Background: an optimization exercise with open tools, aiming at small area and a short achievable clock period. Do not read the settings as production practice. RTL that was checked went through simulation tests only; none was proved equivalent to the original. Some runs may be left out. An edit can pass the tests and still lose a function that they never use. For run 2, only the layout was checked, not whether the RTL still works. No activity file was given, so power comes from the tool's default toggle rates.

$ cat flow/design.v
`timescale 1ns / 1ps
module rob(
    input clk,
    input reset,
    input logic [3:0] inserted,
    input logic [4:0] archReg0,
    input logic [7:0] physReg0,
    input logic [10:0] opcode0,
    input logic [4:0] archReg1,
    input logic [7:0] physReg1,
    input logic [10:0] opcode1,
    input logic [4:0] archReg2,
    input logic [7:0] physReg2,
    input logic [10:0] opcode2,
    input logic [4:0] archReg3,
    input logic [7:0] physReg3,
    input logic [10:0] opcode3,
    input logic flushInst,
    input logic [6:0] flushIndex,
    input logic exception,
    input logic [6:0] exceptionIndex,
    input logic [3:0] executed,
    input logic [6:0] executedIndex0,
    input logic [6:0] executedIndex1,
    input logic [6:0] executedIndex2,
    input logic [6:0] executedIndex3,
    output logic [2:0] numCommited,
    output logic [3:0] commitValid,
    output logic [4:0] commitArchReg0,
    output logic [7:0] commitPhysReg0,
    output logic [10:0] commitOpcode0,
    output logic [4:0] commitArchReg1,
    output logic [7:0] commitPhysReg1,
    output logic [10:0] commitOpcode1,
    output logic [4:0] commitArchReg2,
    output logic [7:0] commitPhysReg2,
    output logic [10:0] commitOpcode2,
    output logic [4:0] commitArchReg3,
    output logic [7:0] commitPhysReg3,
    output logic [10:0] commitOpcode3,
    output logic full
);
    logic [26:0] Q[127:0];
    logic [6:0] head;
    logic [6:0] head_next;
    logic [6:0] tail;
    logic [6:0] tail_next;
    logic [6:0] sum_head;
    logic [6:0] sum_tail;
    logic [26:0] inserted_0_reg;
    logic [26:0] inserted_1_reg;
    logic [26:0] inserted_2_reg;
    logic [26:0] inserted_3_reg;
    logic executed_0_reg;
    logic executed_1_reg;
    logic executed_2_reg;
    logic executed_3_reg;
    logic flushbit;
    logic exceptionbit;
    logic [3:0] executedCommitTime;    
    logic [3:0] validCommitTime;
    logic [3:0] exceptionCommitTime;
    logic full_reg;
    logic [7:0] full_count;
    logic [2:0] insert_amount;
    logic [2:0] retire_amount;
    logic [3:0] retireMask;
    logic [6:0] head_p1, head_p2, head_p3;
    logic [6:0] tail_p1, tail_p2, tail_p3;
    assign head_p1 = head + 7'd1;
    assign head_p2 = head + 7'd2;
    assign head_p3 = head + 7'd3;
    assign tail_p1 = tail + 7'd1;
    assign tail_p2 = tail + 7'd2;
    assign tail_p3 = tail + 7'd3;
    assign full = full_reg;
    assign insert_amount = (full_reg) ? 0:({2'b0, inserted[0]} + {2'b0, inserted[1]} + {2'b0, inserted[2]} + {2'b0, inserted[3]});
    assign tail_next = (full_reg) ? tail:(tail + insert_amount);
    assign full_reg = (full_count > 124);
    assign flushbit = (flushInst) ? 1'b0 : Q[flushIndex][0];
    assign exceptionbit = (exception) ? 1'b1 : Q[exceptionIndex][1];
    assign executedCommitTime = {Q[head_p3][2], Q[head_p2][2], Q[head_p1][2], Q[head][2]};
    assign validCommitTime = {Q[head_p3][0], Q[head_p2][0], Q[head_p1][0], Q[head][0]};
    assign exceptionCommitTime = {Q[head_p3][1], Q[head_p2][1], Q[head_p1][1], Q[head][1]};
    assign inserted_0_reg = (full_reg) ? Q[tail]:{archReg0, physReg0, opcode0, 1'b0, 1'b0, 1'b1}; 
    assign inserted_1_reg = (full_reg) ? Q[tail_p1]:{archReg1, physReg1, opcode1, 1'b0, 1'b0, 1'b1}; 
    assign inserted_2_reg = (full_reg) ? Q[tail_p2]:{archReg2, physReg2, opcode2, 1'b0, 1'b0, 1'b1};      
    assign inserted_3_reg = (full_reg) ? Q[tail_p3]:{archReg3, physReg3, opcode3, 1'b0, 1'b0, 1'b1}; 
    assign executed_0_reg = (executed[0]) ? 1'b1 : Q[executedIndex0][2];
    assign executed_1_reg = (executed[1]) ? 1'b1 : Q[executedIndex1][2];    
    assign executed_2_reg = (executed[2]) ? 1'b1 : Q[executedIndex2][2];
    assign executed_3_reg = (executed[3]) ? 1'b1 : Q[executedIndex3][2];
    always_comb begin
        casex (executedCommitTime)
            4'bxxx0:begin
            head_next = head + 0;
            numCommited = 0;
            retireMask = 4'b0000;
            end
            4'bxx01: begin
            head_next = head + 1;
            retireMask = 4'b0001;
            numCommited = {2'b0,validCommitTime[0] & (~exceptionCommitTime[0])};
            end
            4'bx011:begin
            head_next = head + 2;
            retireMask = 4'b0011;
            numCommited = {2'b0,validCommitTime[0] & (~exceptionCommitTime[0])} + {2'b0,validCommitTime[1] & (~exceptionCommitTime[1])}; 
            end
            4'b0111:begin
            head_next = head + 3;
            retireMask = 4'b0111;
            numCommited = {2'b0,validCommitTime[0] & (~exceptionCommitTime[0])} + {2'b0,validCommitTime[1] & (~exceptionCommitTime[1])} + {2'b0,validCommitTime[2] & (~exceptionCommitTime[2])};   
            end
            4'b1111:begin
            head_next = head + 4;            
            retireMask = 4'b1111;
            numCommited = {2'b0,validCommitTime[0] & (~exceptionCommitTime[0])} + {2'b0,validCommitTime[1] & (~exceptionCommitTime[1])} + {2'b0,validCommitTime[2] & (~exceptionCommitTime[2])} + {2'b0,validCommitTime[3] & (~exceptionCommitTime[3])};    
            end
            default:begin            
            head_next = head + 0;
            numCommited = 0;
            retireMask = 4'b0000;
            end
        endcase
    end
    assign retire_amount = {2'b0, retireMask[0]} + {2'b0, retireMask[1]} + {2'b0, retireMask[2]} + {2'b0, retireMask[3]};
    assign commitValid = retireMask & validCommitTime & (~exceptionCommitTime);
    assign {commitArchReg0, commitPhysReg0, commitOpcode0} = Q[head][26:3];
    assign {commitArchReg1, commitPhysReg1, commitOpcode1} = Q[head_p1][26:3];
    assign {commitArchReg2, commitPhysReg2, commitOpcode2} = Q[head_p2][26:3];
    assign {commitArchReg3, commitPhysReg3, commitOpcode3} = Q[head_p3][26:3];
    always_ff @ (posedge clk) begin
        if(~reset) begin
           for (int r = 0; r < 128; r++) Q[r] <= 27'b0;
           head <= 0;
           tail <= 0;
           full_count <= 0;
        end
        else begin
            full_count <= full_count + insert_amount - retire_amount;
            Q[tail] <= inserted_0_reg;
            Q[tail_p1] <= inserted_1_reg;
            Q[tail_p2] <= inserted_2_reg;
            Q[tail_p3] <= inserted_3_reg;
            tail <= tail_next;   
            if (flushInst) Q[flushIndex][0] <= flushbit;
            if (exception) Q[exceptionIndex][1] <= exceptionbit;
            if (executed[0]) Q[executedIndex0][2] <= executed_0_reg;
            if (executed[1]) Q[executedIndex1][2] <= executed_1_reg;
            if (executed[2]) Q[executedIndex2][2] <= executed_2_reg;
            if (executed[3]) Q[executedIndex3][2] <= executed_3_reg;
            head <= head_next;
        end
    end
endmodule
$ cat flow/constraint.sdc
create_clock -name core_clock -period 12.0 [get_ports {clk}]
set_input_delay 2.4000 -clock core_clock [delete_from_list [all_inputs] [get_ports {clk}]]
set_output_delay 2.4000 -clock core_clock [all_outputs]
set_load 0.01 [all_outputs]
$ cat flow/config.mk
export PLATFORM = sky130hd
export DESIGN_NAME = rob
export DESIGN_NICKNAME = rob
export VERILOG_FILES = /design/flow/design.v
export SDC_FILE = /design/flow/constraint.sdc
export NUM_CORES = 8
export LEC_CHECK = 0
export CAP_MARGIN = 40
export CORE_MARGIN = 2
export CORE_UTILIZATION = 25
export PLACE_DENSITY = 0.32
export SETUP_SLACK_MARGIN = 0.3
export SLEW_MARGIN = 40
$ cat flow/run.sh
#!/bin/bash
# synth_recipe.tcl (not shown) runs the flow's synth.tcl, then flattens the netlist and writes it again
# the make line also repeats each setting of config.mk as NAME=value (left out here)
make -C /OpenROAD-flow-scripts/flow DESIGN_CONFIG=/design/flow/config.mk WORK_HOME=/design/flow/orfs CLKGATE_MAP_FILE= SYNTH_SCRIPT=/design/flow/synth_recipe.tcl finish
### Met1 routing, run 1

Supply wires on this layer in gray.
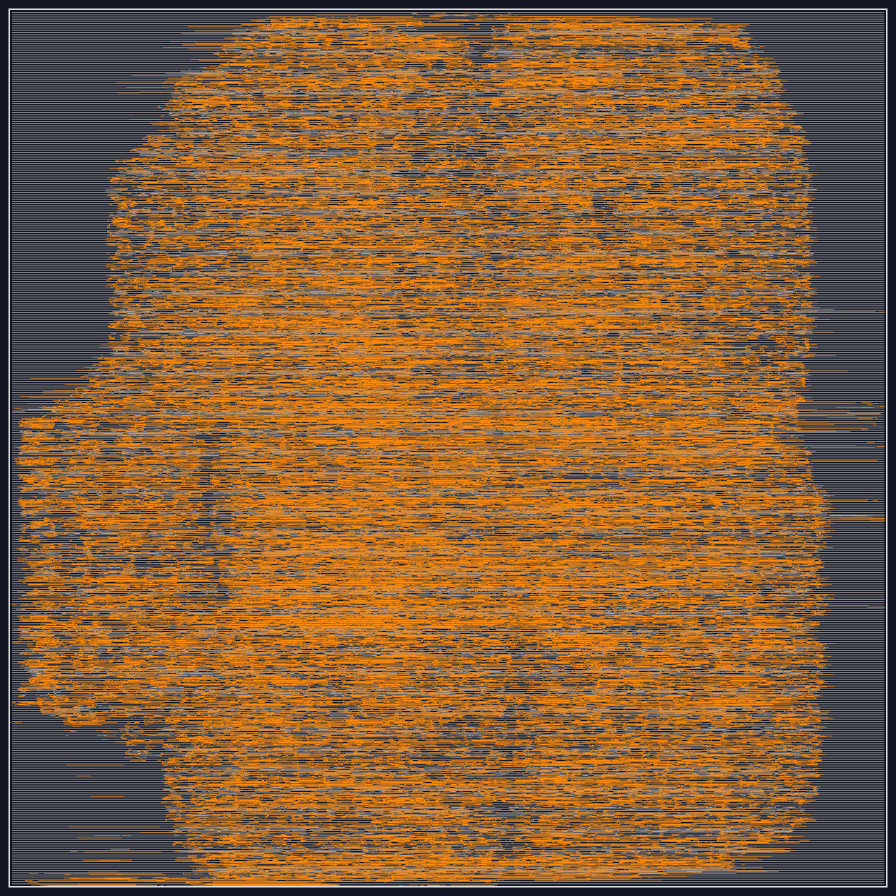
main direction: horizontal
nets with wire on the layer: 22321
longest straight run: 206 um
share of all routed wire: 34%

### Signal wires on met2, run 1

Bar = 200 um.
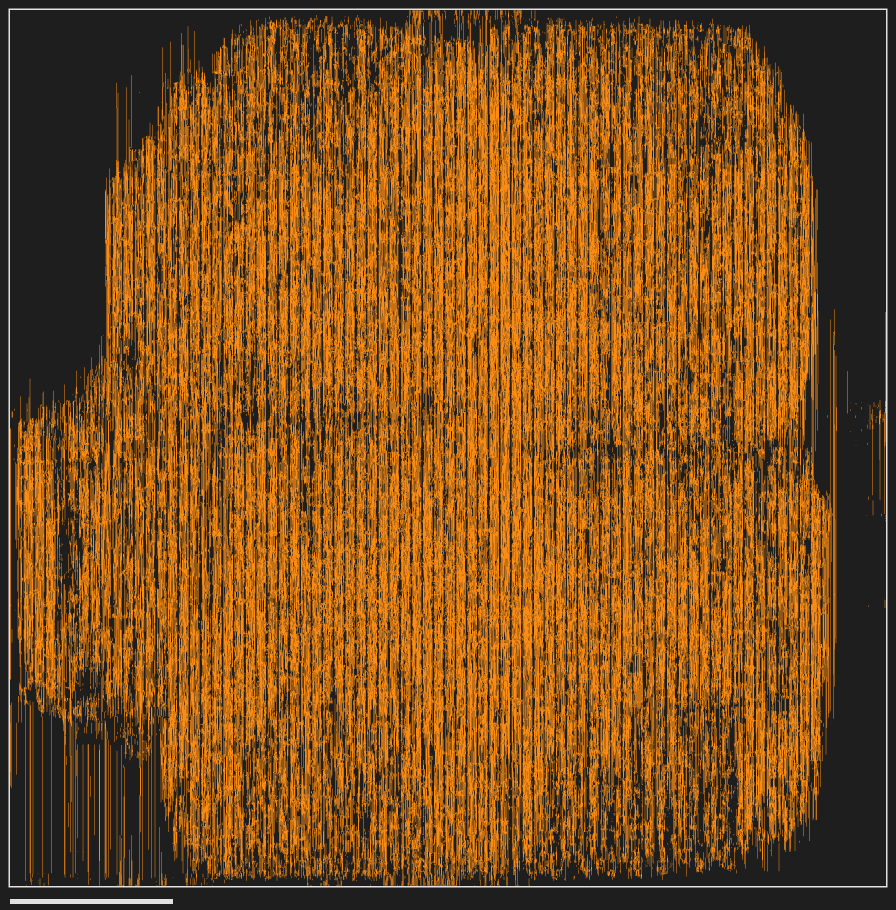
main direction: vertical
wire length on this layer: 982 mm
nets with wire on the layer: 18317
share of all routed wire: 39%
longest straight run: 479 um
final wirelength: 2490000 um
global routing usage on met2: 54.8%
vias post-DR: 297563

### M3 wires, run 1

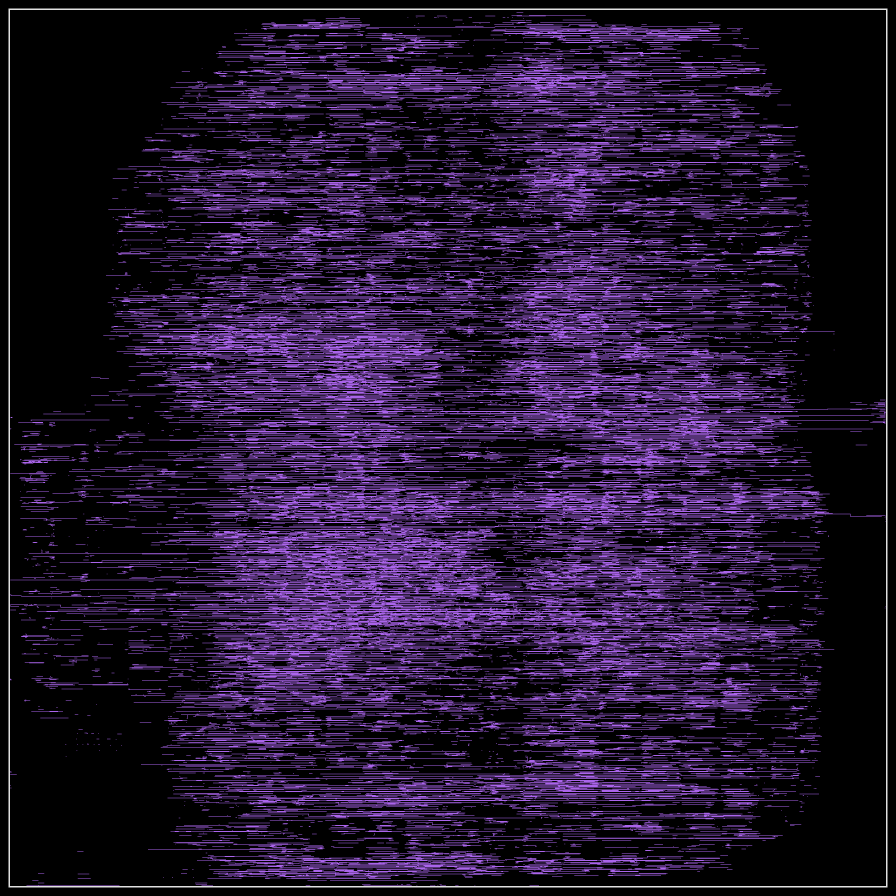
main direction: horizontal
nets with wire on the layer: 5195
share of all routed wire: 16%

run 1: sequential cells by signal, summed over array words and instances, names as in the netlist, named ones only:
name and flops:
full_count 8, Q 3456, head 7, tail 7
run 1: power breakdown:
| group | leakage (nW) | switching, mW | internal [mW] | total [mW] |
|---|---|---|---|---|
| Clock | 7.90 | 7.19 | 8.85 | 16.0 |
| Combinational | 67.5 | 9.10 | 3.28 | 12.4 |
| Sequential | 34.5 | 0.824 | 14.1 | 14.9 |
| Total | 110 | 17.1 | 26.2 | 43.3 |
run 1: worst paths after layout:
path	slack [ns]	cells past startpoint	start	to
worst max-delay path	1.12	13	head[1]	commitOpcode3[8]
worst min-delay path	0.45	2	Q[114][1]	Q[114][1]
worst max register to register	4.44	24	head[1]	full_count[7]
worst min register to register	0.45	2	Q[114][1]	Q[114][1]
run 1: cell type report:
type | count | area (um^2) | area share [%]
Multi-Input combinational cell | 17070 | 176000 | 52.7
Antenna cell | 1542 | 3860 | 1.16
Inverter | 122 | 503 | 0.151
Timing Repair Buffer | 1791 | 17800 | 5.35
Sequential cell | 3485 | 101000 | 30.1
Clock inverter | 231 | 1830 | 0.549
Clock buffer | 688 | 14300 | 4.30
Tap cell | 15169 | 19000 | 5.69
run 1: critical path, stage by stage, from the launching register on:
cell	delay [ns]
dfxtp_4	0.92
inv_2	0.12
buf_4	0.35
ha_4	0.62
buf_12	0.29
buf_12	0.34
buf_12	0.40
buf_12	0.42
mux4_2	0.46
mux4_2	0.51
mux4_2	0.61
nand2_1	0.36
nand2_1	0.67
clkdlybuf4s50_1	0.69
run 1: cells by family (layout without fill, tap and decap cells):
logic type	Yosys count	after routing	share of synthesized area, %
XOR/XNOR	51	51	0.157
AND/OR/NAND/NOR	7775	7775	10.8
adder cells (fa/ha/maj)	38	38	0.190
AO/OA/AOI/OAI	4860	4860	14.5
other	0	1542	0
buffers and inverters	3832	2832	5.35
flip-flops	3485	3485	35.3
multiplexers	4346	4346	33.7
run 1: routing by layer:
| metal | part of all wire (%) | wire [um] |
|---|---|---|
| met1 | 34 | 853000 |
| met2 | 39 | 982000 |
| met3 | 16 | 396000 |
| met4 | 10 | 248000 |
| met5 | 0.32 | 8020 |
run 1: through the flow:
step,setup WS [ns],hold slack (ns)
2_1_floorplan,3.77,0.416
3_3_place_gp,1.32,0.425
3_5_place_dp,2.61,0.436
4_1_cts,1.36,0.449
5_1_grt,1.27,0.468
6_report,1.12,0.447
run 1: cells in the final DEF, fill, tap and decap left out, types with 52 or more instances in the layout:
master / n
clkinv_2: 94
and3_1: 61
nor2_4: 333
edfxtp_1: 3072
clkbuf_1: 128
a222oi_1: 2975
buf_6: 288
dfxtp_1: 402
diode_2: 1542
buf_16: 60
clkinv_1: 116
a22oi_1: 133
nand3_1: 252
clkbuf_16: 548
nand2_1: 5304
nand2_8: 59
o21ai_0: 77
nor2b_1: 98
nor2_1: 1050
nand2_2: 61
nand2b_1: 83
mux4_2: 4178
a21oi_1: 987
nor2_2: 133
mux2i_1: 93
mux2_2: 52
buf_4: 1129
buf_12: 127
a211oi_1: 62
o22ai_1: 252
inv_1: 65
clkdlybuf4s50_1: 140
==> results.sh, run 1 <==
export IMPL_utilization_pct=29.3
export IMPL_dpl_cell_count=37587
export IMPL_clockBufferDepth=5
export IMPL_yosys_area_top_type_share_pct=33.0
export IMPL_cts_hold_buf=0
export IMPL_grt_max_degree=143
export IMPL_busiest_layer="met2"
export IMPL_cts_made_buffers=528
export IMPL_grt_overflow=0
export IMPL_p_total_mw=43.3
export IMPL_via_per_inst=7.42
export IMPL_slew_viol_final=0
export IMPL_met3_usage_pct=22.1
export IMPL_setup_viol=0
export IMPL_tns_ns=0
export IMPL_synth_flop_cell="edfxtp_1"
export IMPL_fillers=115293
export IMPL_fin_nets=23186
export IMPL_io_pins=254
export IMPL_synth_edf_count=3072
export IMPL_grt_pass1_vias=258413
export IMPL_ys_types=87
export IMPL_ir_drop_uv=180
export IMPL_status="complete, no violations"
export IMPL_tightestPinTransition_ns=1.18
export IMPL_leakage_nw=110
export IMPL_p_per_area_mw_per_mm2=130
export IMPL_ys_seq_elements=3485
export IMPL_yosys_top_cells_count="nand2_1, mux4_2, edfxtp_1"
export IMPL_fin_skew_ns=0.126
export IMPL_die_y_um=1070
export IMPL_fmax_ghz=0.0919
export IMPL_fp_row_count=392
export IMPL_drtAntennaViolNets=0
export IMPL_min_path_type="reg2reg"
export IMPL_seq_area_frac_synth_pct=35.3
export IMPL_grt_use_total_pct=41.5
export IMPL_clkTransAtPathRegs_ns=0.06
export IMPL_place_area_mm2=0.312
export IMPL_gp_congestion=1.02
export IMPL_required_ns=9.60
export IMPL_stdcell_count=40098
export IMPL_clock_sinks=3485
export IMPL_yosys_warnings=1
export IMPL_min_period_over_period_pct=90.7
export IMPL_cp_max_fo=86
export IMPL_clock_latency_ns=1.27
export IMPL_synth_most_common_cell="nand2_1"
export IMPL_core_area_mm2=1.14
export IMPL_grt_pass1_wl_um=3090000
export IMPL_async_flop_share_pct=0
export IMPL_cts_root_buf="clkbuf_16"
export IMPL_synth_area_mm2=0.285
export IMPL_antenna_found_initial=592
export IMPL_dr_first_iter_drc_count=80688
export IMPL_avgSynthCellArea_um2=11.7
export IMPL_cts_tree="built"
export IMPL_cts_setup_buffers=0
export IMPL_initial_core_util_pct=25.0
export IMPL_min_period_ns=10.88
export IMPL_dp_hpwl_um=1580000
export IMPL_cts_resized=0
export IMPL_arrival_ns=8.48
export IMPL_max_slew_margin_pct=21.5
export IMPL_syn_to_final_growth_pct=17.0
export IMPL_io_buffer_count=253
export IMPL_drive_gt1_share_pct=32.2
export IMPL_drc=0
export IMPL_firstDrtPassIters=15
export IMPL_wl_per_cell_um=62.0
export IMPL_h_tree_depth=6
==> run 2: a larger rewrite; changed files in full <==
removed: flow/run.sh
==> flow/design.v <==
`timescale 1ns / 1ps
module rob(
    input clk,
    input reset,
    input logic [3:0] inserted,
    input logic [4:0] archReg0,
    input logic [7:0] physReg0,
    input logic [10:0] opcode0,
    input logic [4:0] archReg1,
    input logic [7:0] physReg1,
    input logic [10:0] opcode1,
    input logic [4:0] archReg2,
    input logic [7:0] physReg2,
    input logic [10:0] opcode2,
    input logic [4:0] archReg3,
    input logic [7:0] physReg3,
    input logic [10:0] opcode3,
    input logic flushInst,
    input logic [6:0] flushIndex,
    input logic exception,
    input logic [6:0] exceptionIndex,
    input logic [3:0] executed,
    input logic [6:0] executedIndex0,
    input logic [6:0] executedIndex1,
    input logic [6:0] executedIndex2,
    input logic [6:0] executedIndex3,
    output logic [2:0] numCommited,
    output logic [3:0] commitValid,
    output logic [4:0] commitArchReg0,
    output logic [7:0] commitPhysReg0,
    output logic [10:0] commitOpcode0,
    output logic [4:0] commitArchReg1,
    output logic [7:0] commitPhysReg1,
    output logic [10:0] commitOpcode1,
    output logic [4:0] commitArchReg2,
    output logic [7:0] commitPhysReg2,
    output logic [10:0] commitOpcode2,
    output logic [4:0] commitArchReg3,
    output logic [7:0] commitPhysReg3,
    output logic [10:0] commitOpcode3,
    output logic full
);
    logic [6:0] head, tail;
    logic [7:0] count;
    logic full_r;
    logic [127:0][23:0] P;      
    logic [127:0] E, OK;        
    logic [3:0] FE, FOK;        
    logic [3:0][4:0] rq;        
    logic [3:0][23:0] din;
    assign din[0] = {archReg0, physReg0, opcode0};
    assign din[1] = {archReg1, physReg1, opcode1};
    assign din[2] = {archReg2, physReg2, opcode2};
    assign din[3] = {archReg3, physReg3, opcode3};
    logic [3:0][6:0] xidx;
    assign xidx[0] = executedIndex0;
    assign xidx[1] = executedIndex1;
    assign xidx[2] = executedIndex2;
    assign xidx[3] = executedIndex3;
    logic [4:0] N;              
    logic [3:0] T;              
    always_comb begin
        T[0] = FE[0];
        T[1] = FE[0] & FE[1];
        T[2] = FE[0] & FE[1] & FE[2];
        T[3] = FE[0] & FE[1] & FE[2] & FE[3];
        N[0] = ~FE[0];
        N[1] = T[0] & ~FE[1];
        N[2] = T[1] & ~FE[2];
        N[3] = T[2] & ~FE[3];
        N[4] = T[3];
    end
    logic [3:0] H;              
    always_comb for (int b = 0; b < 4; b++) H[b] = (head[1:0] == 2'(b));
    logic [3:0] cvr;
    logic [2:0] ncr;
    logic [3:0][23:0] O;        
    assign commitValid = cvr;
    assign numCommited = ncr;
    assign full = full_r;
    assign {commitArchReg0, commitPhysReg0, commitOpcode0} = O[0];
    assign {commitArchReg1, commitPhysReg1, commitOpcode1} = O[1];
    assign {commitArchReg2, commitPhysReg2, commitOpcode2} = O[2];
    assign {commitArchReg3, commitPhysReg3, commitOpcode3} = O[3];
    logic [4:0] M;              
    always_comb begin
        case (inserted)
            4'b0000: M = 5'b00001;
            4'b0001, 4'b0010, 4'b0100, 4'b1000: M = 5'b00010;
            4'b0111, 4'b1011, 4'b1101, 4'b1110: M = 5'b01000;
            4'b1111: M = 5'b10000;
            default: M = 5'b00100;
        endcase
        if (full_r) M = 5'b00001;
    end
    logic [3:0] TL;             
    always_comb for (int b = 0; b < 4; b++) TL[b] = (tail[1:0] == 2'(b));
    logic [3:0][4:0] wrow;      
    logic [3:0][23:0] wd;       
    logic [3:0][31:0] wsel;     
    always_comb begin
        for (int b = 0; b < 4; b++) begin
            wrow[b] = tail[6:2] + {4'd0, (2'(b) < tail[1:0])};
            wd[b] = 24'd0;
            for (int k = 0; k < 4; k++)
                wd[b] = wd[b] | ({24{TL[(b - k) & 3]}} & din[k]);
            for (int r = 0; r < 32; r++)
                wsel[b][r] = ~full_r & (wrow[b] == 5'(r));
        end
    end
    logic [127:0] hitE, hitF;
    always_comb begin
        for (int i = 0; i < 128; i++) begin
            hitE[i] = 1'b0;
            for (int p = 0; p < 4; p++)
                if (executed[p] && xidx[p] == 7'(i)) hitE[i] = 1'b1;
            hitF[i] = (flushInst && flushIndex == 7'(i)) || (exception && exceptionIndex == 7'(i));
        end
    end
    logic [3:0] AE, AOK;
    logic [3:0][23:0] rdat;
    always_comb begin
        for (int b = 0; b < 4; b++) begin
            AE[b] = 1'b0;
            AOK[b] = 1'b0;
            rdat[b] = 24'd0;
            for (int r = 0; r < 32; r++) begin
                if (rq[b] == 5'(r)) begin
                    AE[b] = AE[b] | E[4*r+b];
                    AOK[b] = AOK[b] | OK[4*r+b];
                end
                rdat[b] = rdat[b] | ({24{rq[b] == 5'(r)}} & P[4*r+b]);
            end
        end
    end
    logic [7:0] SE, SOK;
    always_comb begin
        for (int j = 0; j < 4; j++) begin
            SE[j] = FE[j];
            SOK[j] = FOK[j];
            SE[4+j] = 1'b0;
            SOK[4+j] = 1'b0;
            for (int b = 0; b < 4; b++) begin
                SE[4+j] = SE[4+j] | (H[(b - j) & 3] & AE[b]);
                SOK[4+j] = SOK[4+j] | (H[(b - j) & 3] & AOK[b]);
            end
        end
    end
    logic [7:0][6:0] hp;
    logic [7:0] wrh;
    always_comb begin
        for (int j = 0; j < 8; j++) begin
            hp[j] = head + 7'(j);
            wrh[j] = ~full_r && (count <= 8'(j)) && (count + 8'd3 >= 8'(j));
        end
    end
    logic [3:0] FE_n, FOK_n;
    always_comb begin
        for (int k = 0; k < 4; k++) begin
            logic [6:0] tgt;
            logic srcE, srcOK, wr, hit, hitf;
            tgt = 7'd0;
            srcE = 1'b0;
            srcOK = 1'b0;
            wr = 1'b0;
            for (int j = 0; j < 5; j++) begin
                tgt = tgt | ({7{N[j]}} & hp[j+k]);
                srcE = srcE | (N[j] & SE[j+k]);
                srcOK = srcOK | (N[j] & SOK[j+k]);
                wr = wr | (N[j] & wrh[j+k]);
            end
            hit = 1'b0;
            for (int p = 0; p < 4; p++)
                hit = hit | (executed[p] & (xidx[p] == tgt));
            hitf = (flushInst & (flushIndex == tgt)) | (exception & (exceptionIndex == tgt));
            FE_n[k] = hit | (srcE & ~wr);
            FOK_n[k] = ~hitf & (srcOK | wr);
        end
    end
    logic [3:0] cv_n;
    always_comb begin
        cv_n[0] = FE_n[0] & FOK_n[0];
        cv_n[1] = FE_n[0] & FE_n[1] & FOK_n[1];
        cv_n[2] = FE_n[0] & FE_n[1] & FE_n[2] & FOK_n[2];
        cv_n[3] = FE_n[0] & FE_n[1] & FE_n[2] & FE_n[3] & FOK_n[3];
    end
    logic [3:0] retire_b;
    always_comb begin
        for (int b = 0; b < 4; b++) begin
            retire_b[b] = 1'b0;
            for (int k = 0; k < 4; k++)
                retire_b[b] = retire_b[b] | (H[(b - k) & 3] & T[k]);
        end
    end
    logic [4:0][6:0] tail_c;
    logic [4:0][7:0] count_c;
    logic [4:0] full_c;
    logic [8:0][7:0] cd;        
    always_comb begin
        for (int d = 0; d < 9; d++) cd[d] = count + 8'(d) - 8'd4;
        for (int j = 0; j < 5; j++) begin
            tail_c[j] = tail + 7'(j);
            count_c[j] = 8'd0;
            for (int i = 0; i < 5; i++)
                count_c[j] = count_c[j] | ({8{N[i]}} & cd[j - i + 4]);
            full_c[j] = 1'b0;
            for (int i = 0; i < 5; i++)
                full_c[j] = full_c[j] | (N[i] & (cd[j - i + 4] > 8'd124));
        end
    end
    always_ff @(posedge clk) begin
        for (int i = 0; i < 128; i++)
            if (wsel[i % 4][i / 4]) P[i] <= wd[i % 4];
    end
    always_ff @(posedge clk) begin
        for (int i = 0; i < 128; i++) begin
            if (!reset && i < 4) E[i] <= 1'b0;
            else E[i] <= hitE[i] | (E[i] & ~wsel[i % 4][i / 4]);
            OK[i] <= ~hitF[i] & (OK[i] | wsel[i % 4][i / 4]);
        end
    end
    logic [3:0][23:0] O_n;
    always_comb begin
        for (int k = 0; k < 4; k++) begin
            logic [3:0] selO, selB, selD;
            logic wr;
            wr = 1'b0;
            for (int j = 0; j < 5; j++) wr = wr | (N[j] & wrh[j+k]);
            for (int q = 0; q < 4; q++) selO[q] = (q >= k) ? (N[(q - k) % 5] & ~wr) : 1'b0;
            for (int b = 0; b < 4; b++) begin
                selB[b] = 1'b0;
                for (int j = 0; j < 5; j++)
                    if (j + k >= 4) selB[b] = selB[b] | (N[j] & H[(b - j - k) & 3]);
                selB[b] = selB[b] & ~wr;
            end
            for (int p = 0; p < 4; p++) begin
                selD[p] = 1'b0;
                for (int j = 0; j < 5; j++)
                    selD[p] = selD[p] | (N[j] & wrh[j+k] & (count[1:0] == 2'(j + k - p)));
            end
            O_n[k] = 24'd0;
            for (int q = 0; q < 4; q++) O_n[k] = O_n[k] | ({24{selO[q]}} & O[q]);
            for (int b = 0; b < 4; b++) O_n[k] = O_n[k] | ({24{selB[b]}} & rdat[b]);
            for (int p = 0; p < 4; p++) O_n[k] = O_n[k] | ({24{selD[p]}} & din[p]);
        end
    end
    always_ff @(posedge clk) O <= O_n;
    always_ff @(posedge clk) begin
        FOK <= FOK_n;
        if (!reset) begin
            head <= 7'd0;
            tail <= 7'd0;
            count <= 8'd0;
            full_r <= 1'b0;
            FE <= 4'd0;
            cvr <= 4'd0;
            ncr <= 3'd0;
            for (int b = 0; b < 4; b++) rq[b] <= 5'd1;
        end else begin
            logic [6:0] tn;
            logic [7:0] cn;
            logic fn;
            tn = 7'd0;
            cn = 8'd0;
            fn = 1'b0;
            for (int j = 0; j < 5; j++) begin
                tn = tn | ({7{M[j]}} & tail_c[j]);
                cn = cn | ({8{M[j]}} & count_c[j]);
                fn = fn | (M[j] & full_c[j]);
            end
            tail <= tn;
            count <= cn;
            full_r <= fn;
            head <= head + {4'd0, n_bin(N)};
            FE <= FE_n;
            cvr <= cv_n;
            ncr <= {2'b0, cv_n[0]} + {2'b0, cv_n[1]} + {2'b0, cv_n[2]} + {2'b0, cv_n[3]};
            for (int b = 0; b < 4; b++) rq[b] <= rq[b] + {4'd0, retire_b[b]};
        end
    end
    function automatic [2:0] n_bin(input [4:0] oh);
        n_bin = {oh[4], oh[3] | oh[2], oh[3] | oh[1]};
    endfunction
endmodule
==> flow/flow/run.sh <==
#!/bin/bash
# The standard layout, with timing repair aimed at a slack margin of MARGIN ns
# (the clock period and constraints stay the design's).
set -euo pipefail
MARGIN=8.3
bash standard.sh SETUP_SLACK_MARGIN=$MARGIN finish > standard.log 2>&1
==> flow/standard.sh <==
#!/bin/bash
# synth_recipe.tcl (not shown) runs the flow's synth.tcl, then flattens the netlist and writes it again
# the make line also repeats each setting of config.mk as NAME=value (left out here)
make -C /OpenROAD-flow-scripts/flow DESIGN_CONFIG=/design/flow/config.mk WORK_HOME=/design/flow/orfs CLKGATE_MAP_FILE= SYNTH_SCRIPT=/design/flow/synth_recipe.tcl "${@:-finish}"
==> flow/config.mk <==
export PLATFORM = sky130hd
export DESIGN_NAME = rob
export DESIGN_NICKNAME = rob
export VERILOG_FILES = /design/flow/design.v
export SDC_FILE = /design/flow/constraint.sdc
export NUM_CORES = 8
export LEC_CHECK = 0
export CAP_MARGIN = 20
export CORE_MARGIN = 2
export CORE_UTILIZATION = 45
export PLACE_DENSITY = 0.6
export SLEW_MARGIN = 20
==> results.sh, run 2 <==
export IMPL_status="did not finish"
export IMPL_haltStage="global routing (5_1_grt)"
export IMPL_tool_error="[ERROR GRT-0232] Routing congestion too high. Check the congestion heatmap in the GUI."
export IMPL_cts_made_buffers=358
export IMPL_initial_core_util_pct=45.3
export IMPL_dp_hpwl_um=401000
export IMPL_clockBufferDepth=4
export IMPL_synth_flop_cell="edfxtp_1"
export IMPL_synth_edf_count=3072
export IMPL_cts_hold_buf=0
export IMPL_yosys_top_cells_count="edfxtp_1, a22oi_1, nand2_1"
export IMPL_ys_seq_elements=3482
export IMPL_clock_sinks=3482
export IMPL_cts_root_buf="clkbuf_16"
export IMPL_h_tree_depth=5
export IMPL_synth_area_mm2=0.146
export IMPL_fp_row_count=208
export IMPL_synth_cells=10718
export IMPL_avgSynthCellArea_um2=13.6
export IMPL_place_area_mm2=0.156
export IMPL_die_w_um=573
export IMPL_grt_use_total_pct=41.4
export IMPL_synth_most_common_cell="edfxtp_1"
export IMPL_yosys_area_top_type_share_pct=63.3
export IMPL_grt_overflow=1
export IMPL_yosys_area_top_type="edfxtp_1"
export IMPL_seq_area_frac_synth_pct=69.0
export IMPL_gp_congestion=1.03
export IMPL_synth_area_top_cells="edfxtp_1, a22oi_1, dfxtp_1"
export IMPL_syn_num_nets=10935
export IMPL_dpl_cell_count=14858
export IMPL_yosys_warnings=1
export IMPL_grt_max_degree=65
export IMPL_die_y_um=573
export IMPL_async_flop_share_pct=0
export IMPL_io_pins=254
export IMPL_ys_types=110
export IMPL_io_buffer_count=253
## run 2: cell types whose count changed after synthesis, moves of 932 or more
cell      previous run  this run
nor2_1            1516       584
mux4_2            4179         1
a222oi_1          2975       142
clkbuf_1          2887       619
a22oi_1            133      1981
nand2_1           5440       768
## run 2: kinds of logic after synthesis
kind of cell             share of synthesized area, %
XOR/XNOR                                         1.19
AND/OR/NAND/NOR                                  8.85
adder cells (fa/ha/maj)                         0.586
flip-flops                                       69.0
multiplexers                                    0.416
AO/OA/AOI/OAI                                    17.3
buffers and inverters                            2.73
## run 2: worst min path at each step
stage / from / endpoint / cells past startpoint
after floorplan: E[28] / E[28] / 2
after global placement: E[59] / E[59] / 2
after detailed placement: E[59] / E[59] / 2
after CTS: E[59] / E[59] / 2
## run 2: metrics by stage
stage,utilization [%],worst slack (ns)
floorplan,-,6.96
global placement,48.4,5.25
detailed placement,48.4,5.30
CTS,53.4,7.27
## run 2: power groups by stage
stage / Combinational [mW] / Sequential, mW / Clock, mW
after global placement: 4.54 / 15.7 / 0
after CTS: 5.31 / 15.5 / 11.1
after floorplan: 2.13 / 15.4 / 0
after detailed placement: 4.65 / 15.7 / 0
## run 2: metal layers
metal | global-route usage, % | GRT overflow
met5 | 1.47 | 0
met4 | 28.7 | 0
met3 | 16.3 | 1
met2 | 60.4 | 0
met1 | 50.2 | 0
## run 2: timing repair
item,4_1_cts
setup endpoints to repair,3844
setup buffers,209
pin swaps,85
gates resized for setup,1282
cloned,19
## Run 3: what changed since run 2
--- a/flow/design.v
+++ b/flow/design.v
@@ -41,12 +41,15 @@
     output logic full
 );
     logic [6:0] head, tail;
+    logic [3:0] hhi1;           
     logic [7:0] count;
     logic full_r;
     logic [127:0][23:0] P;      
     logic [127:0] E, OK;        
     logic [3:0] FE, FOK;        
     logic [3:0][4:0] rq;        
+    logic [3:0][3:0] rfa;       
+    logic [3:0][7:0] rfb;       
     logic [3:0][23:0] din;
     assign din[0] = {archReg0, physReg0, opcode0};
     assign din[1] = {archReg1, physReg1, opcode1};
@@ -125,10 +128,8 @@
             AOK[b] = 1'b0;
             rdat[b] = 24'd0;
             for (int r = 0; r < 32; r++) begin
-                if (rq[b] == 5'(r)) begin
-                    AE[b] = AE[b] | E[4*r+b];
-                    AOK[b] = AOK[b] | OK[4*r+b];
-                end
+                AE[b] = AE[b] | (rfa[b][r / 8] & rfb[b][r % 8] & E[4*r+b]);
+                AOK[b] = AOK[b] | (rfa[b][r / 8] & rfb[b][r % 8] & OK[4*r+b]);
                 rdat[b] = rdat[b] | ({24{rq[b] == 5'(r)}} & P[4*r+b]);
             end
         end
@@ -150,7 +151,9 @@
     logic [7:0] wrh;
     always_comb begin
         for (int j = 0; j < 8; j++) begin
-            hp[j] = head + 7'(j);
+            logic [3:0] lo;
+            lo = {1'b0, head[2:0]} + 4'(j);
+            hp[j] = {lo[3] ? hhi1 : head[6:3], lo[2:0]};
             wrh[j] = ~full_r && (count <= 8'(j)) && (count + 8'd3 >= 8'(j));
         end
     end
@@ -184,6 +187,16 @@
         cv_n[2] = FE_n[0] & FE_n[1] & FE_n[2] & FOK_n[2];
         cv_n[3] = FE_n[0] & FE_n[1] & FE_n[2] & FE_n[3] & FOK_n[3];
     end
+    logic [2:0] nc_n;
+    always_comb begin
+        case (cv_n)
+            4'b0000: nc_n = 3'd0;
+            4'b0001, 4'b0010, 4'b0100, 4'b1000: nc_n = 3'd1;
+            4'b0111, 4'b1011, 4'b1101, 4'b1110: nc_n = 3'd3;
+            4'b1111: nc_n = 3'd4;
+            default: nc_n = 3'd2;
+        endcase
+    end
     logic [3:0] retire_b;
     always_comb begin
         for (int b = 0; b < 4; b++) begin
@@ -249,13 +262,18 @@
         FOK <= FOK_n;
         if (!reset) begin
             head <= 7'd0;
+            hhi1 <= 4'd1;
             tail <= 7'd0;
             count <= 8'd0;
             full_r <= 1'b0;
             FE <= 4'd0;
             cvr <= 4'd0;
             ncr <= 3'd0;
-            for (int b = 0; b < 4; b++) rq[b] <= 5'd1;
+            for (int b = 0; b < 4; b++) begin
+                rq[b] <= 5'd1;
+                rfa[b] <= 4'b0001;
+                rfb[b] <= 8'b00000010;
+            end
         end else begin
             logic [6:0] tn;
             logic [7:0] cn;
@@ -271,14 +289,23 @@
             tail <= tn;
             count <= cn;
             full_r <= fn;
-            head <= head + {4'd0, n_bin(N)};
+            begin
+                logic [6:0] hn;
+                hn = 7'd0;
+                for (int j = 0; j < 5; j++) hn = hn | ({7{N[j]}} & hp[j]);
+                head <= hn;
+                hhi1 <= hn[6:3] + 4'd1;
+            end
             FE <= FE_n;
             cvr <= cv_n;
-            ncr <= {2'b0, cv_n[0]} + {2'b0, cv_n[1]} + {2'b0, cv_n[2]} + {2'b0, cv_n[3]};
-            for (int b = 0; b < 4; b++) rq[b] <= rq[b] + {4'd0, retire_b[b]};
-        end
-    end
-    function automatic [2:0] n_bin(input [4:0] oh);
-        n_bin = {oh[4], oh[3] | oh[2], oh[3] | oh[1]};
-    endfunction
+            ncr <= nc_n;
+            for (int b = 0; b < 4; b++) begin
+                rq[b] <= rq[b] + {4'd0, retire_b[b]};
+                if (retire_b[b]) begin
+                    rfb[b] <= {rfb[b][6:0], rfb[b][7]};
+                    if (rfb[b][7]) rfa[b] <= {rfa[b][2:0], rfa[b][3]};
+                end
+            end
+        end
+    end
 endmodule
==> flow/flow/run.sh (replaced) <==
#!/bin/bash
# The standard layout (standard.sh), with two changes to how it is made:
#  - timing repair aims at a setup slack of MARGIN ns instead of the default, so the
#    resizer keeps working on paths well inside the (unchanged) clock period;
#  - clock tree sinks are clustered in groups of up to 24 flip-flops, without dummy loads.
# The clock period and constraints are the design's; make's output goes to standard.log,
# each ORFS step's own log is under orfs/logs/.
set -euo pipefail
MARGIN=8.2
CTS="-sink_clustering_enable -repair_clock_nets -sink_clustering_size 24 -sink_clustering_max_diameter 100 -dont_use_dummy_load"
bash standard.sh SETUP_SLACK_MARGIN=$MARGIN "CTS_ARGS=$CTS" finish > standard.log 2>&1
--- a/flow/config.mk
+++ b/flow/config.mk
@@ -7,6 +7,6 @@
 export LEC_CHECK = 0
 export CAP_MARGIN = 20
 export CORE_MARGIN = 2
-export CORE_UTILIZATION = 45
-export PLACE_DENSITY = 0.6
+export CORE_UTILIZATION = 40
+export PLACE_DENSITY = 0.52
 export SLEW_MARGIN = 20
### IR drop map, run 3

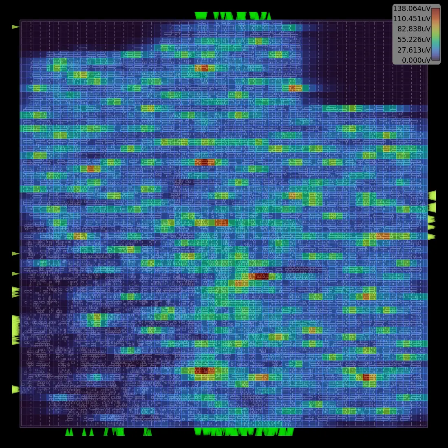
P_sw: 8.46 mW
pwr dens: 166 mW/mm^2
Internal: 19.1 mW
total power: 27.6 mW

### Routing view, run 3

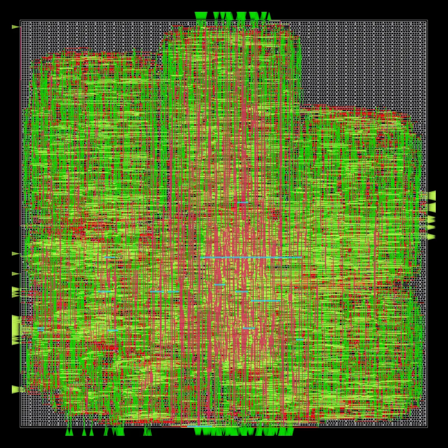
met3 wire len: 92700 um
vias post-DR: 112400
WL/cell: 46.5 um

==> results.sh, run 3 <==
export IMPL_regMostFlops="P"
export IMPL_max_slew_margin_pct=18.5
export IMPL_cts_root_buf="clkbuf_16"
export IMPL_required_ns=12.81
export IMPL_reg_top3="P: 3072 flops, E: 128 flops, OK: 128 flops"
export IMPL_yosys_area_top_type="edfxtp_1"
export IMPL_dieArea_mm2=0.368
export IMPL_slew_viol_final=0
export IMPL_yosys_top_cells_count="edfxtp_1, a22oi_1, clkbuf_1"
export IMPL_antenna_found_initial=37
export IMPL_clock_latency_ns=1.00
export IMPL_fin_area_mm2=0.166
export IMPL_place_area_mm2=0.156
export IMPL_synth_area_mm2=0.145
export IMPL_initial_core_util_pct=40.1
export IMPL_h_tree_depth=4
export IMPL_clockBufferDepth=4
export IMPL_utilization_pct=46.0
export IMPL_cp_start_kind="input port"
export IMPL_synth_most_common_cell="edfxtp_1"
export IMPL_status="complete, no violations"
export IMPL_drive_gt1_share_pct=17.1
export IMPL_die_w_um=606
export IMPL_crit_start="executedIndex0[5]"
export IMPL_grt_pass1_wl_um=941000
export IMPL_synth_fa_ha_area_share_pct=0.517
export IMPL_synth_xor_area_share_pct=1.09
export IMPL_synth_flop_cell="edfxtp_1"
export IMPL_crit_type="in2reg"
export IMPL_avgSynthCellArea_um2=14.0
export IMPL_grt_overflow=0
export IMPL_seq_area_frac_synth_pct=69.9
export IMPL_yosys_warnings=1
export IMPL_syn_num_nets=10572
export IMPL_fp_row_count=221
export IMPL_cts_made_buffers=180
export IMPL_dp_hpwl_um=407000
export IMPL_tns_ns=0
export IMPL_die_y_um=606
export IMPL_final_cell_mix="edfxtp_1, a22oi_1, a221oi_1"
export IMPL_dp_slack_ns=6.21
export IMPL_ys_seq_elements=3534
export IMPL_grt_use_total_pct=37.7
export IMPL_totalWireLength_um=721000
export IMPL_fin_nets=10879
export IMPL_synth_compound_area_share_pct=18.0
export IMPL_timing_rr_start="rfb[9]"
export IMPL_cts_hold_buf=0
export IMPL_tightestPinTransition_ns=1.22
export IMPL_yosys_area_top_type_share_pct=63.6
export IMPL_synth_edf_count=3072
export IMPL_yosys_area_share_simple_pct=7.62
export IMPL_grt_max_degree=62
export IMPL_slowest_stage="or3_1"
export IMPL_synth_area_top_cells="edfxtp_1, a22oi_1, dfxtp_1"
export IMPL_ir_drop_uv=117
export IMPL_async_flop_share_pct=0
export IMPL_clock_sinks=3534
export IMPL_hold_violations=0
export IMPL_largest_reg_flops=3072
export IMPL_io_pins=254
export IMPL_synthMuxAreaShare_pct=0.372
export IMPL_min_path_type="reg2reg"
export IMPL_drc=0
export IMPL_ff2ff_path_depth=13
export IMPL_gp_congestion=0.984
export IMPL_io_buffer_count=253
export IMPL_cp_end_kind="flop"
export IMPL_synth_top_family_by_area="compound AO/OA/AOI/OAI gates"
export IMPL_layout_setup_ws_ns=7.91
export IMPL_cts_tree="built"
export IMPL_ys_types=109
export IMPL_synth_cells=10362
### Signal wires on met2, run 3

Bar = 200 um.
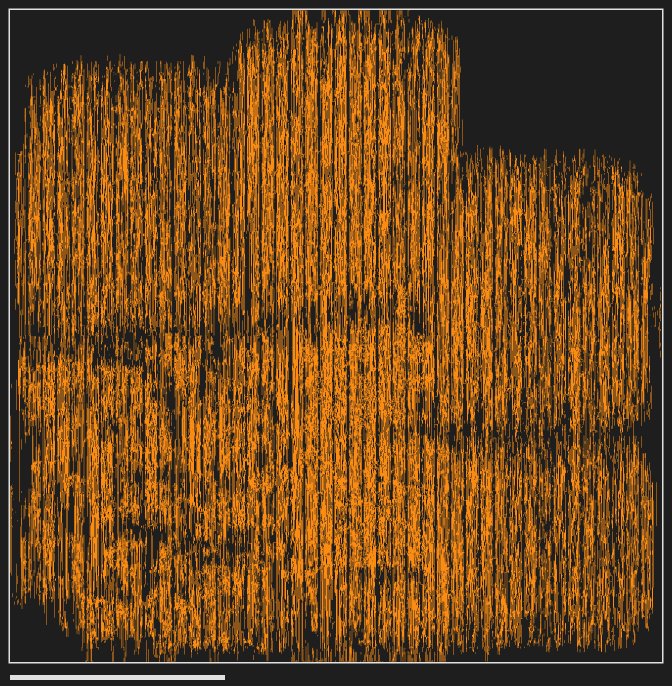
wire length on this layer: 311 mm
main direction: vertical
longest straight run: 208 um
nets with wire on the layer: 8877

-- run 3: changes by cell type after synthesis, sizes merged, moves of 82 or more --
cell,change
a221oi,+249
clkbuf,+82
a22oi,-438
buf,-124
nand2,-323
nor3,-99
a22o,+284
-- run 3: logic make-up (layout without fill, tap and decap cells) --
family                     count (synthesis)  after routing
adders and majority gates                 60             60
muxes                                     52             52
other                                      0             24
buffers and inverters                    924           1214
AOI/OAI and AO/OA                       3378           3378
DFF                                     3534           3534
and+or+nand+nor                         2237           2252
xor gates and xnor gates                 177            177
-- run 3: worst min path at each step --
| stage | endpoint | cells after the start | slack [ns] | from |
|---|---|---|---|---|
| floorplan | E[31] | 2 | 0.43 | E[31] |
| detailed placement | E[57] | 2 | 0.45 | E[57] |
| finish | E[57] | 2 | 0.47 | E[57] |
| global placement | E[94] | 2 | 0.45 | E[94] |
| CTS | E[57] | 2 | 0.46 | E[57] |
| global route | E[53] | 2 | 0.50 | E[53] |
-- run 3: where the power goes --
group          switching [mW]  internal (mW)
Combinational            3.88           1.65
Clock                    3.95           2.68
Sequential              0.626           14.8
Total                    8.46           19.1
-- run 3: cell type report --
class | instances | area, um^2 | share of cell area [%]
diodes | 24 | 60.1 | 0.0361
clock buffers | 180 | 4500 | 2.71
inverters | 90 | 393 | 0.236
multi-input cells | 5919 | 44000 | 26.4
flip-flops and latches | 3534 | 102000 | 61.2
well taps | 4794 | 6000 | 3.60
repair buffers | 944 | 9590 | 5.76
-- run 3: routing by layer --
metal	part of all wire, %	vias up	wire [um]	track usage, %
met1	36	58084	259000	48.1
li1	-	42859	-	-
met4	7.9	30	57100	22.9
met3	13	2259	92700	10.9
met2	43	9168	311000	56.8
met5	0.053	-	385	0.0653
-- run 3: critical path: cells and delay by family --
kind	cells	cell delay, ns
AOI/OAI and AO/OA	3	0.54
adders and majority gates	1	0.23
buffers and inverters	1	0.21
and+or+nand+nor	5	1.50
-- run 3: per-stage QoR --
step / cells / power [mW] / hold WS [ns]
after floorplan: 10362 / 17.2 / 0.434
after global placement: 14947 / 19.8 / 0.454
after detailed placement: 14952 / 19.9 / 0.453
after CTS: 15325 / 26.9 / 0.465
after global routing: 15472 / 28.0 / 0.503
final: 15485 / 27.6 / 0.468
-- run 3: timing repair --
item	in CTS	in global routing
pin swaps	74	85
setup endpoints to repair	3199	2159
buffers inserted	177	111
resized for setup	1259	260
gates cloned	16	17
--- run 4 (changed files replaced; the others as in run 3) ---
==> flow/design.v <==
`timescale 1ns / 1ps
module rob(
    input clk,
    input reset,
    input logic [3:0] inserted,
    input logic [4:0] archReg0,
    input logic [7:0] physReg0,
    input logic [10:0] opcode0,
    input logic [4:0] archReg1,
    input logic [7:0] physReg1,
    input logic [10:0] opcode1,
    input logic [4:0] archReg2,
    input logic [7:0] physReg2,
    input logic [10:0] opcode2,
    input logic [4:0] archReg3,
    input logic [7:0] physReg3,
    input logic [10:0] opcode3,
    input logic flushInst,
    input logic [6:0] flushIndex,
    input logic exception,
    input logic [6:0] exceptionIndex,
    input logic [3:0] executed,
    input logic [6:0] executedIndex0,
    input logic [6:0] executedIndex1,
    input logic [6:0] executedIndex2,
    input logic [6:0] executedIndex3,
    output logic [2:0] numCommited,
    output logic [3:0] commitValid,
    output logic [4:0] commitArchReg0,
    output logic [7:0] commitPhysReg0,
    output logic [10:0] commitOpcode0,
    output logic [4:0] commitArchReg1,
    output logic [7:0] commitPhysReg1,
    output logic [10:0] commitOpcode1,
    output logic [4:0] commitArchReg2,
    output logic [7:0] commitPhysReg2,
    output logic [10:0] commitOpcode2,
    output logic [4:0] commitArchReg3,
    output logic [7:0] commitPhysReg3,
    output logic [10:0] commitOpcode3,
    output logic full
);
    logic [6:0] head, tail;
    logic [3:0] hhi1;           
    logic [7:0] count;
    logic full_r;               
    logic nfull_r;              
    logic fi;
    assign fi = ~nfull_r;
    logic [127:0][23:0] P;      
    logic [127:0] E, OK;        
    logic [3:0] FE, FOK;        
    logic [3:0][4:0] rq;        
    logic [3:0][3:0] rfa;       
    logic [3:0][7:0] rfb;       
    logic [3:0][23:0] din;
    assign din[0] = {archReg0, physReg0, opcode0};
    assign din[1] = {archReg1, physReg1, opcode1};
    assign din[2] = {archReg2, physReg2, opcode2};
    assign din[3] = {archReg3, physReg3, opcode3};
    logic [3:0][6:0] xidx;
    assign xidx[0] = executedIndex0;
    assign xidx[1] = executedIndex1;
    assign xidx[2] = executedIndex2;
    assign xidx[3] = executedIndex3;
    logic [4:0] N;              
    logic [3:0] T;              
    always_comb begin
        T[0] = FE[0];
        T[1] = FE[0] & FE[1];
        T[2] = FE[0] & FE[1] & FE[2];
        T[3] = FE[0] & FE[1] & FE[2] & FE[3];
        N[0] = ~FE[0];
        N[1] = T[0] & ~FE[1];
        N[2] = T[1] & ~FE[2];
        N[3] = T[2] & ~FE[3];
        N[4] = T[3];
    end
    logic [3:0] H;              
    always_comb for (int b = 0; b < 4; b++) H[b] = (head[1:0] == 2'(b));
    logic [3:0] cvr;
    logic [2:0] ncr;
    logic [3:0][23:0] Oq;       
    logic [3:0][23:0] On;       
    assign commitValid = cvr;
    assign numCommited = ncr;
    assign full = full_r;
    assign {commitArchReg0, commitPhysReg0, commitOpcode0} = Oq[0];
    assign {commitArchReg1, commitPhysReg1, commitOpcode1} = Oq[1];
    assign {commitArchReg2, commitPhysReg2, commitOpcode2} = Oq[2];
    assign {commitArchReg3, commitPhysReg3, commitOpcode3} = Oq[3];
    logic [4:0] M;              
    always_comb begin
        case (inserted)
            4'b0000: M = 5'b00001;
            4'b0001, 4'b0010, 4'b0100, 4'b1000: M = 5'b00010;
            4'b0111, 4'b1011, 4'b1101, 4'b1110: M = 5'b01000;
            4'b1111: M = 5'b10000;
            default: M = 5'b00100;
        endcase
        if (fi) M = 5'b00001;
    end
    logic [3:0] TL;             
    always_comb for (int b = 0; b < 4; b++) TL[b] = (tail[1:0] == 2'(b));
    logic [3:0][3:0] wa;        
    logic [3:0][7:0] wb;        
    logic [3:0][23:0] wd;       
    logic [3:0][31:0] wsel;     
    always_comb begin
        for (int b = 0; b < 4; b++) begin
            wd[b] = 24'd0;
            for (int k = 0; k < 4; k++)
                wd[b] = wd[b] | ({24{TL[(b - k) & 3]}} & din[k]);
            for (int r = 0; r < 32; r++)
                wsel[b][r] = ~fi & wa[b][r / 8] & wb[b][r % 8];
        end
    end
    logic [127:0] hitE, hitF;
    always_comb begin
        for (int i = 0; i < 128; i++) begin
            hitE[i] = 1'b0;
            for (int p = 0; p < 4; p++)
                if (executed[p] && xidx[p] == 7'(i)) hitE[i] = 1'b1;
            hitF[i] = (flushInst && flushIndex == 7'(i)) || (exception && exceptionIndex == 7'(i));
        end
    end
    logic [3:0] AE, AOK;
    logic [3:0][23:0] rdat;
    always_comb begin
        for (int b = 0; b < 4; b++) begin
            AE[b] = 1'b0;
            AOK[b] = 1'b0;
            rdat[b] = 24'd0;
            for (int r = 0; r < 32; r++) begin
                AE[b] = AE[b] | (rfa[b][r / 8] & rfb[b][r % 8] & E[4*r+b]);
                AOK[b] = AOK[b] | (rfa[b][r / 8] & rfb[b][r % 8] & OK[4*r+b]);
                rdat[b] = rdat[b] | ({24{rq[b] == 5'(r)}} & P[4*r+b]);
            end
        end
    end
    logic [7:0] SE, SOK;
    always_comb begin
        for (int j = 0; j < 4; j++) begin
            SE[j] = FE[j];
            SOK[j] = FOK[j];
            SE[4+j] = 1'b0;
            SOK[4+j] = 1'b0;
            for (int b = 0; b < 4; b++) begin
                SE[4+j] = SE[4+j] | (H[(b - j) & 3] & AE[b]);
                SOK[4+j] = SOK[4+j] | (H[(b - j) & 3] & AOK[b]);
            end
        end
    end
    logic [7:0][6:0] hp;
    logic [7:0] wrh;            
    always_comb begin
        for (int j = 0; j < 8; j++) begin
            logic [3:0] lo;
            lo = {1'b0, head[2:0]} + 4'(j);
            hp[j] = {lo[3] ? hhi1 : head[6:3], lo[2:0]};
        end
    end
    logic [3:0] FE_n, FOK_n;
    always_comb begin
        for (int k = 0; k < 4; k++) begin
            logic [6:0] tgt;
            logic srcE, srcOK, wr, hit, hitf;
            tgt = 7'd0;
            srcE = 1'b0;
            srcOK = 1'b0;
            wr = 1'b0;
            for (int j = 0; j < 5; j++) begin
                tgt = tgt | ({7{N[j]}} & hp[j+k]);
                srcE = srcE | (N[j] & SE[j+k]);
                srcOK = srcOK | (N[j] & SOK[j+k]);
                wr = wr | (N[j] & wrh[j+k]);
            end
            hit = 1'b0;
            for (int p = 0; p < 4; p++)
                hit = hit | (executed[p] & (xidx[p] == tgt));
            hitf = (flushInst & (flushIndex == tgt)) | (exception & (exceptionIndex == tgt));
            FE_n[k] = hit | (srcE & ~wr);
            FOK_n[k] = ~hitf & (srcOK | wr);
        end
    end
    logic [3:0] cv_n;
    always_comb begin
        cv_n[0] = FE_n[0] & FOK_n[0];
        cv_n[1] = FE_n[0] & FE_n[1] & FOK_n[1];
        cv_n[2] = FE_n[0] & FE_n[1] & FE_n[2] & FOK_n[2];
        cv_n[3] = FE_n[0] & FE_n[1] & FE_n[2] & FE_n[3] & FOK_n[3];
    end
    logic [2:0] nc_n;
    logic [4:0] Nn;
    always_comb begin
        Nn[0] = ~FE_n[0];
        Nn[1] = FE_n[0] & ~FE_n[1];
        Nn[2] = FE_n[0] & FE_n[1] & ~FE_n[2];
        Nn[3] = FE_n[0] & FE_n[1] & FE_n[2] & ~FE_n[3];
        Nn[4] = FE_n[0] & FE_n[1] & FE_n[2] & FE_n[3];
        nc_n[0] = (Nn[1] & FOK_n[0])
            | (Nn[2] & ~FOK_n[0] & FOK_n[1])
            | (Nn[2] & FOK_n[0] & ~FOK_n[1])
            | (Nn[3] & ~FOK_n[0] & ~FOK_n[1] & FOK_n[2])
            | (Nn[3] & ~FOK_n[0] & FOK_n[1] & ~FOK_n[2])
            | (Nn[3] & FOK_n[0] & ~FOK_n[1] & ~FOK_n[2])
            | (Nn[3] & FOK_n[0] & FOK_n[1] & FOK_n[2])
            | (Nn[4] & ~FOK_n[0] & ~FOK_n[1] & ~FOK_n[2] & FOK_n[3])
            | (Nn[4] & ~FOK_n[0] & ~FOK_n[1] & FOK_n[2] & ~FOK_n[3])
            | (Nn[4] & ~FOK_n[0] & FOK_n[1] & ~FOK_n[2] & ~FOK_n[3])
            | (Nn[4] & ~FOK_n[0] & FOK_n[1] & FOK_n[2] & FOK_n[3])
            | (Nn[4] & FOK_n[0] & ~FOK_n[1] & ~FOK_n[2] & ~FOK_n[3])
            | (Nn[4] & FOK_n[0] & ~FOK_n[1] & FOK_n[2] & FOK_n[3])
            | (Nn[4] & FOK_n[0] & FOK_n[1] & ~FOK_n[2] & FOK_n[3])
            | (Nn[4] & FOK_n[0] & FOK_n[1] & FOK_n[2] & ~FOK_n[3]);
        nc_n[1] = (Nn[2] & FOK_n[0] & FOK_n[1])
            | (Nn[3] & ~FOK_n[0] & FOK_n[1] & FOK_n[2])
            | (Nn[3] & FOK_n[0] & ~FOK_n[1] & FOK_n[2])
            | (Nn[3] & FOK_n[0] & FOK_n[1] & ~FOK_n[2])
            | (Nn[3] & FOK_n[0] & FOK_n[1] & FOK_n[2])
            | (Nn[4] & ~FOK_n[0] & ~FOK_n[1] & FOK_n[2] & FOK_n[3])
            | (Nn[4] & ~FOK_n[0] & FOK_n[1] & ~FOK_n[2] & FOK_n[3])
            | (Nn[4] & ~FOK_n[0] & FOK_n[1] & FOK_n[2] & ~FOK_n[3])
            | (Nn[4] & ~FOK_n[0] & FOK_n[1] & FOK_n[2] & FOK_n[3])
            | (Nn[4] & FOK_n[0] & ~FOK_n[1] & ~FOK_n[2] & FOK_n[3])
            | (Nn[4] & FOK_n[0] & ~FOK_n[1] & FOK_n[2] & ~FOK_n[3])
            | (Nn[4] & FOK_n[0] & ~FOK_n[1] & FOK_n[2] & FOK_n[3])
            | (Nn[4] & FOK_n[0] & FOK_n[1] & ~FOK_n[2] & ~FOK_n[3])
            | (Nn[4] & FOK_n[0] & FOK_n[1] & ~FOK_n[2] & FOK_n[3])
            | (Nn[4] & FOK_n[0] & FOK_n[1] & FOK_n[2] & ~FOK_n[3]);
        nc_n[2] = (Nn[4] & FOK_n[0] & FOK_n[1] & FOK_n[2] & FOK_n[3]);
    end
    logic [3:0] retire_b;
    always_comb begin
        for (int b = 0; b < 4; b++) begin
            retire_b[b] = 1'b0;
            for (int k = 0; k < 4; k++)
                retire_b[b] = retire_b[b] | (H[(b - k) & 3] & T[k]);
        end
    end
    logic [4:0][6:0] tail_c;
    logic [4:0][7:0] count_c;
    logic [4:0] full_c;
    logic [8:0][7:0] cd;        
    logic [4:0][7:0] wrh_c;
    always_comb begin
        for (int d = 0; d < 9; d++) cd[d] = count + 8'(d) - 8'd4;
        for (int j = 0; j < 5; j++) begin
            tail_c[j] = tail + 7'(j);
            count_c[j] = 8'd0;
            for (int i = 0; i < 5; i++)
                count_c[j] = count_c[j] | ({8{N[i]}} & cd[j - i + 4]);
            full_c[j] = 1'b0;
            for (int i = 0; i < 5; i++)
                full_c[j] = full_c[j] | (N[i] & (cd[j - i + 4] > 8'd124));
            for (int q = 0; q < 8; q++)
                wrh_c[j][q] = ~full_c[j] && (count_c[j] <= 8'(q)) && (count_c[j] + 8'd3 >= 8'(q));
        end
    end
    always_ff @(posedge clk) begin
        for (int i = 0; i < 128; i++)
            if (wsel[i % 4][i / 4]) P[i] <= wd[i % 4];
    end
    always_ff @(posedge clk) begin
        for (int i = 0; i < 128; i++) begin
            if (!reset && i < 4) E[i] <= 1'b0;
            else E[i] <= hitE[i] | (E[i] & ~wsel[i % 4][i / 4]);
            OK[i] <= ~hitF[i] & (OK[i] | wsel[i % 4][i / 4]);
        end
    end
    logic [3:0][23:0] O_n;
    always_comb begin
        for (int k = 0; k < 4; k++) begin
            logic [3:0] selO, selB, selD;
            logic wr;
            wr = 1'b0;
            for (int j = 0; j < 5; j++) wr = wr | (N[j] & wrh[j+k]);
            for (int q = 0; q < 4; q++) selO[q] = (q >= k) ? (N[(q - k) % 5] & ~wr) : 1'b0;
            for (int b = 0; b < 4; b++) begin
                selB[b] = 1'b0;
                for (int j = 0; j < 5; j++)
                    if (j + k >= 4) selB[b] = selB[b] | (N[j] & H[(b - j - k) & 3]);
                selB[b] = selB[b] & ~wr;
            end
            for (int p = 0; p < 4; p++) begin
                selD[p] = 1'b0;
                for (int j = 0; j < 5; j++)
                    selD[p] = selD[p] | (N[j] & wrh[j+k] & (count[1:0] == 2'(j + k - p)));
            end
            O_n[k] = 24'd0;
            for (int q = 0; q < 4; q++) O_n[k] = O_n[k] | ({24{selO[q]}} & ~On[q]);
            for (int b = 0; b < 4; b++) O_n[k] = O_n[k] | ({24{selB[b]}} & rdat[b]);
            for (int p = 0; p < 4; p++) O_n[k] = O_n[k] | ({24{selD[p]}} & din[p]);
        end
    end
    always_ff @(posedge clk) begin
        Oq <= O_n;
        On <= ~O_n;
    end
    always_ff @(posedge clk) begin
        FOK <= FOK_n;
        if (!reset) begin
            head <= 7'd0;
            hhi1 <= 4'd1;
            tail <= 7'd0;
            count <= 8'd0;
            full_r <= 1'b0;
            nfull_r <= 1'b1;
            wrh <= 8'b00001111;
            FE <= 4'd0;
            cvr <= 4'd0;
            ncr <= 3'd0;
            for (int b = 0; b < 4; b++) begin
                rq[b] <= 5'd1;
                rfa[b] <= 4'b0001;
                rfb[b] <= 8'b00000010;
                wa[b] <= 4'b0001;
                wb[b] <= 8'b00000001;
            end
        end else begin
            logic [6:0] tn;
            logic [7:0] cn;
            logic fn;
            tn = 7'd0;
            cn = 8'd0;
            fn = 1'b0;
            for (int j = 0; j < 5; j++) begin
                tn = tn | ({7{M[j]}} & tail_c[j]);
                cn = cn | ({8{M[j]}} & count_c[j]);
                fn = fn | (M[j] & full_c[j]);
            end
            tail <= tn;
            count <= cn;
            full_r <= fn;
            nfull_r <= ~fn;
            begin
                logic [7:0] wn;
                wn = 8'd0;
                for (int j = 0; j < 5; j++) wn = wn | ({8{M[j]}} & wrh_c[j]);
                wrh <= wn;
            end
            begin
                logic [6:0] hn;
                hn = 7'd0;
                for (int j = 0; j < 5; j++) hn = hn | ({7{N[j]}} & hp[j]);
                head <= hn;
                hhi1 <= hn[6:3] + 4'd1;
            end
            FE <= FE_n;
            cvr <= cv_n;
            ncr <= nc_n;
            for (int b = 0; b < 4; b++) begin
                logic adv;
                adv = 1'b0;
                for (int j = 1; j < 5; j++)
                    for (int o = 0; o < 4; o++)
                        if (o < j) adv = adv | (M[j] & TL[(b - o) & 3]);
                if (adv) begin
                    wb[b] <= {wb[b][6:0], wb[b][7]};
                    if (wb[b][7]) wa[b] <= {wa[b][2:0], wa[b][3]};
                end
            end
            for (int b = 0; b < 4; b++) begin
                rq[b] <= rq[b] + {4'd0, retire_b[b]};
                if (retire_b[b]) begin
                    rfb[b] <= {rfb[b][6:0], rfb[b][7]};
                    if (rfb[b][7]) rfa[b] <= {rfa[b][2:0], rfa[b][3]};
                end
            end
        end
    end
endmodule
==> flow/flow/run.sh <==
#!/bin/bash
# The standard layout (standard.sh), with these changes to how it is made:
#  - timing repair aims at a setup slack of MARGIN ns instead of the default, so the
#    resizer keeps working on paths well inside the (unchanged) clock period;
#  - clock tree sinks are clustered in groups of up to 24 flip-flops, without dummy loads;
#  - the port buffers are plain buffers (buf_2), which the resizer can size, rather than
#    delay cells;
#  - before detailed placement, flow/pre_dp.tcl puts each flip-flop that drives an output
#    port buffer beside that buffer.
# The clock period and constraints are the design's; make's output goes to standard.log,
# each ORFS step's own log is under orfs/logs/.
set -euo pipefail
HERE=$(pwd)
MARGIN=8.1
CTS="-sink_clustering_enable -repair_clock_nets -sink_clustering_size 24 -sink_clustering_max_diameter 100 -dont_use_dummy_load"
bash standard.sh SETUP_SLACK_MARGIN=$MARGIN "CTS_ARGS=$CTS" \
  "BUFFER_PORTS_ARGS=-buffer_cell sky130_fd_sc_hd__buf_2" \
  PRE_DETAIL_PLACE_TCL=$HERE/flow/pre_dp.tcl finish > standard.log 2>&1
==> flow/flow/pre_dp.tcl <==
# Before detailed placement: put each flip-flop that drives an output port's buffer (and
# nothing else) right beside that buffer, so the register-to-port wire is short. Detailed
# placement then legalizes the moved cells.
set block [ord::get_db_block]
set die [$block getDieArea]
set cx [expr {([$die xMin] + [$die xMax]) / 2}]
set cy [expr {([$die yMin] + [$die yMax]) / 2}]
set moved 0
foreach bt [$block getBTerms] {
  if {[$bt getIoType] != "OUTPUT"} { continue }
  set net [$bt getNet]
  if {$net == "NULL"} { continue }
  set buf ""
  foreach it [$net getITerms] { if {[$it isOutputSignal]} { set buf [$it getInst] } }
  if {$buf == ""} { continue }
  set in ""
  foreach it [$buf getITerms] { if {[$it isInputSignal]} { set in [$it getNet] } }
  if {$in == "" || $in == "NULL"} { continue }
  if {[llength [$in getITerms]] != 2 || [llength [$in getBTerms]] != 0} { continue }
  set ff ""
  foreach it [$in getITerms] { if {[$it isOutputSignal]} { set ff [$it getInst] } }
  if {$ff == "" || ![[$ff getMaster] isSequential]} { continue }
  set bl [$buf getLocation]
  set bx [lindex $bl 0]; set by [lindex $bl 1]
  set dx [expr {$cx - $bx}]; set dy [expr {$cy - $by}]
  set d [expr {sqrt(double($dx*$dx + $dy*$dy))}]
  if {$d < 1} { set d 1 }
  set step 8000.0
  set nx [expr {int($bx + $dx / $d * $step)}]
  set ny [expr {int($by + $dy / $d * $step)}]
  $ff setLocation $nx $ny
  incr moved
}
puts "pre_dp: moved $moved output flip-flops beside their port buffers"
==> flow/config.mk <==
export PLATFORM = sky130hd
export DESIGN_NAME = rob
export DESIGN_NICKNAME = rob
export VERILOG_FILES = /design/flow/design.v
export SDC_FILE = /design/flow/constraint.sdc
export NUM_CORES = 8
export LEC_CHECK = 0
export CAP_MARGIN = 10
export CORE_MARGIN = 2
export CORE_UTILIZATION = 42
export PLACE_DENSITY = 0.55
export SLEW_MARGIN = 10
### Routing view, run 4

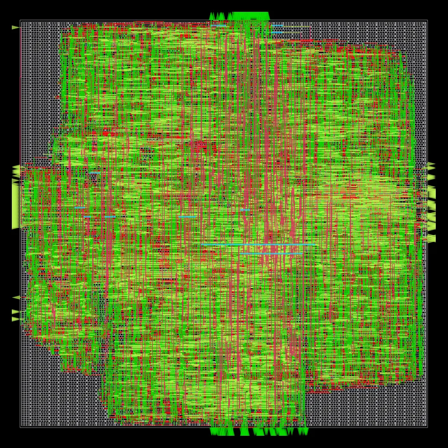
Top Layer Used: met5
met2 wire len: 301000 um
final wirelength: 694000 um
met3 wire len: 92400 um

### Signal wires on met2, run 4

Bar = 200 um.
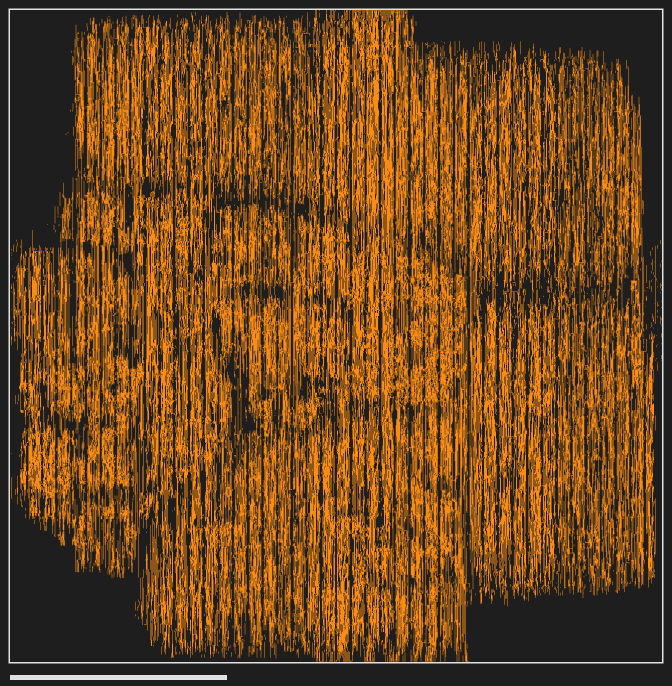
share of all routed wire: 43%
longest straight run: 241 um
main direction: vertical
nets with wire on the layer: 9320
wire length on this layer: 301 mm

==> results.sh, run 4 <==
export IMPL_status="complete, no violations"
export IMPL_die_w_um=602
export IMPL_p_clk_share_pct=24.2
export IMPL_r2r_end="P[1231]"
export IMPL_crit_type="reg2reg"
export IMPL_largest_reg_flops=3072
export IMPL_cts_root_buf="clkbuf_16"
export IMPL_utilization_pct=46.9
export IMPL_min_period_over_period_pct=33.2
export IMPL_internal_power_mw=19.7
export IMPL_cts_hold_buf=0
export IMPL_synth_area_mm2=0.150
export IMPL_combPwrFrac_pct=18.7
export IMPL_hold_violations=0
export IMPL_synth_xor_area_share_pct=1.05
export IMPL_timing_rr_start="tail[0]"
export IMPL_gp_congestion=0.993
export IMPL_synth_fa_ha_area_share_pct=0.517
export IMPL_ys_types=111
export IMPL_final_cell_mix="edfxtp_1, a22oi_1, nand2_1"
export IMPL_fillers=31349
export IMPL_fmax_ghz=0.251
export IMPL_slowest_stage="nand2_1"
export IMPL_die_y_um=602
export IMPL_synth_compound_area_share_pct=17.4
export IMPL_yosys_area_share_simple_pct=7.94
export IMPL_seqPwrFrac_pct=57.0
export IMPL_setup_viol=0
export IMPL_fin_area_mm2=0.167
export IMPL_seq_area_frac_synth_pct=69.6
export IMPL_yosys_area_top_type="edfxtp_1"
export IMPL_dp_slack_ns=6.72
export IMPL_drive_gt1_share_pct=15.1
export IMPL_slew_viol_final=0
export IMPL_grt_use_total_pct=37.1
export IMPL_arrival_ns=4.55
export IMPL_crit_path_frequent_cell="buf_4"
export IMPL_async_flop_share_pct=0
export IMPL_ir_drop_uv=115
export IMPL_synth_cells=10929
export IMPL_ys_seq_elements=3682
export IMPL_synth_most_common_cell="edfxtp_1"
export IMPL_place_area_mm2=0.159
export IMPL_cts_tree="built"
export IMPL_antenna_found_initial=30
export IMPL_via_per_inst=7.15
export IMPL_synthMuxAreaShare_pct=0.597
export IMPL_cp_buffers_inverters=3
export IMPL_yosys_top_cells_count="edfxtp_1, a22oi_1, nand2_1"
export IMPL_io_pins=254
export IMPL_layout_cells_most_common="edfxtp_1"
export IMPL_clockBufferDepth=4
export IMPL_crit_start="tail[0]"
export IMPL_tns_ns=0
export IMPL_syn_to_final_growth_pct=11.2
export IMPL_tightestPinTransition_ns=1.35
export IMPL_io_buffer_count=253
export IMPL_initial_core_util_pct=42.2
export IMPL_cp_start_kind="flop"
export IMPL_drc=0
export IMPL_yosys_area_top_type_share_pct=61.5
export IMPL_h_tree_depth=4
export IMPL_yosys_warnings=1
export IMPL_cp_slowest_stage_delay_ns=0.97
export IMPL_cp_end_kind="flop"
export IMPL_dieArea_mm2=0.362
export IMPL_synth_area_top_cells="edfxtp_1, dfxtp_1, a22oi_1"
export IMPL_reg_top3="P: 3072 flops, E: 128 flops, OK: 128 flops"
export IMPL_fin_nets=11368
export IMPL_wl_per_cell_um=43.6
export IMPL_leakage_nw=53.7
export IMPL_avgSynthCellArea_um2=13.7
export IMPL_vias=113928
export IMPL_clock_sinks=3682
export IMPL_crit_cells=6
export IMPL_grt_overflow=0
export IMPL_grt_pass1_wl_um=922000
export IMPL_p_per_area_mw_per_mm2=168
export IMPL_wl_met1_um=256000
export IMPL_required_ns=12.56
export IMPL_regMostFlops="P"
export IMPL_synth_top_family_by_area="compound AO/OA/AOI/OAI gates"
export IMPL_fp_row_count=219
export IMPL_fin_skew_ns=0.0804
export IMPL_cts_made_buffers=185
export IMPL_ff2ff_setup_slack_ns=8.01
export IMPL_crit_family="buffers and inverters"
export IMPL_layout_setup_ws_ns=8.01
export IMPL_ff2ff_path_depth=6
export IMPL_clock_latency_ns=0.97
export IMPL_swShare_pct=30.0
export IMPL_max_slew_margin_pct=9.15
export IMPL_min_path_type="reg2reg"
export IMPL_synth_edf_count=3072
export IMPL_dp_hpwl_um=416000
export IMPL_syn_num_nets=11141
export IMPL_min_period_ns=3.99
export IMPL_grt_max_degree=63
export IMPL_synth_flop_cell="edfxtp_1"
### IR drop map, run 4

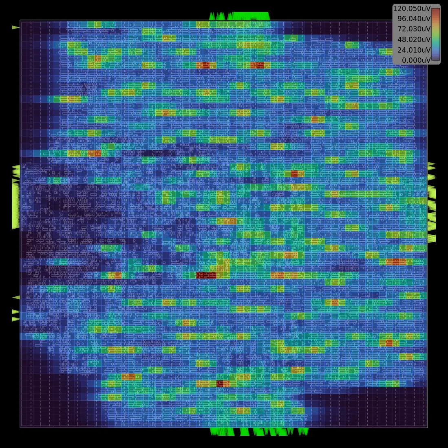
P_sw: 8.42 mW
total power: 28.1 mW

-- run 4: changes by cell type after synthesis, moves of 56 or more --
| cell | change |
|---|---|
| inv_1 | +200 |
| nand2_1 | +214 |
| dfxtp_1 | +148 |
| a222oi_1 | -56 |
| o22a_1 | +58 |
| o22ai_1 | +63 |
-- run 4: per-layer routing --
metal	GRT usage [%]	vias up
met5	0	-
li1	-	44207
met1	49.2	58643
met2	55.6	9226
met3	10.2	1830
met4	19.4	22
-- run 4: through the flow --
stage	std cells	hold slack [ns]	total power [mW]
floorplan	10929	0.445	18.4
global placement	15544	0.455	20.8
detailed placement	15544	0.473	20.9
CTS	15830	0.482	27.7
global route	15914	0.496	28.7
finish	15925	0.479	28.1
-- run 4: timing repair --
action | 4_1_cts | 5_1_grt
hold endpoints to repair | 0 | 0
cloned | 3 | 1
resized for setup | 234 | 170
pin swaps | 53 | 48
setup buffers | 98 | 70
endpoints found under the setup margin | 248 | 353
-- run 4: how the worst min path moves through the flow --
stage | from | slack (ns) | cells past startpoint | endpoint
floorplan | wa[14] | 0.44 | 2 | wa[14]
global placement | wa[6] | 0.46 | 2 | wa[6]
detailed placement | wa[3] | 0.47 | 2 | wa[3]
CTS | wa[3] | 0.48 | 2 | wa[3]
global route | wa[5] | 0.50 | 2 | wa[6]
finish | wa[3] | 0.48 | 2 | wa[3]
-- run 4: final cells by class --
cell class / count / area, um^2 / share of cell area (%)
inverter: 295 / 1160 / 0.694
sequential: 3682 / 105000 / 62.6
antenna: 20 / 50.0 / 0.0300
clock buffer: 185 / 4630 / 2.77
multi-input combinational: 6140 / 44200 / 26.5
timing repair buffer: 852 / 6410 / 3.84
tap: 4751 / 5940 / 3.56
-- run 4: cell families after synthesis --
group                    count (synthesis)
XOR/XNOR                               172
AO/OA/AOI/OAI                         3369
flip-flops                            3682
AND/OR/NAND/NOR                       2447
adder cells (fa/ha/maj)                 62
multiplexers                            88
buffers and inverters                 1109
-- run 4: worst min-delay path, stage by stage, from the launching register on --
cell	delay, ns
dfxtp_1	0.33
nand2_1	0.05
a21oi_1	0.05
-- run 4: power groups by stage --
stage          sequential, mW  clock [mW]  combinational, mW
3_3_place_gp             16.5           0               4.23
2_1_floorplan            16.2           0               2.20
4_1_cts                  16.0        6.82               4.84
6_report                 16.0        6.81               5.26
3_5_place_dp             16.3           0               4.60
5_1_grt                  16.1        7.20               5.35
## Run 5: what changed since run 4
--- a/flow/design.v
+++ b/flow/design.v
@@ -81,7 +81,6 @@
     logic [3:0] cvr;
     logic [2:0] ncr;
     logic [3:0][23:0] Oq;       
-    logic [3:0][23:0] On;       
     assign commitValid = cvr;
     assign numCommited = ncr;
     assign full = full_r;
@@ -288,14 +287,13 @@
                     selD[p] = selD[p] | (N[j] & wrh[j+k] & (count[1:0] == 2'(j + k - p)));
             end
             O_n[k] = 24'd0;
-            for (int q = 0; q < 4; q++) O_n[k] = O_n[k] | ({24{selO[q]}} & ~On[q]);
+            for (int q = 0; q < 4; q++) O_n[k] = O_n[k] | ({24{selO[q]}} & Oq[q]);
             for (int b = 0; b < 4; b++) O_n[k] = O_n[k] | ({24{selB[b]}} & rdat[b]);
             for (int p = 0; p < 4; p++) O_n[k] = O_n[k] | ({24{selD[p]}} & din[p]);
         end
     end
     always_ff @(posedge clk) begin
         Oq <= O_n;
-        On <= ~O_n;
     end
     always_ff @(posedge clk) begin
         FOK <= FOK_n;
--- a/flow/flow/pre_dp.tcl
+++ b/flow/flow/pre_dp.tcl
@@ -1,5 +1,5 @@
-# Before detailed placement: put each flip-flop that drives an output port's buffer (and
-# nothing else) right beside that buffer, so the register-to-port wire is short. Detailed
+# Before detailed placement: put each flip-flop that drives an output port's buffer right
+# beside that buffer, so the register-to-port wire is short. Detailed
 # placement then legalizes the moved cells.
 set block [ord::get_db_block]
 set die [$block getDieArea]
@@ -16,7 +16,7 @@
   set in ""
   foreach it [$buf getITerms] { if {[$it isInputSignal]} { set in [$it getNet] } }
   if {$in == "" || $in == "NULL"} { continue }
-  if {[llength [$in getITerms]] != 2 || [llength [$in getBTerms]] != 0} { continue }
+  if {[llength [$in getBTerms]] != 0} { continue }
   set ff ""
   foreach it [$in getITerms] { if {[$it isOutputSignal]} { set ff [$it getInst] } }
   if {$ff == "" || ![[$ff getMaster] isSequential]} { continue }
### Met1 routing, run 5

Supply wires on this layer in gray.
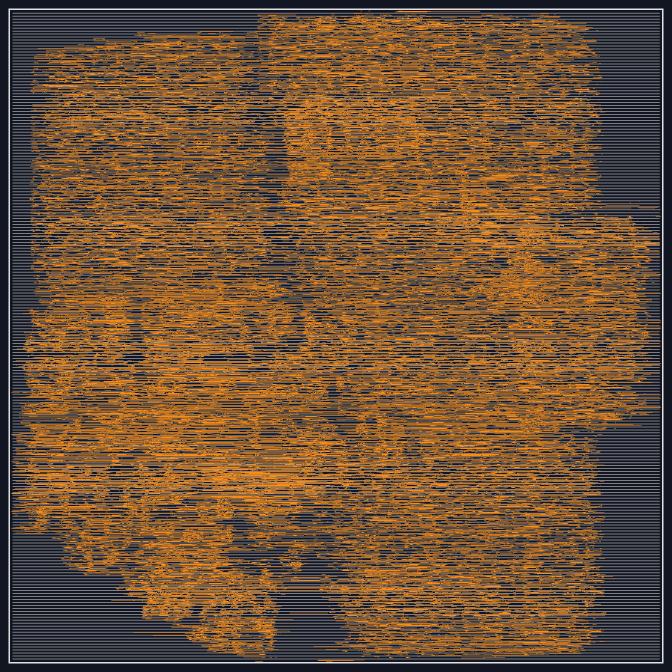
share of all routed wire: 37%
main direction: horizontal
nets with wire on the layer: 10500
longest straight run: 192 um
vias post-DR: 113136
final wirelength: 691000 um
GR Layer Usage met1: 50.4%

### IR drop map, run 5

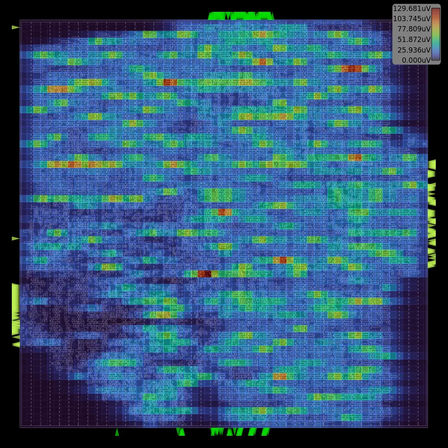
Internal: 19.3 mW
pwr dens: 167 mW/mm^2
P_sw: 8.14 mW

==> results.sh, run 5 <==
export IMPL_yosys_area_top_type_share_pct=62.7
export IMPL_crit_type="in2reg"
export IMPL_h_tree_depth=4
export IMPL_fin_skew_ns=0.137
export IMPL_dieArea_mm2=0.355
export IMPL_clock_sinks=3586
export IMPL_drc=0
export IMPL_tns_ns=0
export IMPL_drtAntennaViolNets=1
export IMPL_antenna_found_initial=64
export IMPL_stdcell_count=15409
export IMPL_dpl_cell_count=15002
export IMPL_syn_num_nets=10774
export IMPL_arrival_ns=4.86
export IMPL_yosys_area_top_type="edfxtp_1"
export IMPL_layout_cells_most_common="edfxtp_1"
export IMPL_via_per_inst=7.34
export IMPL_hold_violations=0
export IMPL_cts_tree="built"
export IMPL_grt_use_met2_pct=55.2
export IMPL_fmax_ghz=0.251
export IMPL_setup_viol=0
export IMPL_cp_end_kind="flop"
export IMPL_cts_made_buffers=183
export IMPL_ff2ff_setup_slack_ns=8.03
export IMPL_io_pins=254
export IMPL_min_period_ns=3.99
export IMPL_crit_family="simple AND/OR/NAND/NOR gates"
export IMPL_fillers=30359
export IMPL_busiest_layer="met2"
export IMPL_yosys_top_cells_count="edfxtp_1, a22oi_1, clkbuf_1"
export IMPL_gp_congestion=0.958
export IMPL_largest_reg_flops=3072
export IMPL_seq_area_frac_synth_pct=69.7
export IMPL_clock_latency_ns=0.98
export IMPL_cp_buffers_inverters=1
export IMPL_max_slew_margin_pct=6.86
export IMPL_grt_use_total_pct=37.6
export IMPL_synth_area_mm2=0.147
export IMPL_dp_hpwl_um=404000
export IMPL_yosys_warnings=1
export IMPL_io_buffer_count=253
export IMPL_reg_top3="P: 3072 flops, E: 128 flops, OK: 128 flops"
export IMPL_cp_slowest_stage_delay_ns=1.09
export IMPL_status="failed layout checks"
export IMPL_slowest_stage="nor3_1"
export IMPL_avgSynthCellArea_um2=13.9
export IMPL_so_faults="antenna violations"
export IMPL_die_w_um=596
export IMPL_ys_seq_elements=3586
export IMPL_fp_row_count=217
export IMPL_syn_to_final_growth_pct=11.3
export IMPL_cts_hold_buf=0
export IMPL_tightestPinTransition_ns=1.40
export IMPL_regMostFlops="P"
export IMPL_fin_nets=10974
export IMPL_min_path_type="reg2reg"
export IMPL_async_flop_share_pct=0
export IMPL_die_y_um=596
export IMPL_drive_gt1_share_pct=15.7
export IMPL_initial_core_util_pct=42.2
### M3 wires, run 5

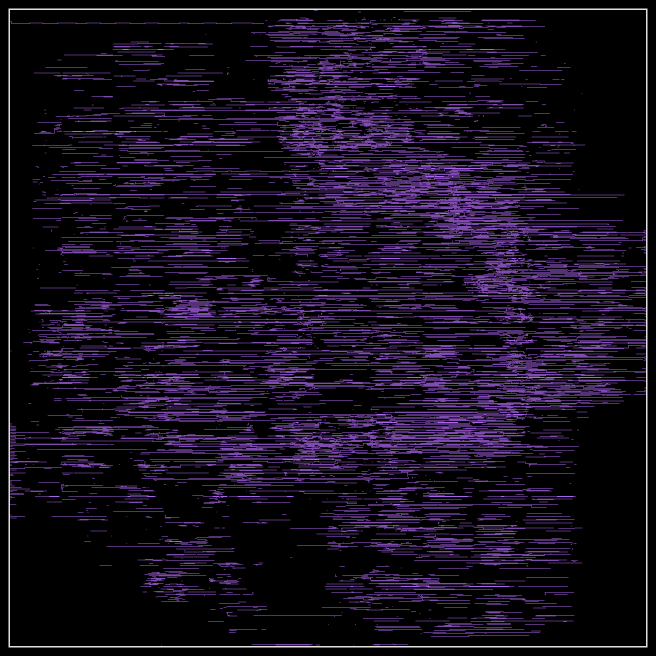
wire length on this layer: 98.5 mm
main direction: horizontal
GR Util met3: 11.2%

[run 5: cell types whose count changed in the layout (fill, tap and decap cells not counted), moves of 43 or more]
| cell | previous run | this run |
|---|---|---|
| a22oi_1 | 1497 | 1715 |
| buf_2 | 248 | 177 |
| buf_4 | 539 | 582 |
| dfxtp_1 | 588 | 401 |
| dfxtp_4 | 5 | 56 |
| inv_1 | 152 | 57 |
| nand2_1 | 632 | 587 |
| nor2_1 | 440 | 376 |
| nor2_2 | 67 | 20 |
| nor2_4 | 75 | 132 |
| o21ai_0 | 165 | 94 |
| o22a_1 | 62 | 5 |
| o22ai_1 | 112 | 27 |
[run 5: worst paths after layout]
path / to / cells after the start / startpoint
hold reg to reg: wa[11] / 2 / wa[10]
setup / recovery: E[2] / 5 / executedIndex3[4]
setup reg to reg: wrh[5] / 16 / count[2]
hold / removal: wa[11] / 2 / wa[10]
[run 5: final cells by class]
type / count / area [um^2] / share of cell area [%]
repair buffers: 836 / 6380 / 3.90
diodes: 50 / 125 / 0.0764
well taps: 4599 / 5750 / 3.51
multi-input cells: 5962 / 43400 / 26.5
inverters: 193 / 763 / 0.466
clock buffers: 183 / 4580 / 2.80
flip-flops and latches: 3586 / 103000 / 62.8
[run 5: metrics by stage]
stage,hold WS (ns),instance area [um^2],setup slack (ns),total power [mW],utilization [%]
global placement,0.459,156000,6.31,19.9,44.6
finish,0.470,164000,8.01,27.4,46.9
detailed placement,0.462,156000,6.30,20.1,44.6
CTS,0.462,162000,8.04,27.0,46.5
floorplan,0.445,147000,7.45,17.8,-
global route,0.501,164000,7.93,27.9,46.9
[run 5: power breakdown]
part	leakage (nW)	total, mW	switching (mW)	internal, mW
Sequential	32.2	15.5	0.458	15.0
Combinational	17.8	5.20	3.69	1.52
Clock	2.26	6.72	4.00	2.73
Total	52.3	27.4	8.14	19.3
[run 5: worst reg2reg max path, stage by stage (launching register included)]
cell and delay, ns:
dfxtp_4 0.37, buf_12 0.14, clkinvlp_4 0.12, buf_12 0.14, ha_4 0.17, nor3b_4 0.42, a31oi_1 0.16, o41a_1 0.45
a221o_1 0.37, nor3_2 0.23, a2bb2oi_2 0.10, a21o_1 0.21, buf_4 0.15, a211oi_1 0.23, nor2_1 0.11, nor4_2 0.35
a21oi_1 0.11
[run 5: timing repair]
action,CTS,global route
pin swaps,26,36
gates resized for setup,417,133
setup buffers,101,64
endpoints found under the setup margin,256,356
cloned,1,4
[run 5: metal layers]
metal	up-vias	wire (um)
met3	2106	98500
met5	-	540
met2	10227	294000
met1	57618	252000
li1	43153	-
met4	32	45300
[run 5: kinds of logic (layout without fill, tap and decap cells)]
family | Yosys count | in the layout | synth area share (%)
other cells | 0 | 50 | 0
xor+xnor | 190 | 190 | 1.18
flops | 3586 | 3586 | 69.7
compound gates | 3286 | 3286 | 17.5
simple gates | 2328 | 2330 | 7.85
mux | 94 | 94 | 0.648
fa+ha+maj | 62 | 62 | 0.527
buf+inv | 1016 | 1212 | 2.67
## Run 6: what changed since run 5
--- a/flow/design.v
+++ b/flow/design.v
@@ -50,7 +50,6 @@
     logic [127:0][23:0] P;      
     logic [127:0] E, OK;        
     logic [3:0] FE, FOK;        
-    logic [3:0][4:0] rq;        
     logic [3:0][3:0] rfa;       
     logic [3:0][7:0] rfb;       
     logic [3:0][23:0] din;
@@ -77,7 +76,6 @@
         N[4] = T[3];
     end
     logic [3:0] H;              
-    always_comb for (int b = 0; b < 4; b++) H[b] = (head[1:0] == 2'(b));
     logic [3:0] cvr;
     logic [2:0] ncr;
     logic [3:0][23:0] Oq;       
@@ -100,7 +98,6 @@
         if (fi) M = 5'b00001;
     end
     logic [3:0] TL;             
-    always_comb for (int b = 0; b < 4; b++) TL[b] = (tail[1:0] == 2'(b));
     logic [3:0][3:0] wa;        
     logic [3:0][7:0] wb;        
     logic [3:0][23:0] wd;       
@@ -133,7 +130,7 @@
             for (int r = 0; r < 32; r++) begin
                 AE[b] = AE[b] | (rfa[b][r / 8] & rfb[b][r % 8] & E[4*r+b]);
                 AOK[b] = AOK[b] | (rfa[b][r / 8] & rfb[b][r % 8] & OK[4*r+b]);
-                rdat[b] = rdat[b] | ({24{rq[b] == 5'(r)}} & P[4*r+b]);
+                rdat[b] = rdat[b] | ({24{rfa[b][r / 8] & rfb[b][r % 8]}} & P[4*r+b]);
             end
         end
     end
@@ -299,6 +296,8 @@
         FOK <= FOK_n;
         if (!reset) begin
             head <= 7'd0;
+            H <= 4'b0001;
+            TL <= 4'b0001;
             hhi1 <= 4'd1;
             tail <= 7'd0;
             count <= 8'd0;
@@ -309,7 +308,6 @@
             cvr <= 4'd0;
             ncr <= 3'd0;
             for (int b = 0; b < 4; b++) begin
-                rq[b] <= 5'd1;
                 rfa[b] <= 4'b0001;
                 rfb[b] <= 8'b00000010;
                 wa[b] <= 4'b0001;
@@ -328,6 +326,17 @@
                 fn = fn | (M[j] & full_c[j]);
             end
             tail <= tn;
+            for (int b = 0; b < 4; b++) begin
+                logic tl, hh;
+                tl = 1'b0;
+                hh = 1'b0;
+                for (int j = 0; j < 5; j++) begin
+                    tl = tl | (M[j] & TL[(b - j) & 3]);
+                    hh = hh | (N[j] & H[(b - j) & 3]);
+                end
+                TL[b] <= tl;
+                H[b] <= hh;
+            end
             count <= cn;
             full_r <= fn;
             nfull_r <= ~fn;
@@ -359,7 +368,6 @@
                 end
             end
             for (int b = 0; b < 4; b++) begin
-                rq[b] <= rq[b] + {4'd0, retire_b[b]};
                 if (retire_b[b]) begin
                     rfb[b] <= {rfb[b][6:0], rfb[b][7]};
                     if (rfb[b][7]) rfa[b] <= {rfa[b][2:0], rfa[b][3]};
--- a/flow/flow/run.sh
+++ b/flow/flow/run.sh
@@ -6,7 +6,8 @@
 #  - the port buffers are plain buffers (buf_2), which the resizer can size, rather than
 #    delay cells;
 #  - before detailed placement, flow/pre_dp.tcl puts each flip-flop that drives an output
-#    port buffer beside that buffer.
+#    port buffer beside that buffer;
+#  - up to 15 rounds of antenna repair after detailed routing (default 5).
 # The clock period and constraints are the design's; make's output goes to standard.log,
 # each ORFS step's own log is under orfs/logs/.
 set -euo pipefail
@@ -15,4 +16,4 @@
 CTS="-sink_clustering_enable -repair_clock_nets -sink_clustering_size 24 -sink_clustering_max_diameter 100 -dont_use_dummy_load"
 bash standard.sh SETUP_SLACK_MARGIN=$MARGIN "CTS_ARGS=$CTS" \
   "BUFFER_PORTS_ARGS=-buffer_cell sky130_fd_sc_hd__buf_2" \
-  PRE_DETAIL_PLACE_TCL=$HERE/flow/pre_dp.tcl finish > standard.log 2>&1
+  PRE_DETAIL_PLACE_TCL=$HERE/flow/pre_dp.tcl MAX_REPAIR_ANTENNAS_ITER_DRT=15 finish > standard.log 2>&1
--- a/flow/config.mk
+++ b/flow/config.mk
@@ -5,8 +5,8 @@
 export SDC_FILE = /design/flow/constraint.sdc
 export NUM_CORES = 8
 export LEC_CHECK = 0
-export CAP_MARGIN = 10
+export CAP_MARGIN = 20
 export CORE_MARGIN = 2
 export CORE_UTILIZATION = 42
 export PLACE_DENSITY = 0.55
-export SLEW_MARGIN = 10
+export SLEW_MARGIN = 20
### IR drop map, run 6

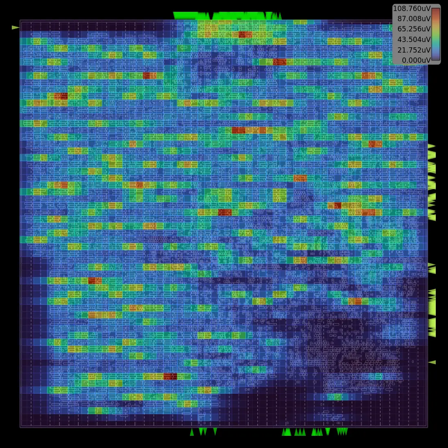
Internal: 18.5 mW
P_sw: 7.41 mW
total power: 25.9 mW

### Signal wires on met2, run 6

Bar = 200 um.
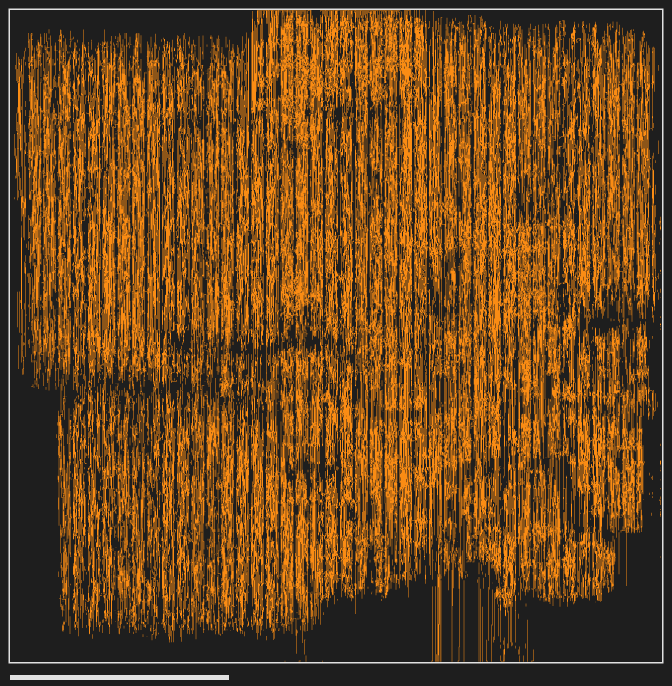
main direction: vertical
share of all routed wire: 43%
global routing usage on met2: 56.2%
final wirelength: 692000 um

==> results.sh, run 6 <==
export IMPL_p_clk_share_pct=25.4
export IMPL_synth_most_common_cell="edfxtp_1"
export IMPL_drc=0
export IMPL_synth_cells=10696
export IMPL_die_w_um=596
export IMPL_crit_chain="and2_1 > buf_4 > a22o_1 > a221oi_1 > nand3_1 > or4_4 > a22o_1 > a221oi_1 > nand4_1"
export IMPL_async_flop_share_pct=0
export IMPL_h_tree_depth=4
export IMPL_io_buffer_count=253
export IMPL_regMostFlops="P"
export IMPL_ir_drop_uv=130
export IMPL_synth_edf_count=3072
export IMPL_setup_viol=0
export IMPL_cts_tree="built"
export IMPL_seqPwrFrac_pct=58.4
export IMPL_grt_use_total_pct=37.6
export IMPL_avgSynthCellArea_um2=13.8
export IMPL_cts_made_buffers=178
export IMPL_vias=112961
export IMPL_clock_sinks=3572
export IMPL_slowest_stage="or4_4"
export IMPL_hold_violations=0
export IMPL_fmax_ghz=0.246
export IMPL_slew_viol_final=0
export IMPL_drtAntennaViolNets=0
export IMPL_tightestPinTransition_ns=1.37
export IMPL_min_period_ns=4.06
export IMPL_grt_pass1_wl_um=915000
export IMPL_seq_area_frac_synth_pct=69.4
export IMPL_wl_per_cell_um=44.9
export IMPL_combPwrFrac_pct=16.2
export IMPL_cp_start_kind="flop"
export IMPL_fp_row_count=217
export IMPL_fin_nets=10954
export IMPL_io_pins=254
export IMPL_cp_max_fo=24
export IMPL_syn_num_nets=10894
export IMPL_ff2ff_path_depth=9
export IMPL_swShare_pct=28.6
export IMPL_grt_overflow=0
export IMPL_grt_pass1_vias=103654
export IMPL_yosys_warnings=1
export IMPL_initial_core_util_pct=42.2
export IMPL_yosys_area_top_type_share_pct=62.6
export IMPL_grt_setup_unrepaired="true"
export IMPL_arrival_ns=4.56
export IMPL_clock_latency_ns=0.96
export IMPL_cp_slowest_stage_delay_ns=0.66
export IMPL_yosys_top_cells_count="edfxtp_1, a22oi_1, clkbuf_1"
export IMPL_reg_top3="P: 3072 flops, E: 128 flops, OK: 128 flops"
export IMPL_clkTransAtPathRegs_ns=0.08
export IMPL_fillers=30594
export IMPL_cp_end_kind="flop"
export IMPL_synth_area_mm2=0.147
export IMPL_max_slew_margin_pct=8.90
export IMPL_tns_ns=0
export IMPL_dieArea_mm2=0.355
export IMPL_hold_depth=2
export IMPL_required_ns=12.50
export IMPL_utilization_pct=46.6
export IMPL_min_path_type="reg2reg"
export IMPL_dp_hpwl_um=389000
export IMPL_crit_cells=9
export IMPL_syn_to_final_growth_pct=10.4
export IMPL_p_per_area_mw_per_mm2=159
export IMPL_fin_skew_ns=0.0926
export IMPL_crit_type="reg2reg"
export IMPL_place_area_mm2=0.154
export IMPL_status="complete, no violations"
export IMPL_layout_cells_most_common="edfxtp_1"
export IMPL_firstDrtPassIters=12
export IMPL_antenna_found_initial=73
export IMPL_max_cap_violations=0
export IMPL_yosys_area_top_type="edfxtp_1"
export IMPL_largest_reg_flops=3072
export IMPL_cp_buffers_inverters=1
export IMPL_fin_area_mm2=0.163
export IMPL_gp_congestion=0.973
export IMPL_ys_seq_elements=3572
export IMPL_ys_types=104
export IMPL_via_per_inst=7.33
export IMPL_die_y_um=596
export IMPL_drive_gt1_share_pct=15.9
export IMPL_core_area_mm2=0.349
export IMPL_crit_family="simple AND/OR/NAND/NOR gates"
export IMPL_synth_flop_cell="edfxtp_1"
export IMPL_cts_root_buf="clkbuf_16"
### Met1 routing, run 6

Supply wires on this layer in gray.
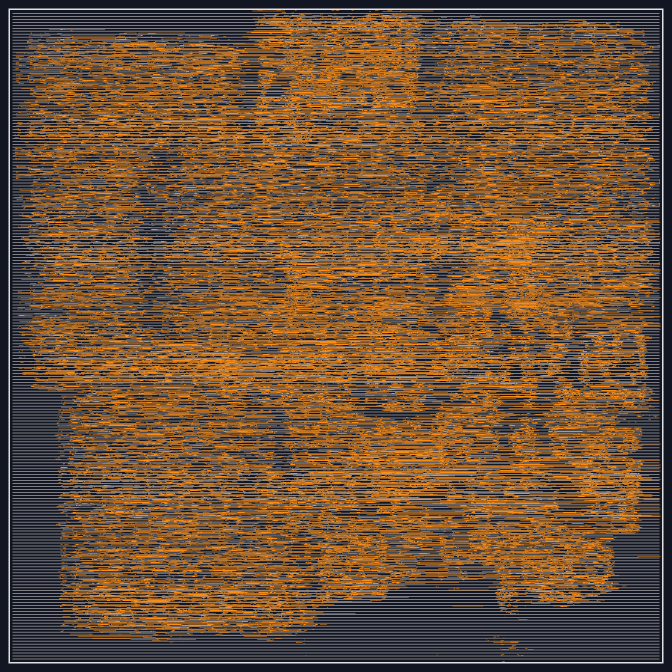
longest straight run: 132 um
main direction: horizontal
wire length on this layer: 252 mm
share of all routed wire: 36%

## run 6: cell count changes after synthesis, sizes merged, moves of 52 or more
cell	before	now
nand3	360	501
and2	46	165
nor2	528	414
clkbuf	677	790
a22oi	1718	1612
nand4	339	255
a22o	431	498
nand2	608	660
## run 6: cell type report
cell class	count	area (um^2)	area share [%]
diodes	58	145	0.0892
well taps	4599	5750	3.54
repair buffers	817	6240	3.84
inverters	212	880	0.541
flip-flops and latches	3572	103000	63.0
multi-input cells	5975	42700	26.2
clock buffers	178	4450	2.74
## run 6: cell families (layout without fill, tap and decap cells)
| family | Yosys count | count (layout) | share of synthesized area [%] |
|---|---|---|---|
| other | 0 | 58 | 0 |
| multiplexers | 74 | 74 | 0.515 |
| buffers and inverters | 1150 | 1207 | 3.03 |
| adder cells (fa/ha/maj) | 48 | 48 | 0.408 |
| AND/OR/NAND/NOR | 2374 | 2374 | 7.95 |
| XOR/XNOR | 159 | 159 | 1.01 |
| flip-flops | 3572 | 3572 | 69.4 |
| AO/OA/AOI/OAI | 3319 | 3320 | 17.7 |
## run 6: worst register-to-register path, stage by stage (launching register included)
cell,delay [ns]
dfxtp_1,0.50
and2_1,0.25
buf_4,0.32
a22o_1,0.38
a221oi_1,0.21
nand3_1,0.17
or4_4,0.66
a22o_1,0.27
a221oi_1,0.27
nand4_1,0.66
## run 6: worst paths after layout
| path | slack [ns] | startpoint | end |
|---|---|---|---|
| setup / recovery | 7.94 | rfa[12] | Oq[9] |
| hold reg to reg | 0.48 | wa[2] | wa[2] |
| setup reg to reg | 7.94 | rfa[12] | Oq[9] |
| hold / removal | 0.48 | wa[2] | wa[2] |
## run 6: stage by stage
| step | hold slack, ns | worst slack, ns | power (mW) | std cells |
|---|---|---|---|---|
| CTS | 0.483 | 8.08 | 25.5 | 15268 |
| global placement | 0.465 | 6.31 | 18.8 | 14998 |
| detailed placement | 0.469 | 6.37 | 19.0 | 15002 |
| finish | 0.484 | 7.94 | 25.9 | 15411 |
| floorplan | 0.445 | 7.29 | 17.0 | 10696 |
| global route | 0.514 | 7.98 | 26.4 | 15379 |
## run 6: what timing repair did
item	CTS	global route
buffers inserted	85	76
hold buffers	0	0
gates resized for setup	361	185
cloned	3	4
pin swaps	50	62
setup endpoints to repair	250	117
## run 6: power by group through the flow
stage / Combinational (mW) / Sequential (mW) / Clock (mW)
after floorplan: 1.87 / 15.2 / 0
after global placement: 3.49 / 15.3 / 0
after detailed placement: 3.63 / 15.3 / 0
after CTS: 3.84 / 15.1 / 6.56
after global routing: 4.30 / 15.1 / 6.95
final: 4.19 / 15.1 / 6.57
## run 6: metal layers
metal / vias up / wire, um / global-route usage (%)
met3: 2151 / 95900 / 11.9
li1: 43123 / - / -
met4: 32 / 45000 / 18.9
met1: 58024 / 252000 / 49.2
met5: - / 398 / 0.554
met2: 9631 / 298000 / 56.2
## Run 7: what changed since run 6
--- a/flow/flow/run.sh
+++ b/flow/flow/run.sh
@@ -12,7 +12,7 @@
 # each ORFS step's own log is under orfs/logs/.
 set -euo pipefail
 HERE=$(pwd)
-MARGIN=8.1
+MARGIN=8.25
 CTS="-sink_clustering_enable -repair_clock_nets -sink_clustering_size 24 -sink_clustering_max_diameter 100 -dont_use_dummy_load"
 bash standard.sh SETUP_SLACK_MARGIN=$MARGIN "CTS_ARGS=$CTS" \
   "BUFFER_PORTS_ARGS=-buffer_cell sky130_fd_sc_hd__buf_2" \
### Routing view, run 7

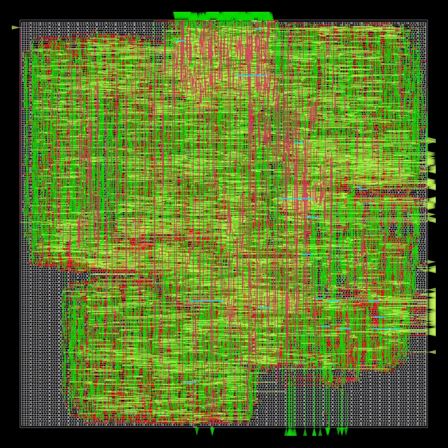
vias post-DR: 112106
met2 wire len: 295000 um
GRT Total Usage: 36.9%
WL/cell: 43.9 um
wire length on met1: 252000 um

### M3 wires, run 7

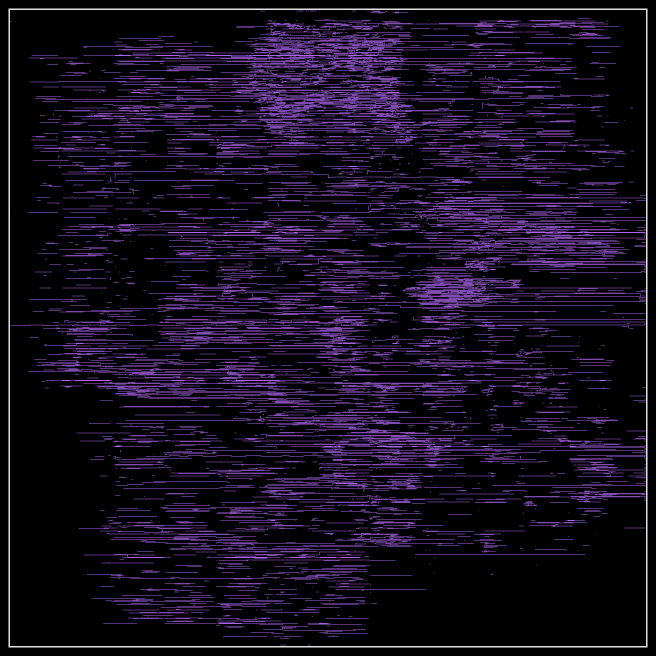
share of all routed wire: 13%
nets with wire on the layer: 1583
main direction: horizontal

==> results.sh, run 7 <==
export IMPL_dp_hpwl_um=389000
export IMPL_avgSynthCellArea_um2=13.8
export IMPL_slew_viol_final=0
export IMPL_drtAntennaViolNets=0
export IMPL_status="complete, no violations"
export IMPL_max_slew_margin_pct=14.1
export IMPL_fmax_ghz=0.255
export IMPL_cp_end_kind="flop"
export IMPL_grt_overflow=0
export IMPL_hold_violations=0
export IMPL_utilization_pct=47.0
export IMPL_tns_ns=0
export IMPL_slowest_stage="nor4_1"
export IMPL_cp_max_fo=9
export IMPL_fp_row_count=217
export IMPL_ff2ff_setup_slack_ns=8.09
export IMPL_tightestPinTransition_ns=1.28
export IMPL_layout_cells_most_common="edfxtp_1"
export IMPL_ir_drop_uv=114
export IMPL_cts_root_buf="clkbuf_16"
export IMPL_p_per_area_mw_per_mm2=161
export IMPL_yosys_area_top_type_share_pct=62.6
export IMPL_p_total_mw=26.3
export IMPL_ys_seq_elements=3572
export IMPL_seq_area_frac_synth_pct=69.4
export IMPL_gp_congestion=0.973
export IMPL_cp_slowest_stage_delay_ns=0.44
export IMPL_die_w_um=596
export IMPL_multi_input_area_mm2=0.0426
export IMPL_arrival_ns=4.65
export IMPL_max_cap_violations=0
export IMPL_fillers=30479
export IMPL_cp_start_kind="input port"
export IMPL_async_flop_share_pct=0
export IMPL_synth_most_common_cell="edfxtp_1"
export IMPL_clock_latency_ns=0.99
export IMPL_io_pins=254
export IMPL_drc=0
export IMPL_fin_skew_ns=0.135
export IMPL_yosys_area_top_type="edfxtp_1"
### Met1 routing, run 7

Supply wires on this layer in gray.
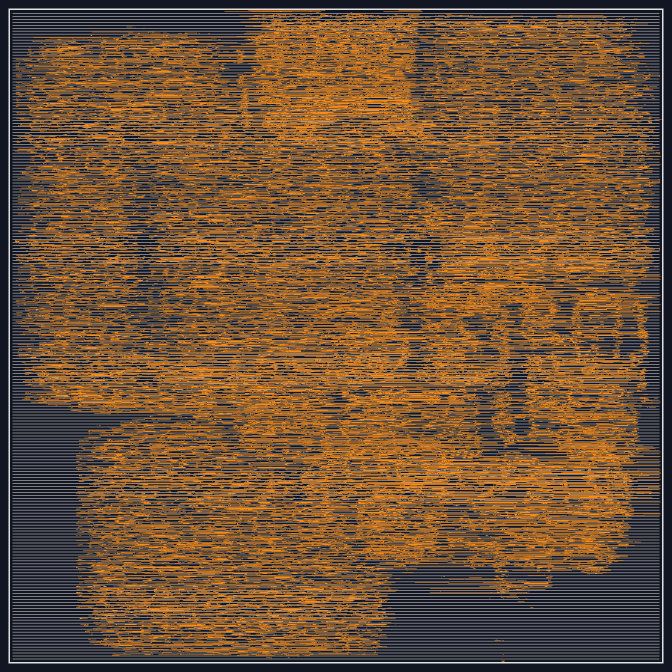
wire length on this layer: 252 mm
longest straight run: 207 um
share of all routed wire: 37%
nets with wire on the layer: 10550

[run 7: path summary, 6_finish.rpt]
kind                                         from     end  cells past startpoint
worst max register to register            rfb[20]  ncr[0]                     12
worst max-delay path            exceptionIndex[1]  ncr[0]                     10
worst min-delay path                        wa[0]   wa[1]                      2
worst min register to register              wa[0]   wa[1]                      2
[run 7: logic make-up after synthesis]
logic type | after synthesis | synth area share (%)
flip-flops | 3572 | 69.4
AO/OA/AOI/OAI | 3319 | 17.7
AND/OR/NAND/NOR | 2374 | 7.95
buffers and inverters | 1150 | 3.03
XOR/XNOR | 159 | 1.01
multiplexers | 74 | 0.515
adder cells (fa/ha/maj) | 48 | 0.408
[run 7: timing repair]
item                       4_1_cts  5_1_grt
hold buffers                     0        0
pin swaps                       62       50
setup endpoints to repair      329      201
gates resized for setup        591      142
buffers inserted               175       67
gates cloned                     3        2
[run 7: worst max-delay path, delay by kind of cell]
kind	cells	cell delay, ns
AO/OA/AOI/OAI	2	0.47
AND/OR/NAND/NOR	3	0.73
buffers and inverters	2	0.49
XOR/XNOR	3	0.54
[run 7: power by group]
| part | internal, mW | total (mW) | leakage [nW] | switching (mW) |
|---|---|---|---|---|
| sequential | 14.6 | 15.0 | 32.0 | 0.403 |
| combinational | 1.52 | 4.70 | 18.8 | 3.18 |
| clock | 2.68 | 6.60 | 2.22 | 3.92 |
[run 7: per-layer routing]
metal | global-route usage, % | routed length (um) | vias up
met4 | 17.8 | 41600 | 40
met3 | 10.3 | 90900 | 1913
met5 | 0.0270 | 347 | -
li1 | - | - | 43272
met2 | 55.7 | 295000 | 9226
met1 | 49.3 | 252000 | 57655
[run 7: final cells by class]
class	count	share of cell area (%)
multi-input cells	5974	26.0
inverters	212	0.542
diodes	21	0.0321
flip-flops and latches	3572	62.6
well taps	4599	3.51
repair buffers	906	4.59
clock buffers	180	2.75
[run 7: per-stage QoR]
| step | area, um^2 | setup slack (ns) | std cells | hold slack (ns) |
|---|---|---|---|---|
| final | 164000 | 8.08 | 15464 | 0.486 |
| after global routing | 164000 | 7.98 | 15461 | 0.505 |
| after CTS | 163000 | 8.06 | 15369 | 0.483 |
| after detailed placement | 154000 | 6.44 | 15011 | 0.467 |
| after global placement | 154000 | 6.50 | 15007 | 0.464 |
| after floorplan | 148000 | 7.29 | 10696 | 0.445 |
## Run 8: what changed since run 7
--- a/flow/flow/run.sh
+++ b/flow/flow/run.sh
@@ -12,7 +12,7 @@
 # each ORFS step's own log is under orfs/logs/.
 set -euo pipefail
 HERE=$(pwd)
-MARGIN=8.25
+MARGIN=8.4
 CTS="-sink_clustering_enable -repair_clock_nets -sink_clustering_size 24 -sink_clustering_max_diameter 100 -dont_use_dummy_load"
 bash standard.sh SETUP_SLACK_MARGIN=$MARGIN "CTS_ARGS=$CTS" \
   "BUFFER_PORTS_ARGS=-buffer_cell sky130_fd_sc_hd__buf_2" \
### IR drop map, run 8

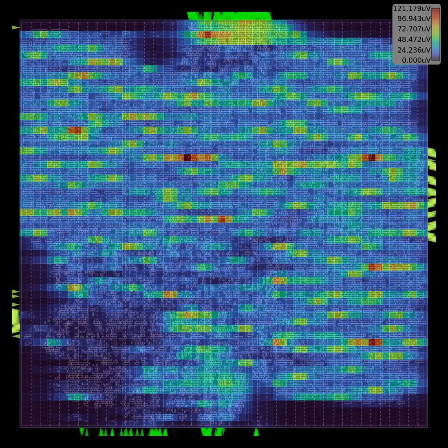
Internal: 18.9 mW
P_sw: 7.59 mW
pwr dens: 161 mW/mm^2

### M3 wires, run 8

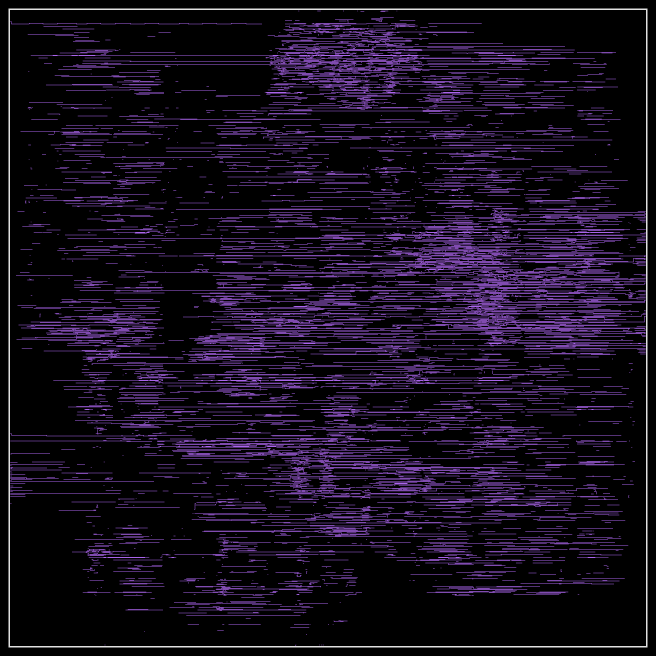
share of all routed wire: 13%
main direction: horizontal
nets with wire on the layer: 1556
longest straight run: 335 um

==> results.sh, run 8 <==
export IMPL_dp_hpwl_um=393000
export IMPL_crit_type="in2reg"
export IMPL_dieArea_mm2=0.355
export IMPL_min_from="wa[10]"
export IMPL_ys_seq_elements=3572
export IMPL_io_pins=254
export IMPL_fin_area_mm2=0.165
export IMPL_fp_row_count=217
export IMPL_cp_buffers_inverters=3
export IMPL_cts_tree="built"
export IMPL_synthMuxAreaShare_pct=0.515
export IMPL_yosys_warnings=1
export IMPL_setup_viol=0
export IMPL_synth_area_mm2=0.147
export IMPL_synth_flop_cell="edfxtp_1"
export IMPL_ff2ff_path_depth=12
export IMPL_via_per_inst=7.24
export IMPL_async_flop_share_pct=0
export IMPL_hold_violations=0
export IMPL_gp_congestion=0.953
export IMPL_max_cap_violations=0
export IMPL_seq_area_frac_synth_pct=69.4
export IMPL_synth_compound_area_share_pct=17.7
export IMPL_grt_max_degree=62
export IMPL_synth_fa_ha_area_share_pct=0.408
export IMPL_regMostFlops="P"
export IMPL_drtAntennaViolNets=0
export IMPL_worst_hold_slack_ns=0.492
export IMPL_synth_top_family_by_area="compound AO/OA/AOI/OAI gates"
export IMPL_tns_ns=0
export IMPL_dpl_cell_count=15019
export IMPL_syn_num_nets=10894
export IMPL_fin_skew_ns=0.0801
export IMPL_avgSynthCellArea_um2=13.8
export IMPL_slew_viol_final=0
export IMPL_dr_first_iter_drc_count=20582
export IMPL_timing_rr_start="rfb[24]"
export IMPL_hold_depth=2
export IMPL_yosys_area_share_simple_pct=7.95
export IMPL_yosys_area_top_type_share_pct=62.6
export IMPL_place_area_mm2=0.155
export IMPL_clock_latency_ns=0.92
export IMPL_required_ns=12.73
export IMPL_cts_made_buffers=181
export IMPL_cp_slowest_stage_delay_ns=0.48
export IMPL_ir_drop_uv=147
export IMPL_grt_pass1_vias=105008
export IMPL_wl_per_cell_um=44.5
export IMPL_clock_sinks=3572
export IMPL_arrival_ns=4.85
export IMPL_reg_top3="P: 3072 flops, E: 128 flops, OK: 128 flops"
export IMPL_drc=0
export IMPL_firstDrtPassIters=20
export IMPL_synth_edf_count=3072
export IMPL_syn_to_final_growth_pct=12.1
export IMPL_cts_root_buf="clkbuf_16"
export IMPL_synth_area_top_cells="edfxtp_1, a22oi_1, dfxtp_1"
export IMPL_stdcell_count=15504
export IMPL_utilization_pct=47.3
export IMPL_cts_hold_buf=0
export IMPL_min_period_over_period_pct=34.3
export IMPL_r2r_end="ncr[1]"
export IMPL_grt_pass1_wl_um=915000
export IMPL_dp_slack_ns=6.50
export IMPL_layout_setup_ws_ns=7.88
export IMPL_cp_end_kind="flop"
export IMPL_fillers=30441
export IMPL_fin_nets=11070
export IMPL_largest_reg_flops=3072
export IMPL_grt_use_total_pct=37.5
export IMPL_min_path_type="reg2reg"
export IMPL_leakage_nw=53.3
export IMPL_yosys_area_top_type="edfxtp_1"
export IMPL_totalWireLength_um=690000
export IMPL_vias=112301
export IMPL_slowest_stage="buf_2"
export IMPL_cp_max_fo=11
export IMPL_max_slew_margin_pct=16.0
export IMPL_tightestPinTransition_ns=1.26
export IMPL_cp_start_kind="input port"
export IMPL_io_buffer_count=253
export IMPL_fmax_ghz=0.243
export IMPL_p_total_mw=26.5
export IMPL_crit_family="compound AO/OA/AOI/OAI gates"
export IMPL_status="complete, no violations"
export IMPL_synth_most_common_cell="edfxtp_1"
export IMPL_synth_xor_area_share_pct=1.01
export IMPL_min_period_ns=4.12
export IMPL_die_w_um=596
export IMPL_layout_cells_most_common="edfxtp_1"
export IMPL_ff2ff_setup_slack_ns=7.89
export IMPL_min_to="wa[11]"
export IMPL_antenna_found_initial=64
export IMPL_clkTransAtPathRegs_ns=0.09
export IMPL_crit_start="flushIndex[3]"
export IMPL_grt_overflow=0
export IMPL_final_cell_mix="edfxtp_1, a22oi_1, nand2_1"
export IMPL_clockBufferDepth=4
### Met1 routing, run 8

Supply wires on this layer in gray.
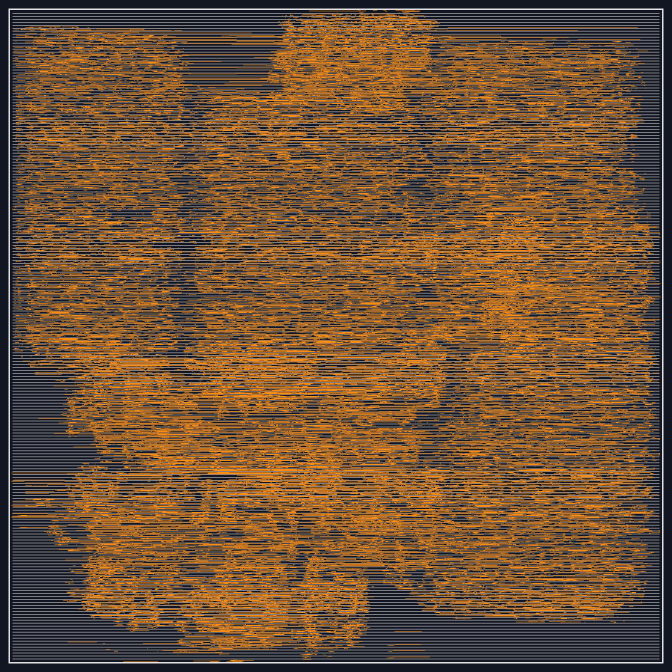
nets with wire on the layer: 10542
wire length on this layer: 254 mm
main direction: horizontal
share of all routed wire: 37%

-- run 8: power breakdown --
part / internal [mW] / total [mW] / switching (mW)
clock: 2.70 / 6.62 / 3.93
sequential: 14.6 / 15.1 / 0.434
combinational: 1.61 / 4.84 / 3.23
-- run 8: worst max path at each step --
stage | endpoint | slack (ns) | cells after the start
after CTS | ncr[0] | 7.89 | 13
after global routing | ncr[0] | 7.74 | 12
after detailed placement | wa[15] | 6.50 | 11
after floorplan | wa[4] | 7.29 | 14
after global placement | wa[15] | 6.46 | 11
final | ncr[1] | 7.88 | 11
-- run 8: routing by layer --
metal / share of wire [%] / vias to the layer above / track usage, % / wire length, um
li1: - / 43350 / - / -
met1: 37 / 57644 / 49.1 / 254000
met2: 44 / 9110 / 56.8 / 301000
met3: 13 / 2159 / 10.9 / 90600
met4: 6.4 / 38 / 19.0 / 44000
met5: 0.036 / - / 0.0135 / 248
-- run 8: cell families (layout without fill, tap and decap cells) --
family / count (synthesis) / in the layout
buffers and inverters: 1150 / 1322
and+or+nand+nor: 2374 / 2376
adders and majority gates: 48 / 48
muxes: 74 / 74
DFF: 3572 / 3572
xor gates and xnor gates: 159 / 159
AOI/OAI and AO/OA: 3319 / 3319
other: 0 / 35
-- run 8: final cells by class --
type	instances	area [um^2]	area share [%]
Clock buffer	181	4530	2.74
Sequential cell	3572	103000	62.2
Inverter	212	871	0.528
Multi-Input combinational cell	5976	43400	26.3
Tap cell	4599	5750	3.49
Antenna cell	35	87.6	0.0531
Timing Repair Buffer	929	7800	4.72
-- run 8: worst reg2reg max path: cells and delay by family (launching register included) --
kind                   cells  cell delay [ns]
AO/OA/AOI/OAI              6             2.20
buffers and inverters      2             0.26
flip-flops                 1             0.36
AND/OR/NAND/NOR            4             1.20
-- run 8: timing repair --
| item | CTS | global route |
|---|---|---|
| gates resized for setup | 617 | 230 |
| setup endpoints to repair | 311 | 272 |
| pin swaps | 59 | 70 |
| cloned | 4 | 4 |
| setup buffers | 191 | 63 |

==> layout pictures side by side <==
Met4 routing.
Bar = 200 um. Supply wires on this layer in gray.
shot_01.png
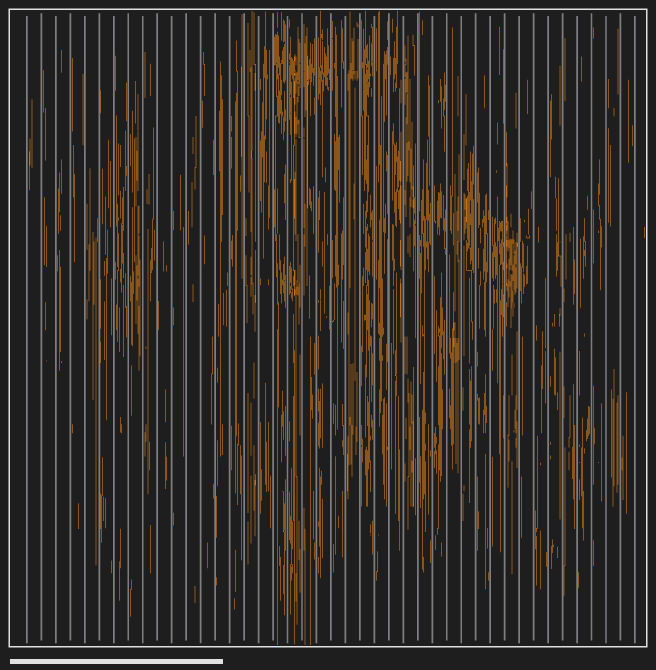
shot_02.png
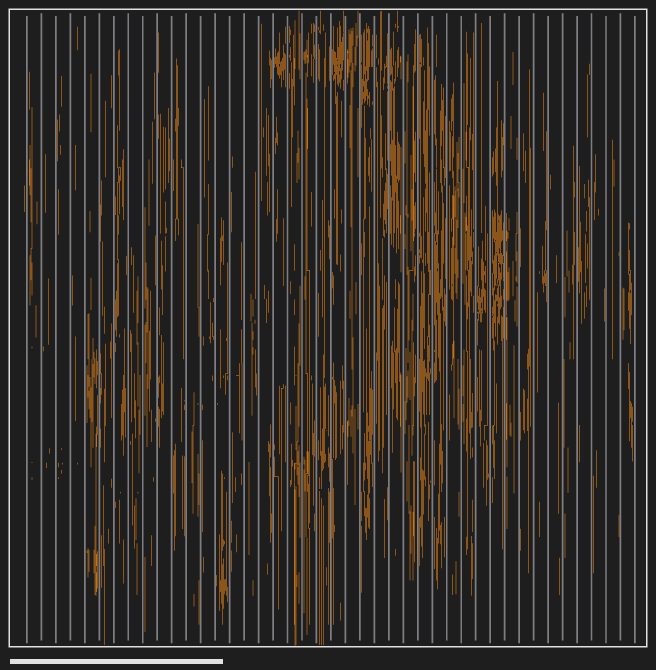
shot_03.png
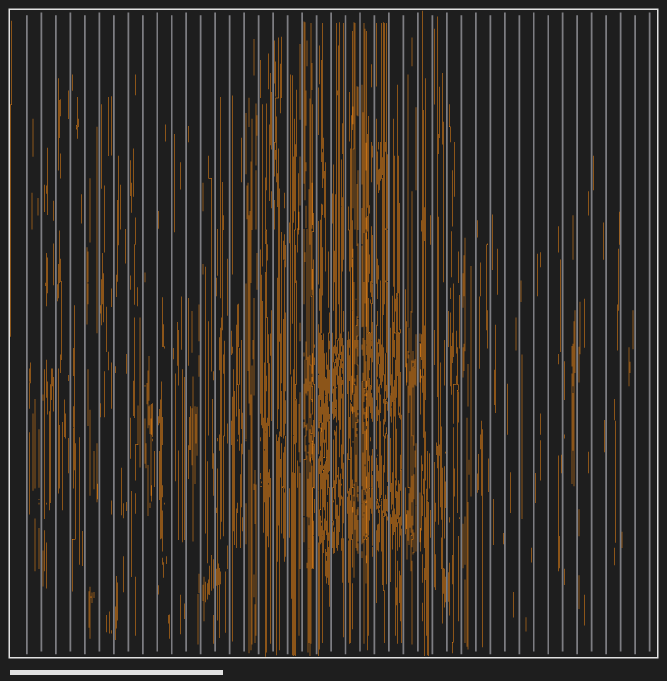
shot_04.png
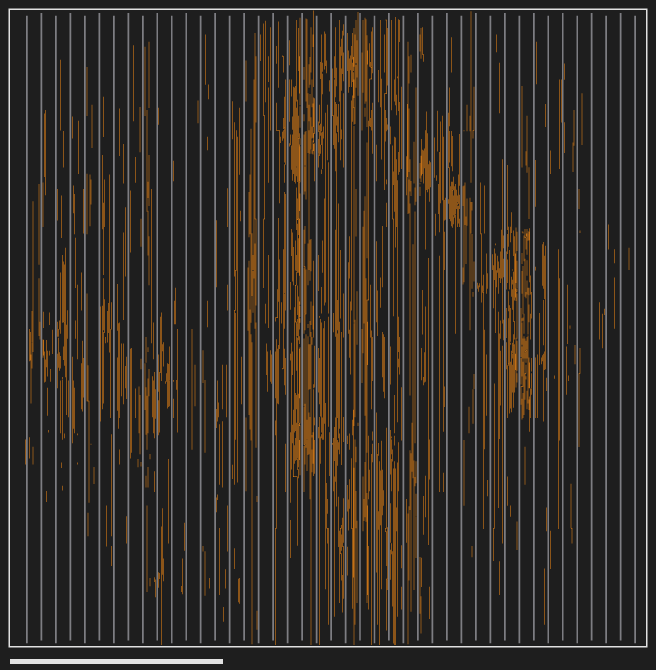
shot_05.png
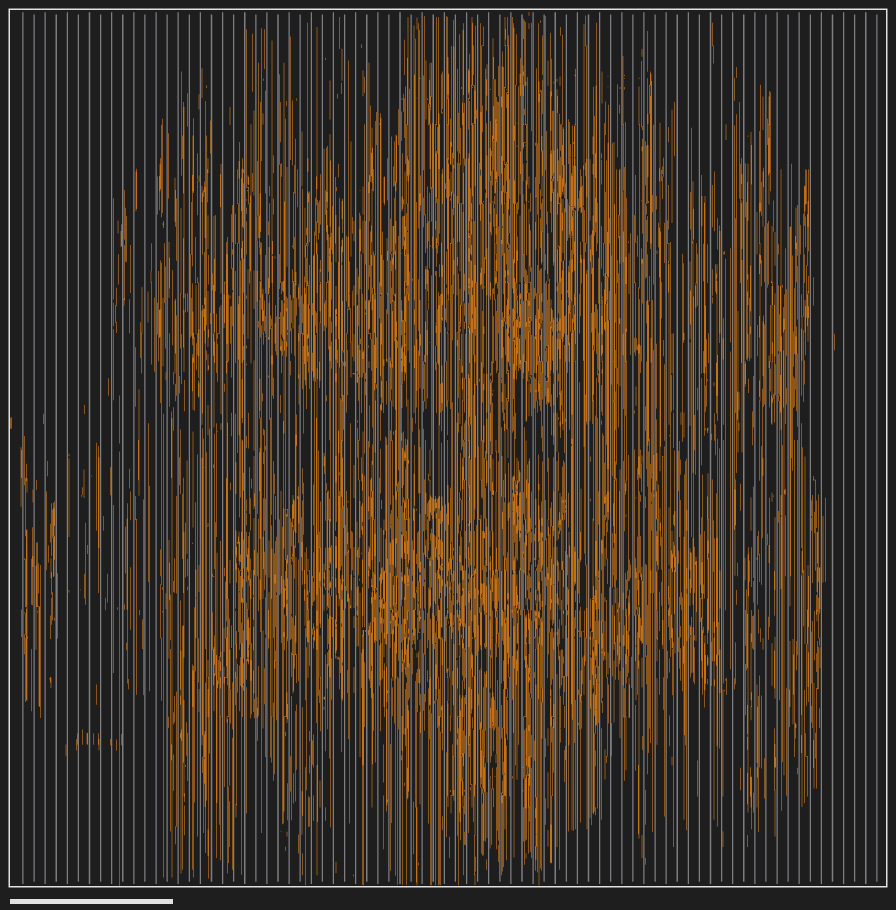
shot_02.png -> run 8
shot_03.png -> run 3
shot_04.png -> run 5
shot_05.png -> run 1
shot_01.png -> run 6

Key to shot_05.png:
share of all routed wire: 10%
wire length on this layer: 248 mm
longest straight run: 671 um
main direction: vertical
nets with wire on the layer: 1685

-- afterwards: timing with drivers on the ports --
In the flow no input, the clock included, has a driving cell. The finished layouts below were timed again as built, in two steps. Step 1: set_driving_cell puts a clkbuf_16 on clk and a buf_2 on each other input, an assumption about the parent block. Step 2 times the ports against the registers' clock, not the clock port: input delays grow and output delays shrink by t, the midpoint of the rising clock arrivals with the driver on. Slacks: no drivers / after step 1 / after step 2; pairs: no drivers / after step 1.
run | t, ns | setup slack, ns | hold slack, ns | worst setup path at the end
run 1 | 1.397 | 1.119 / 0.930 / 2.327 | 0.447 / 0.447 / 0.447 | register to output
run 3 | 1.027 | 7.909 / 7.808 / 6.931 | 0.468 / 0.468 / 0.468 | input to register
run 4 | 1.055 | 8.015 / 8.015 / 7.080 | 0.479 / 0.479 / 0.479 | input to register
run 5 | 1.022 | 8.010 / 7.972 / 7.083 | 0.470 / 0.470 / 0.470 | input to register
run 6 | 1.027 | 7.940 / 7.940 / 6.993 | 0.484 / 0.484 / 0.484 | input to register
run 7 | 1.010 | 8.083 / 8.004 / 7.067 | 0.486 / 0.486 / 0.486 | input to register
run 8 | 0.996 | 7.882 / 7.893 / 6.924 | 0.492 / 0.492 / 0.492 | input to register
The setup slack of run 7, which loses most, moves by -0.079 ns with the drivers and by -1.016 ns with both steps.
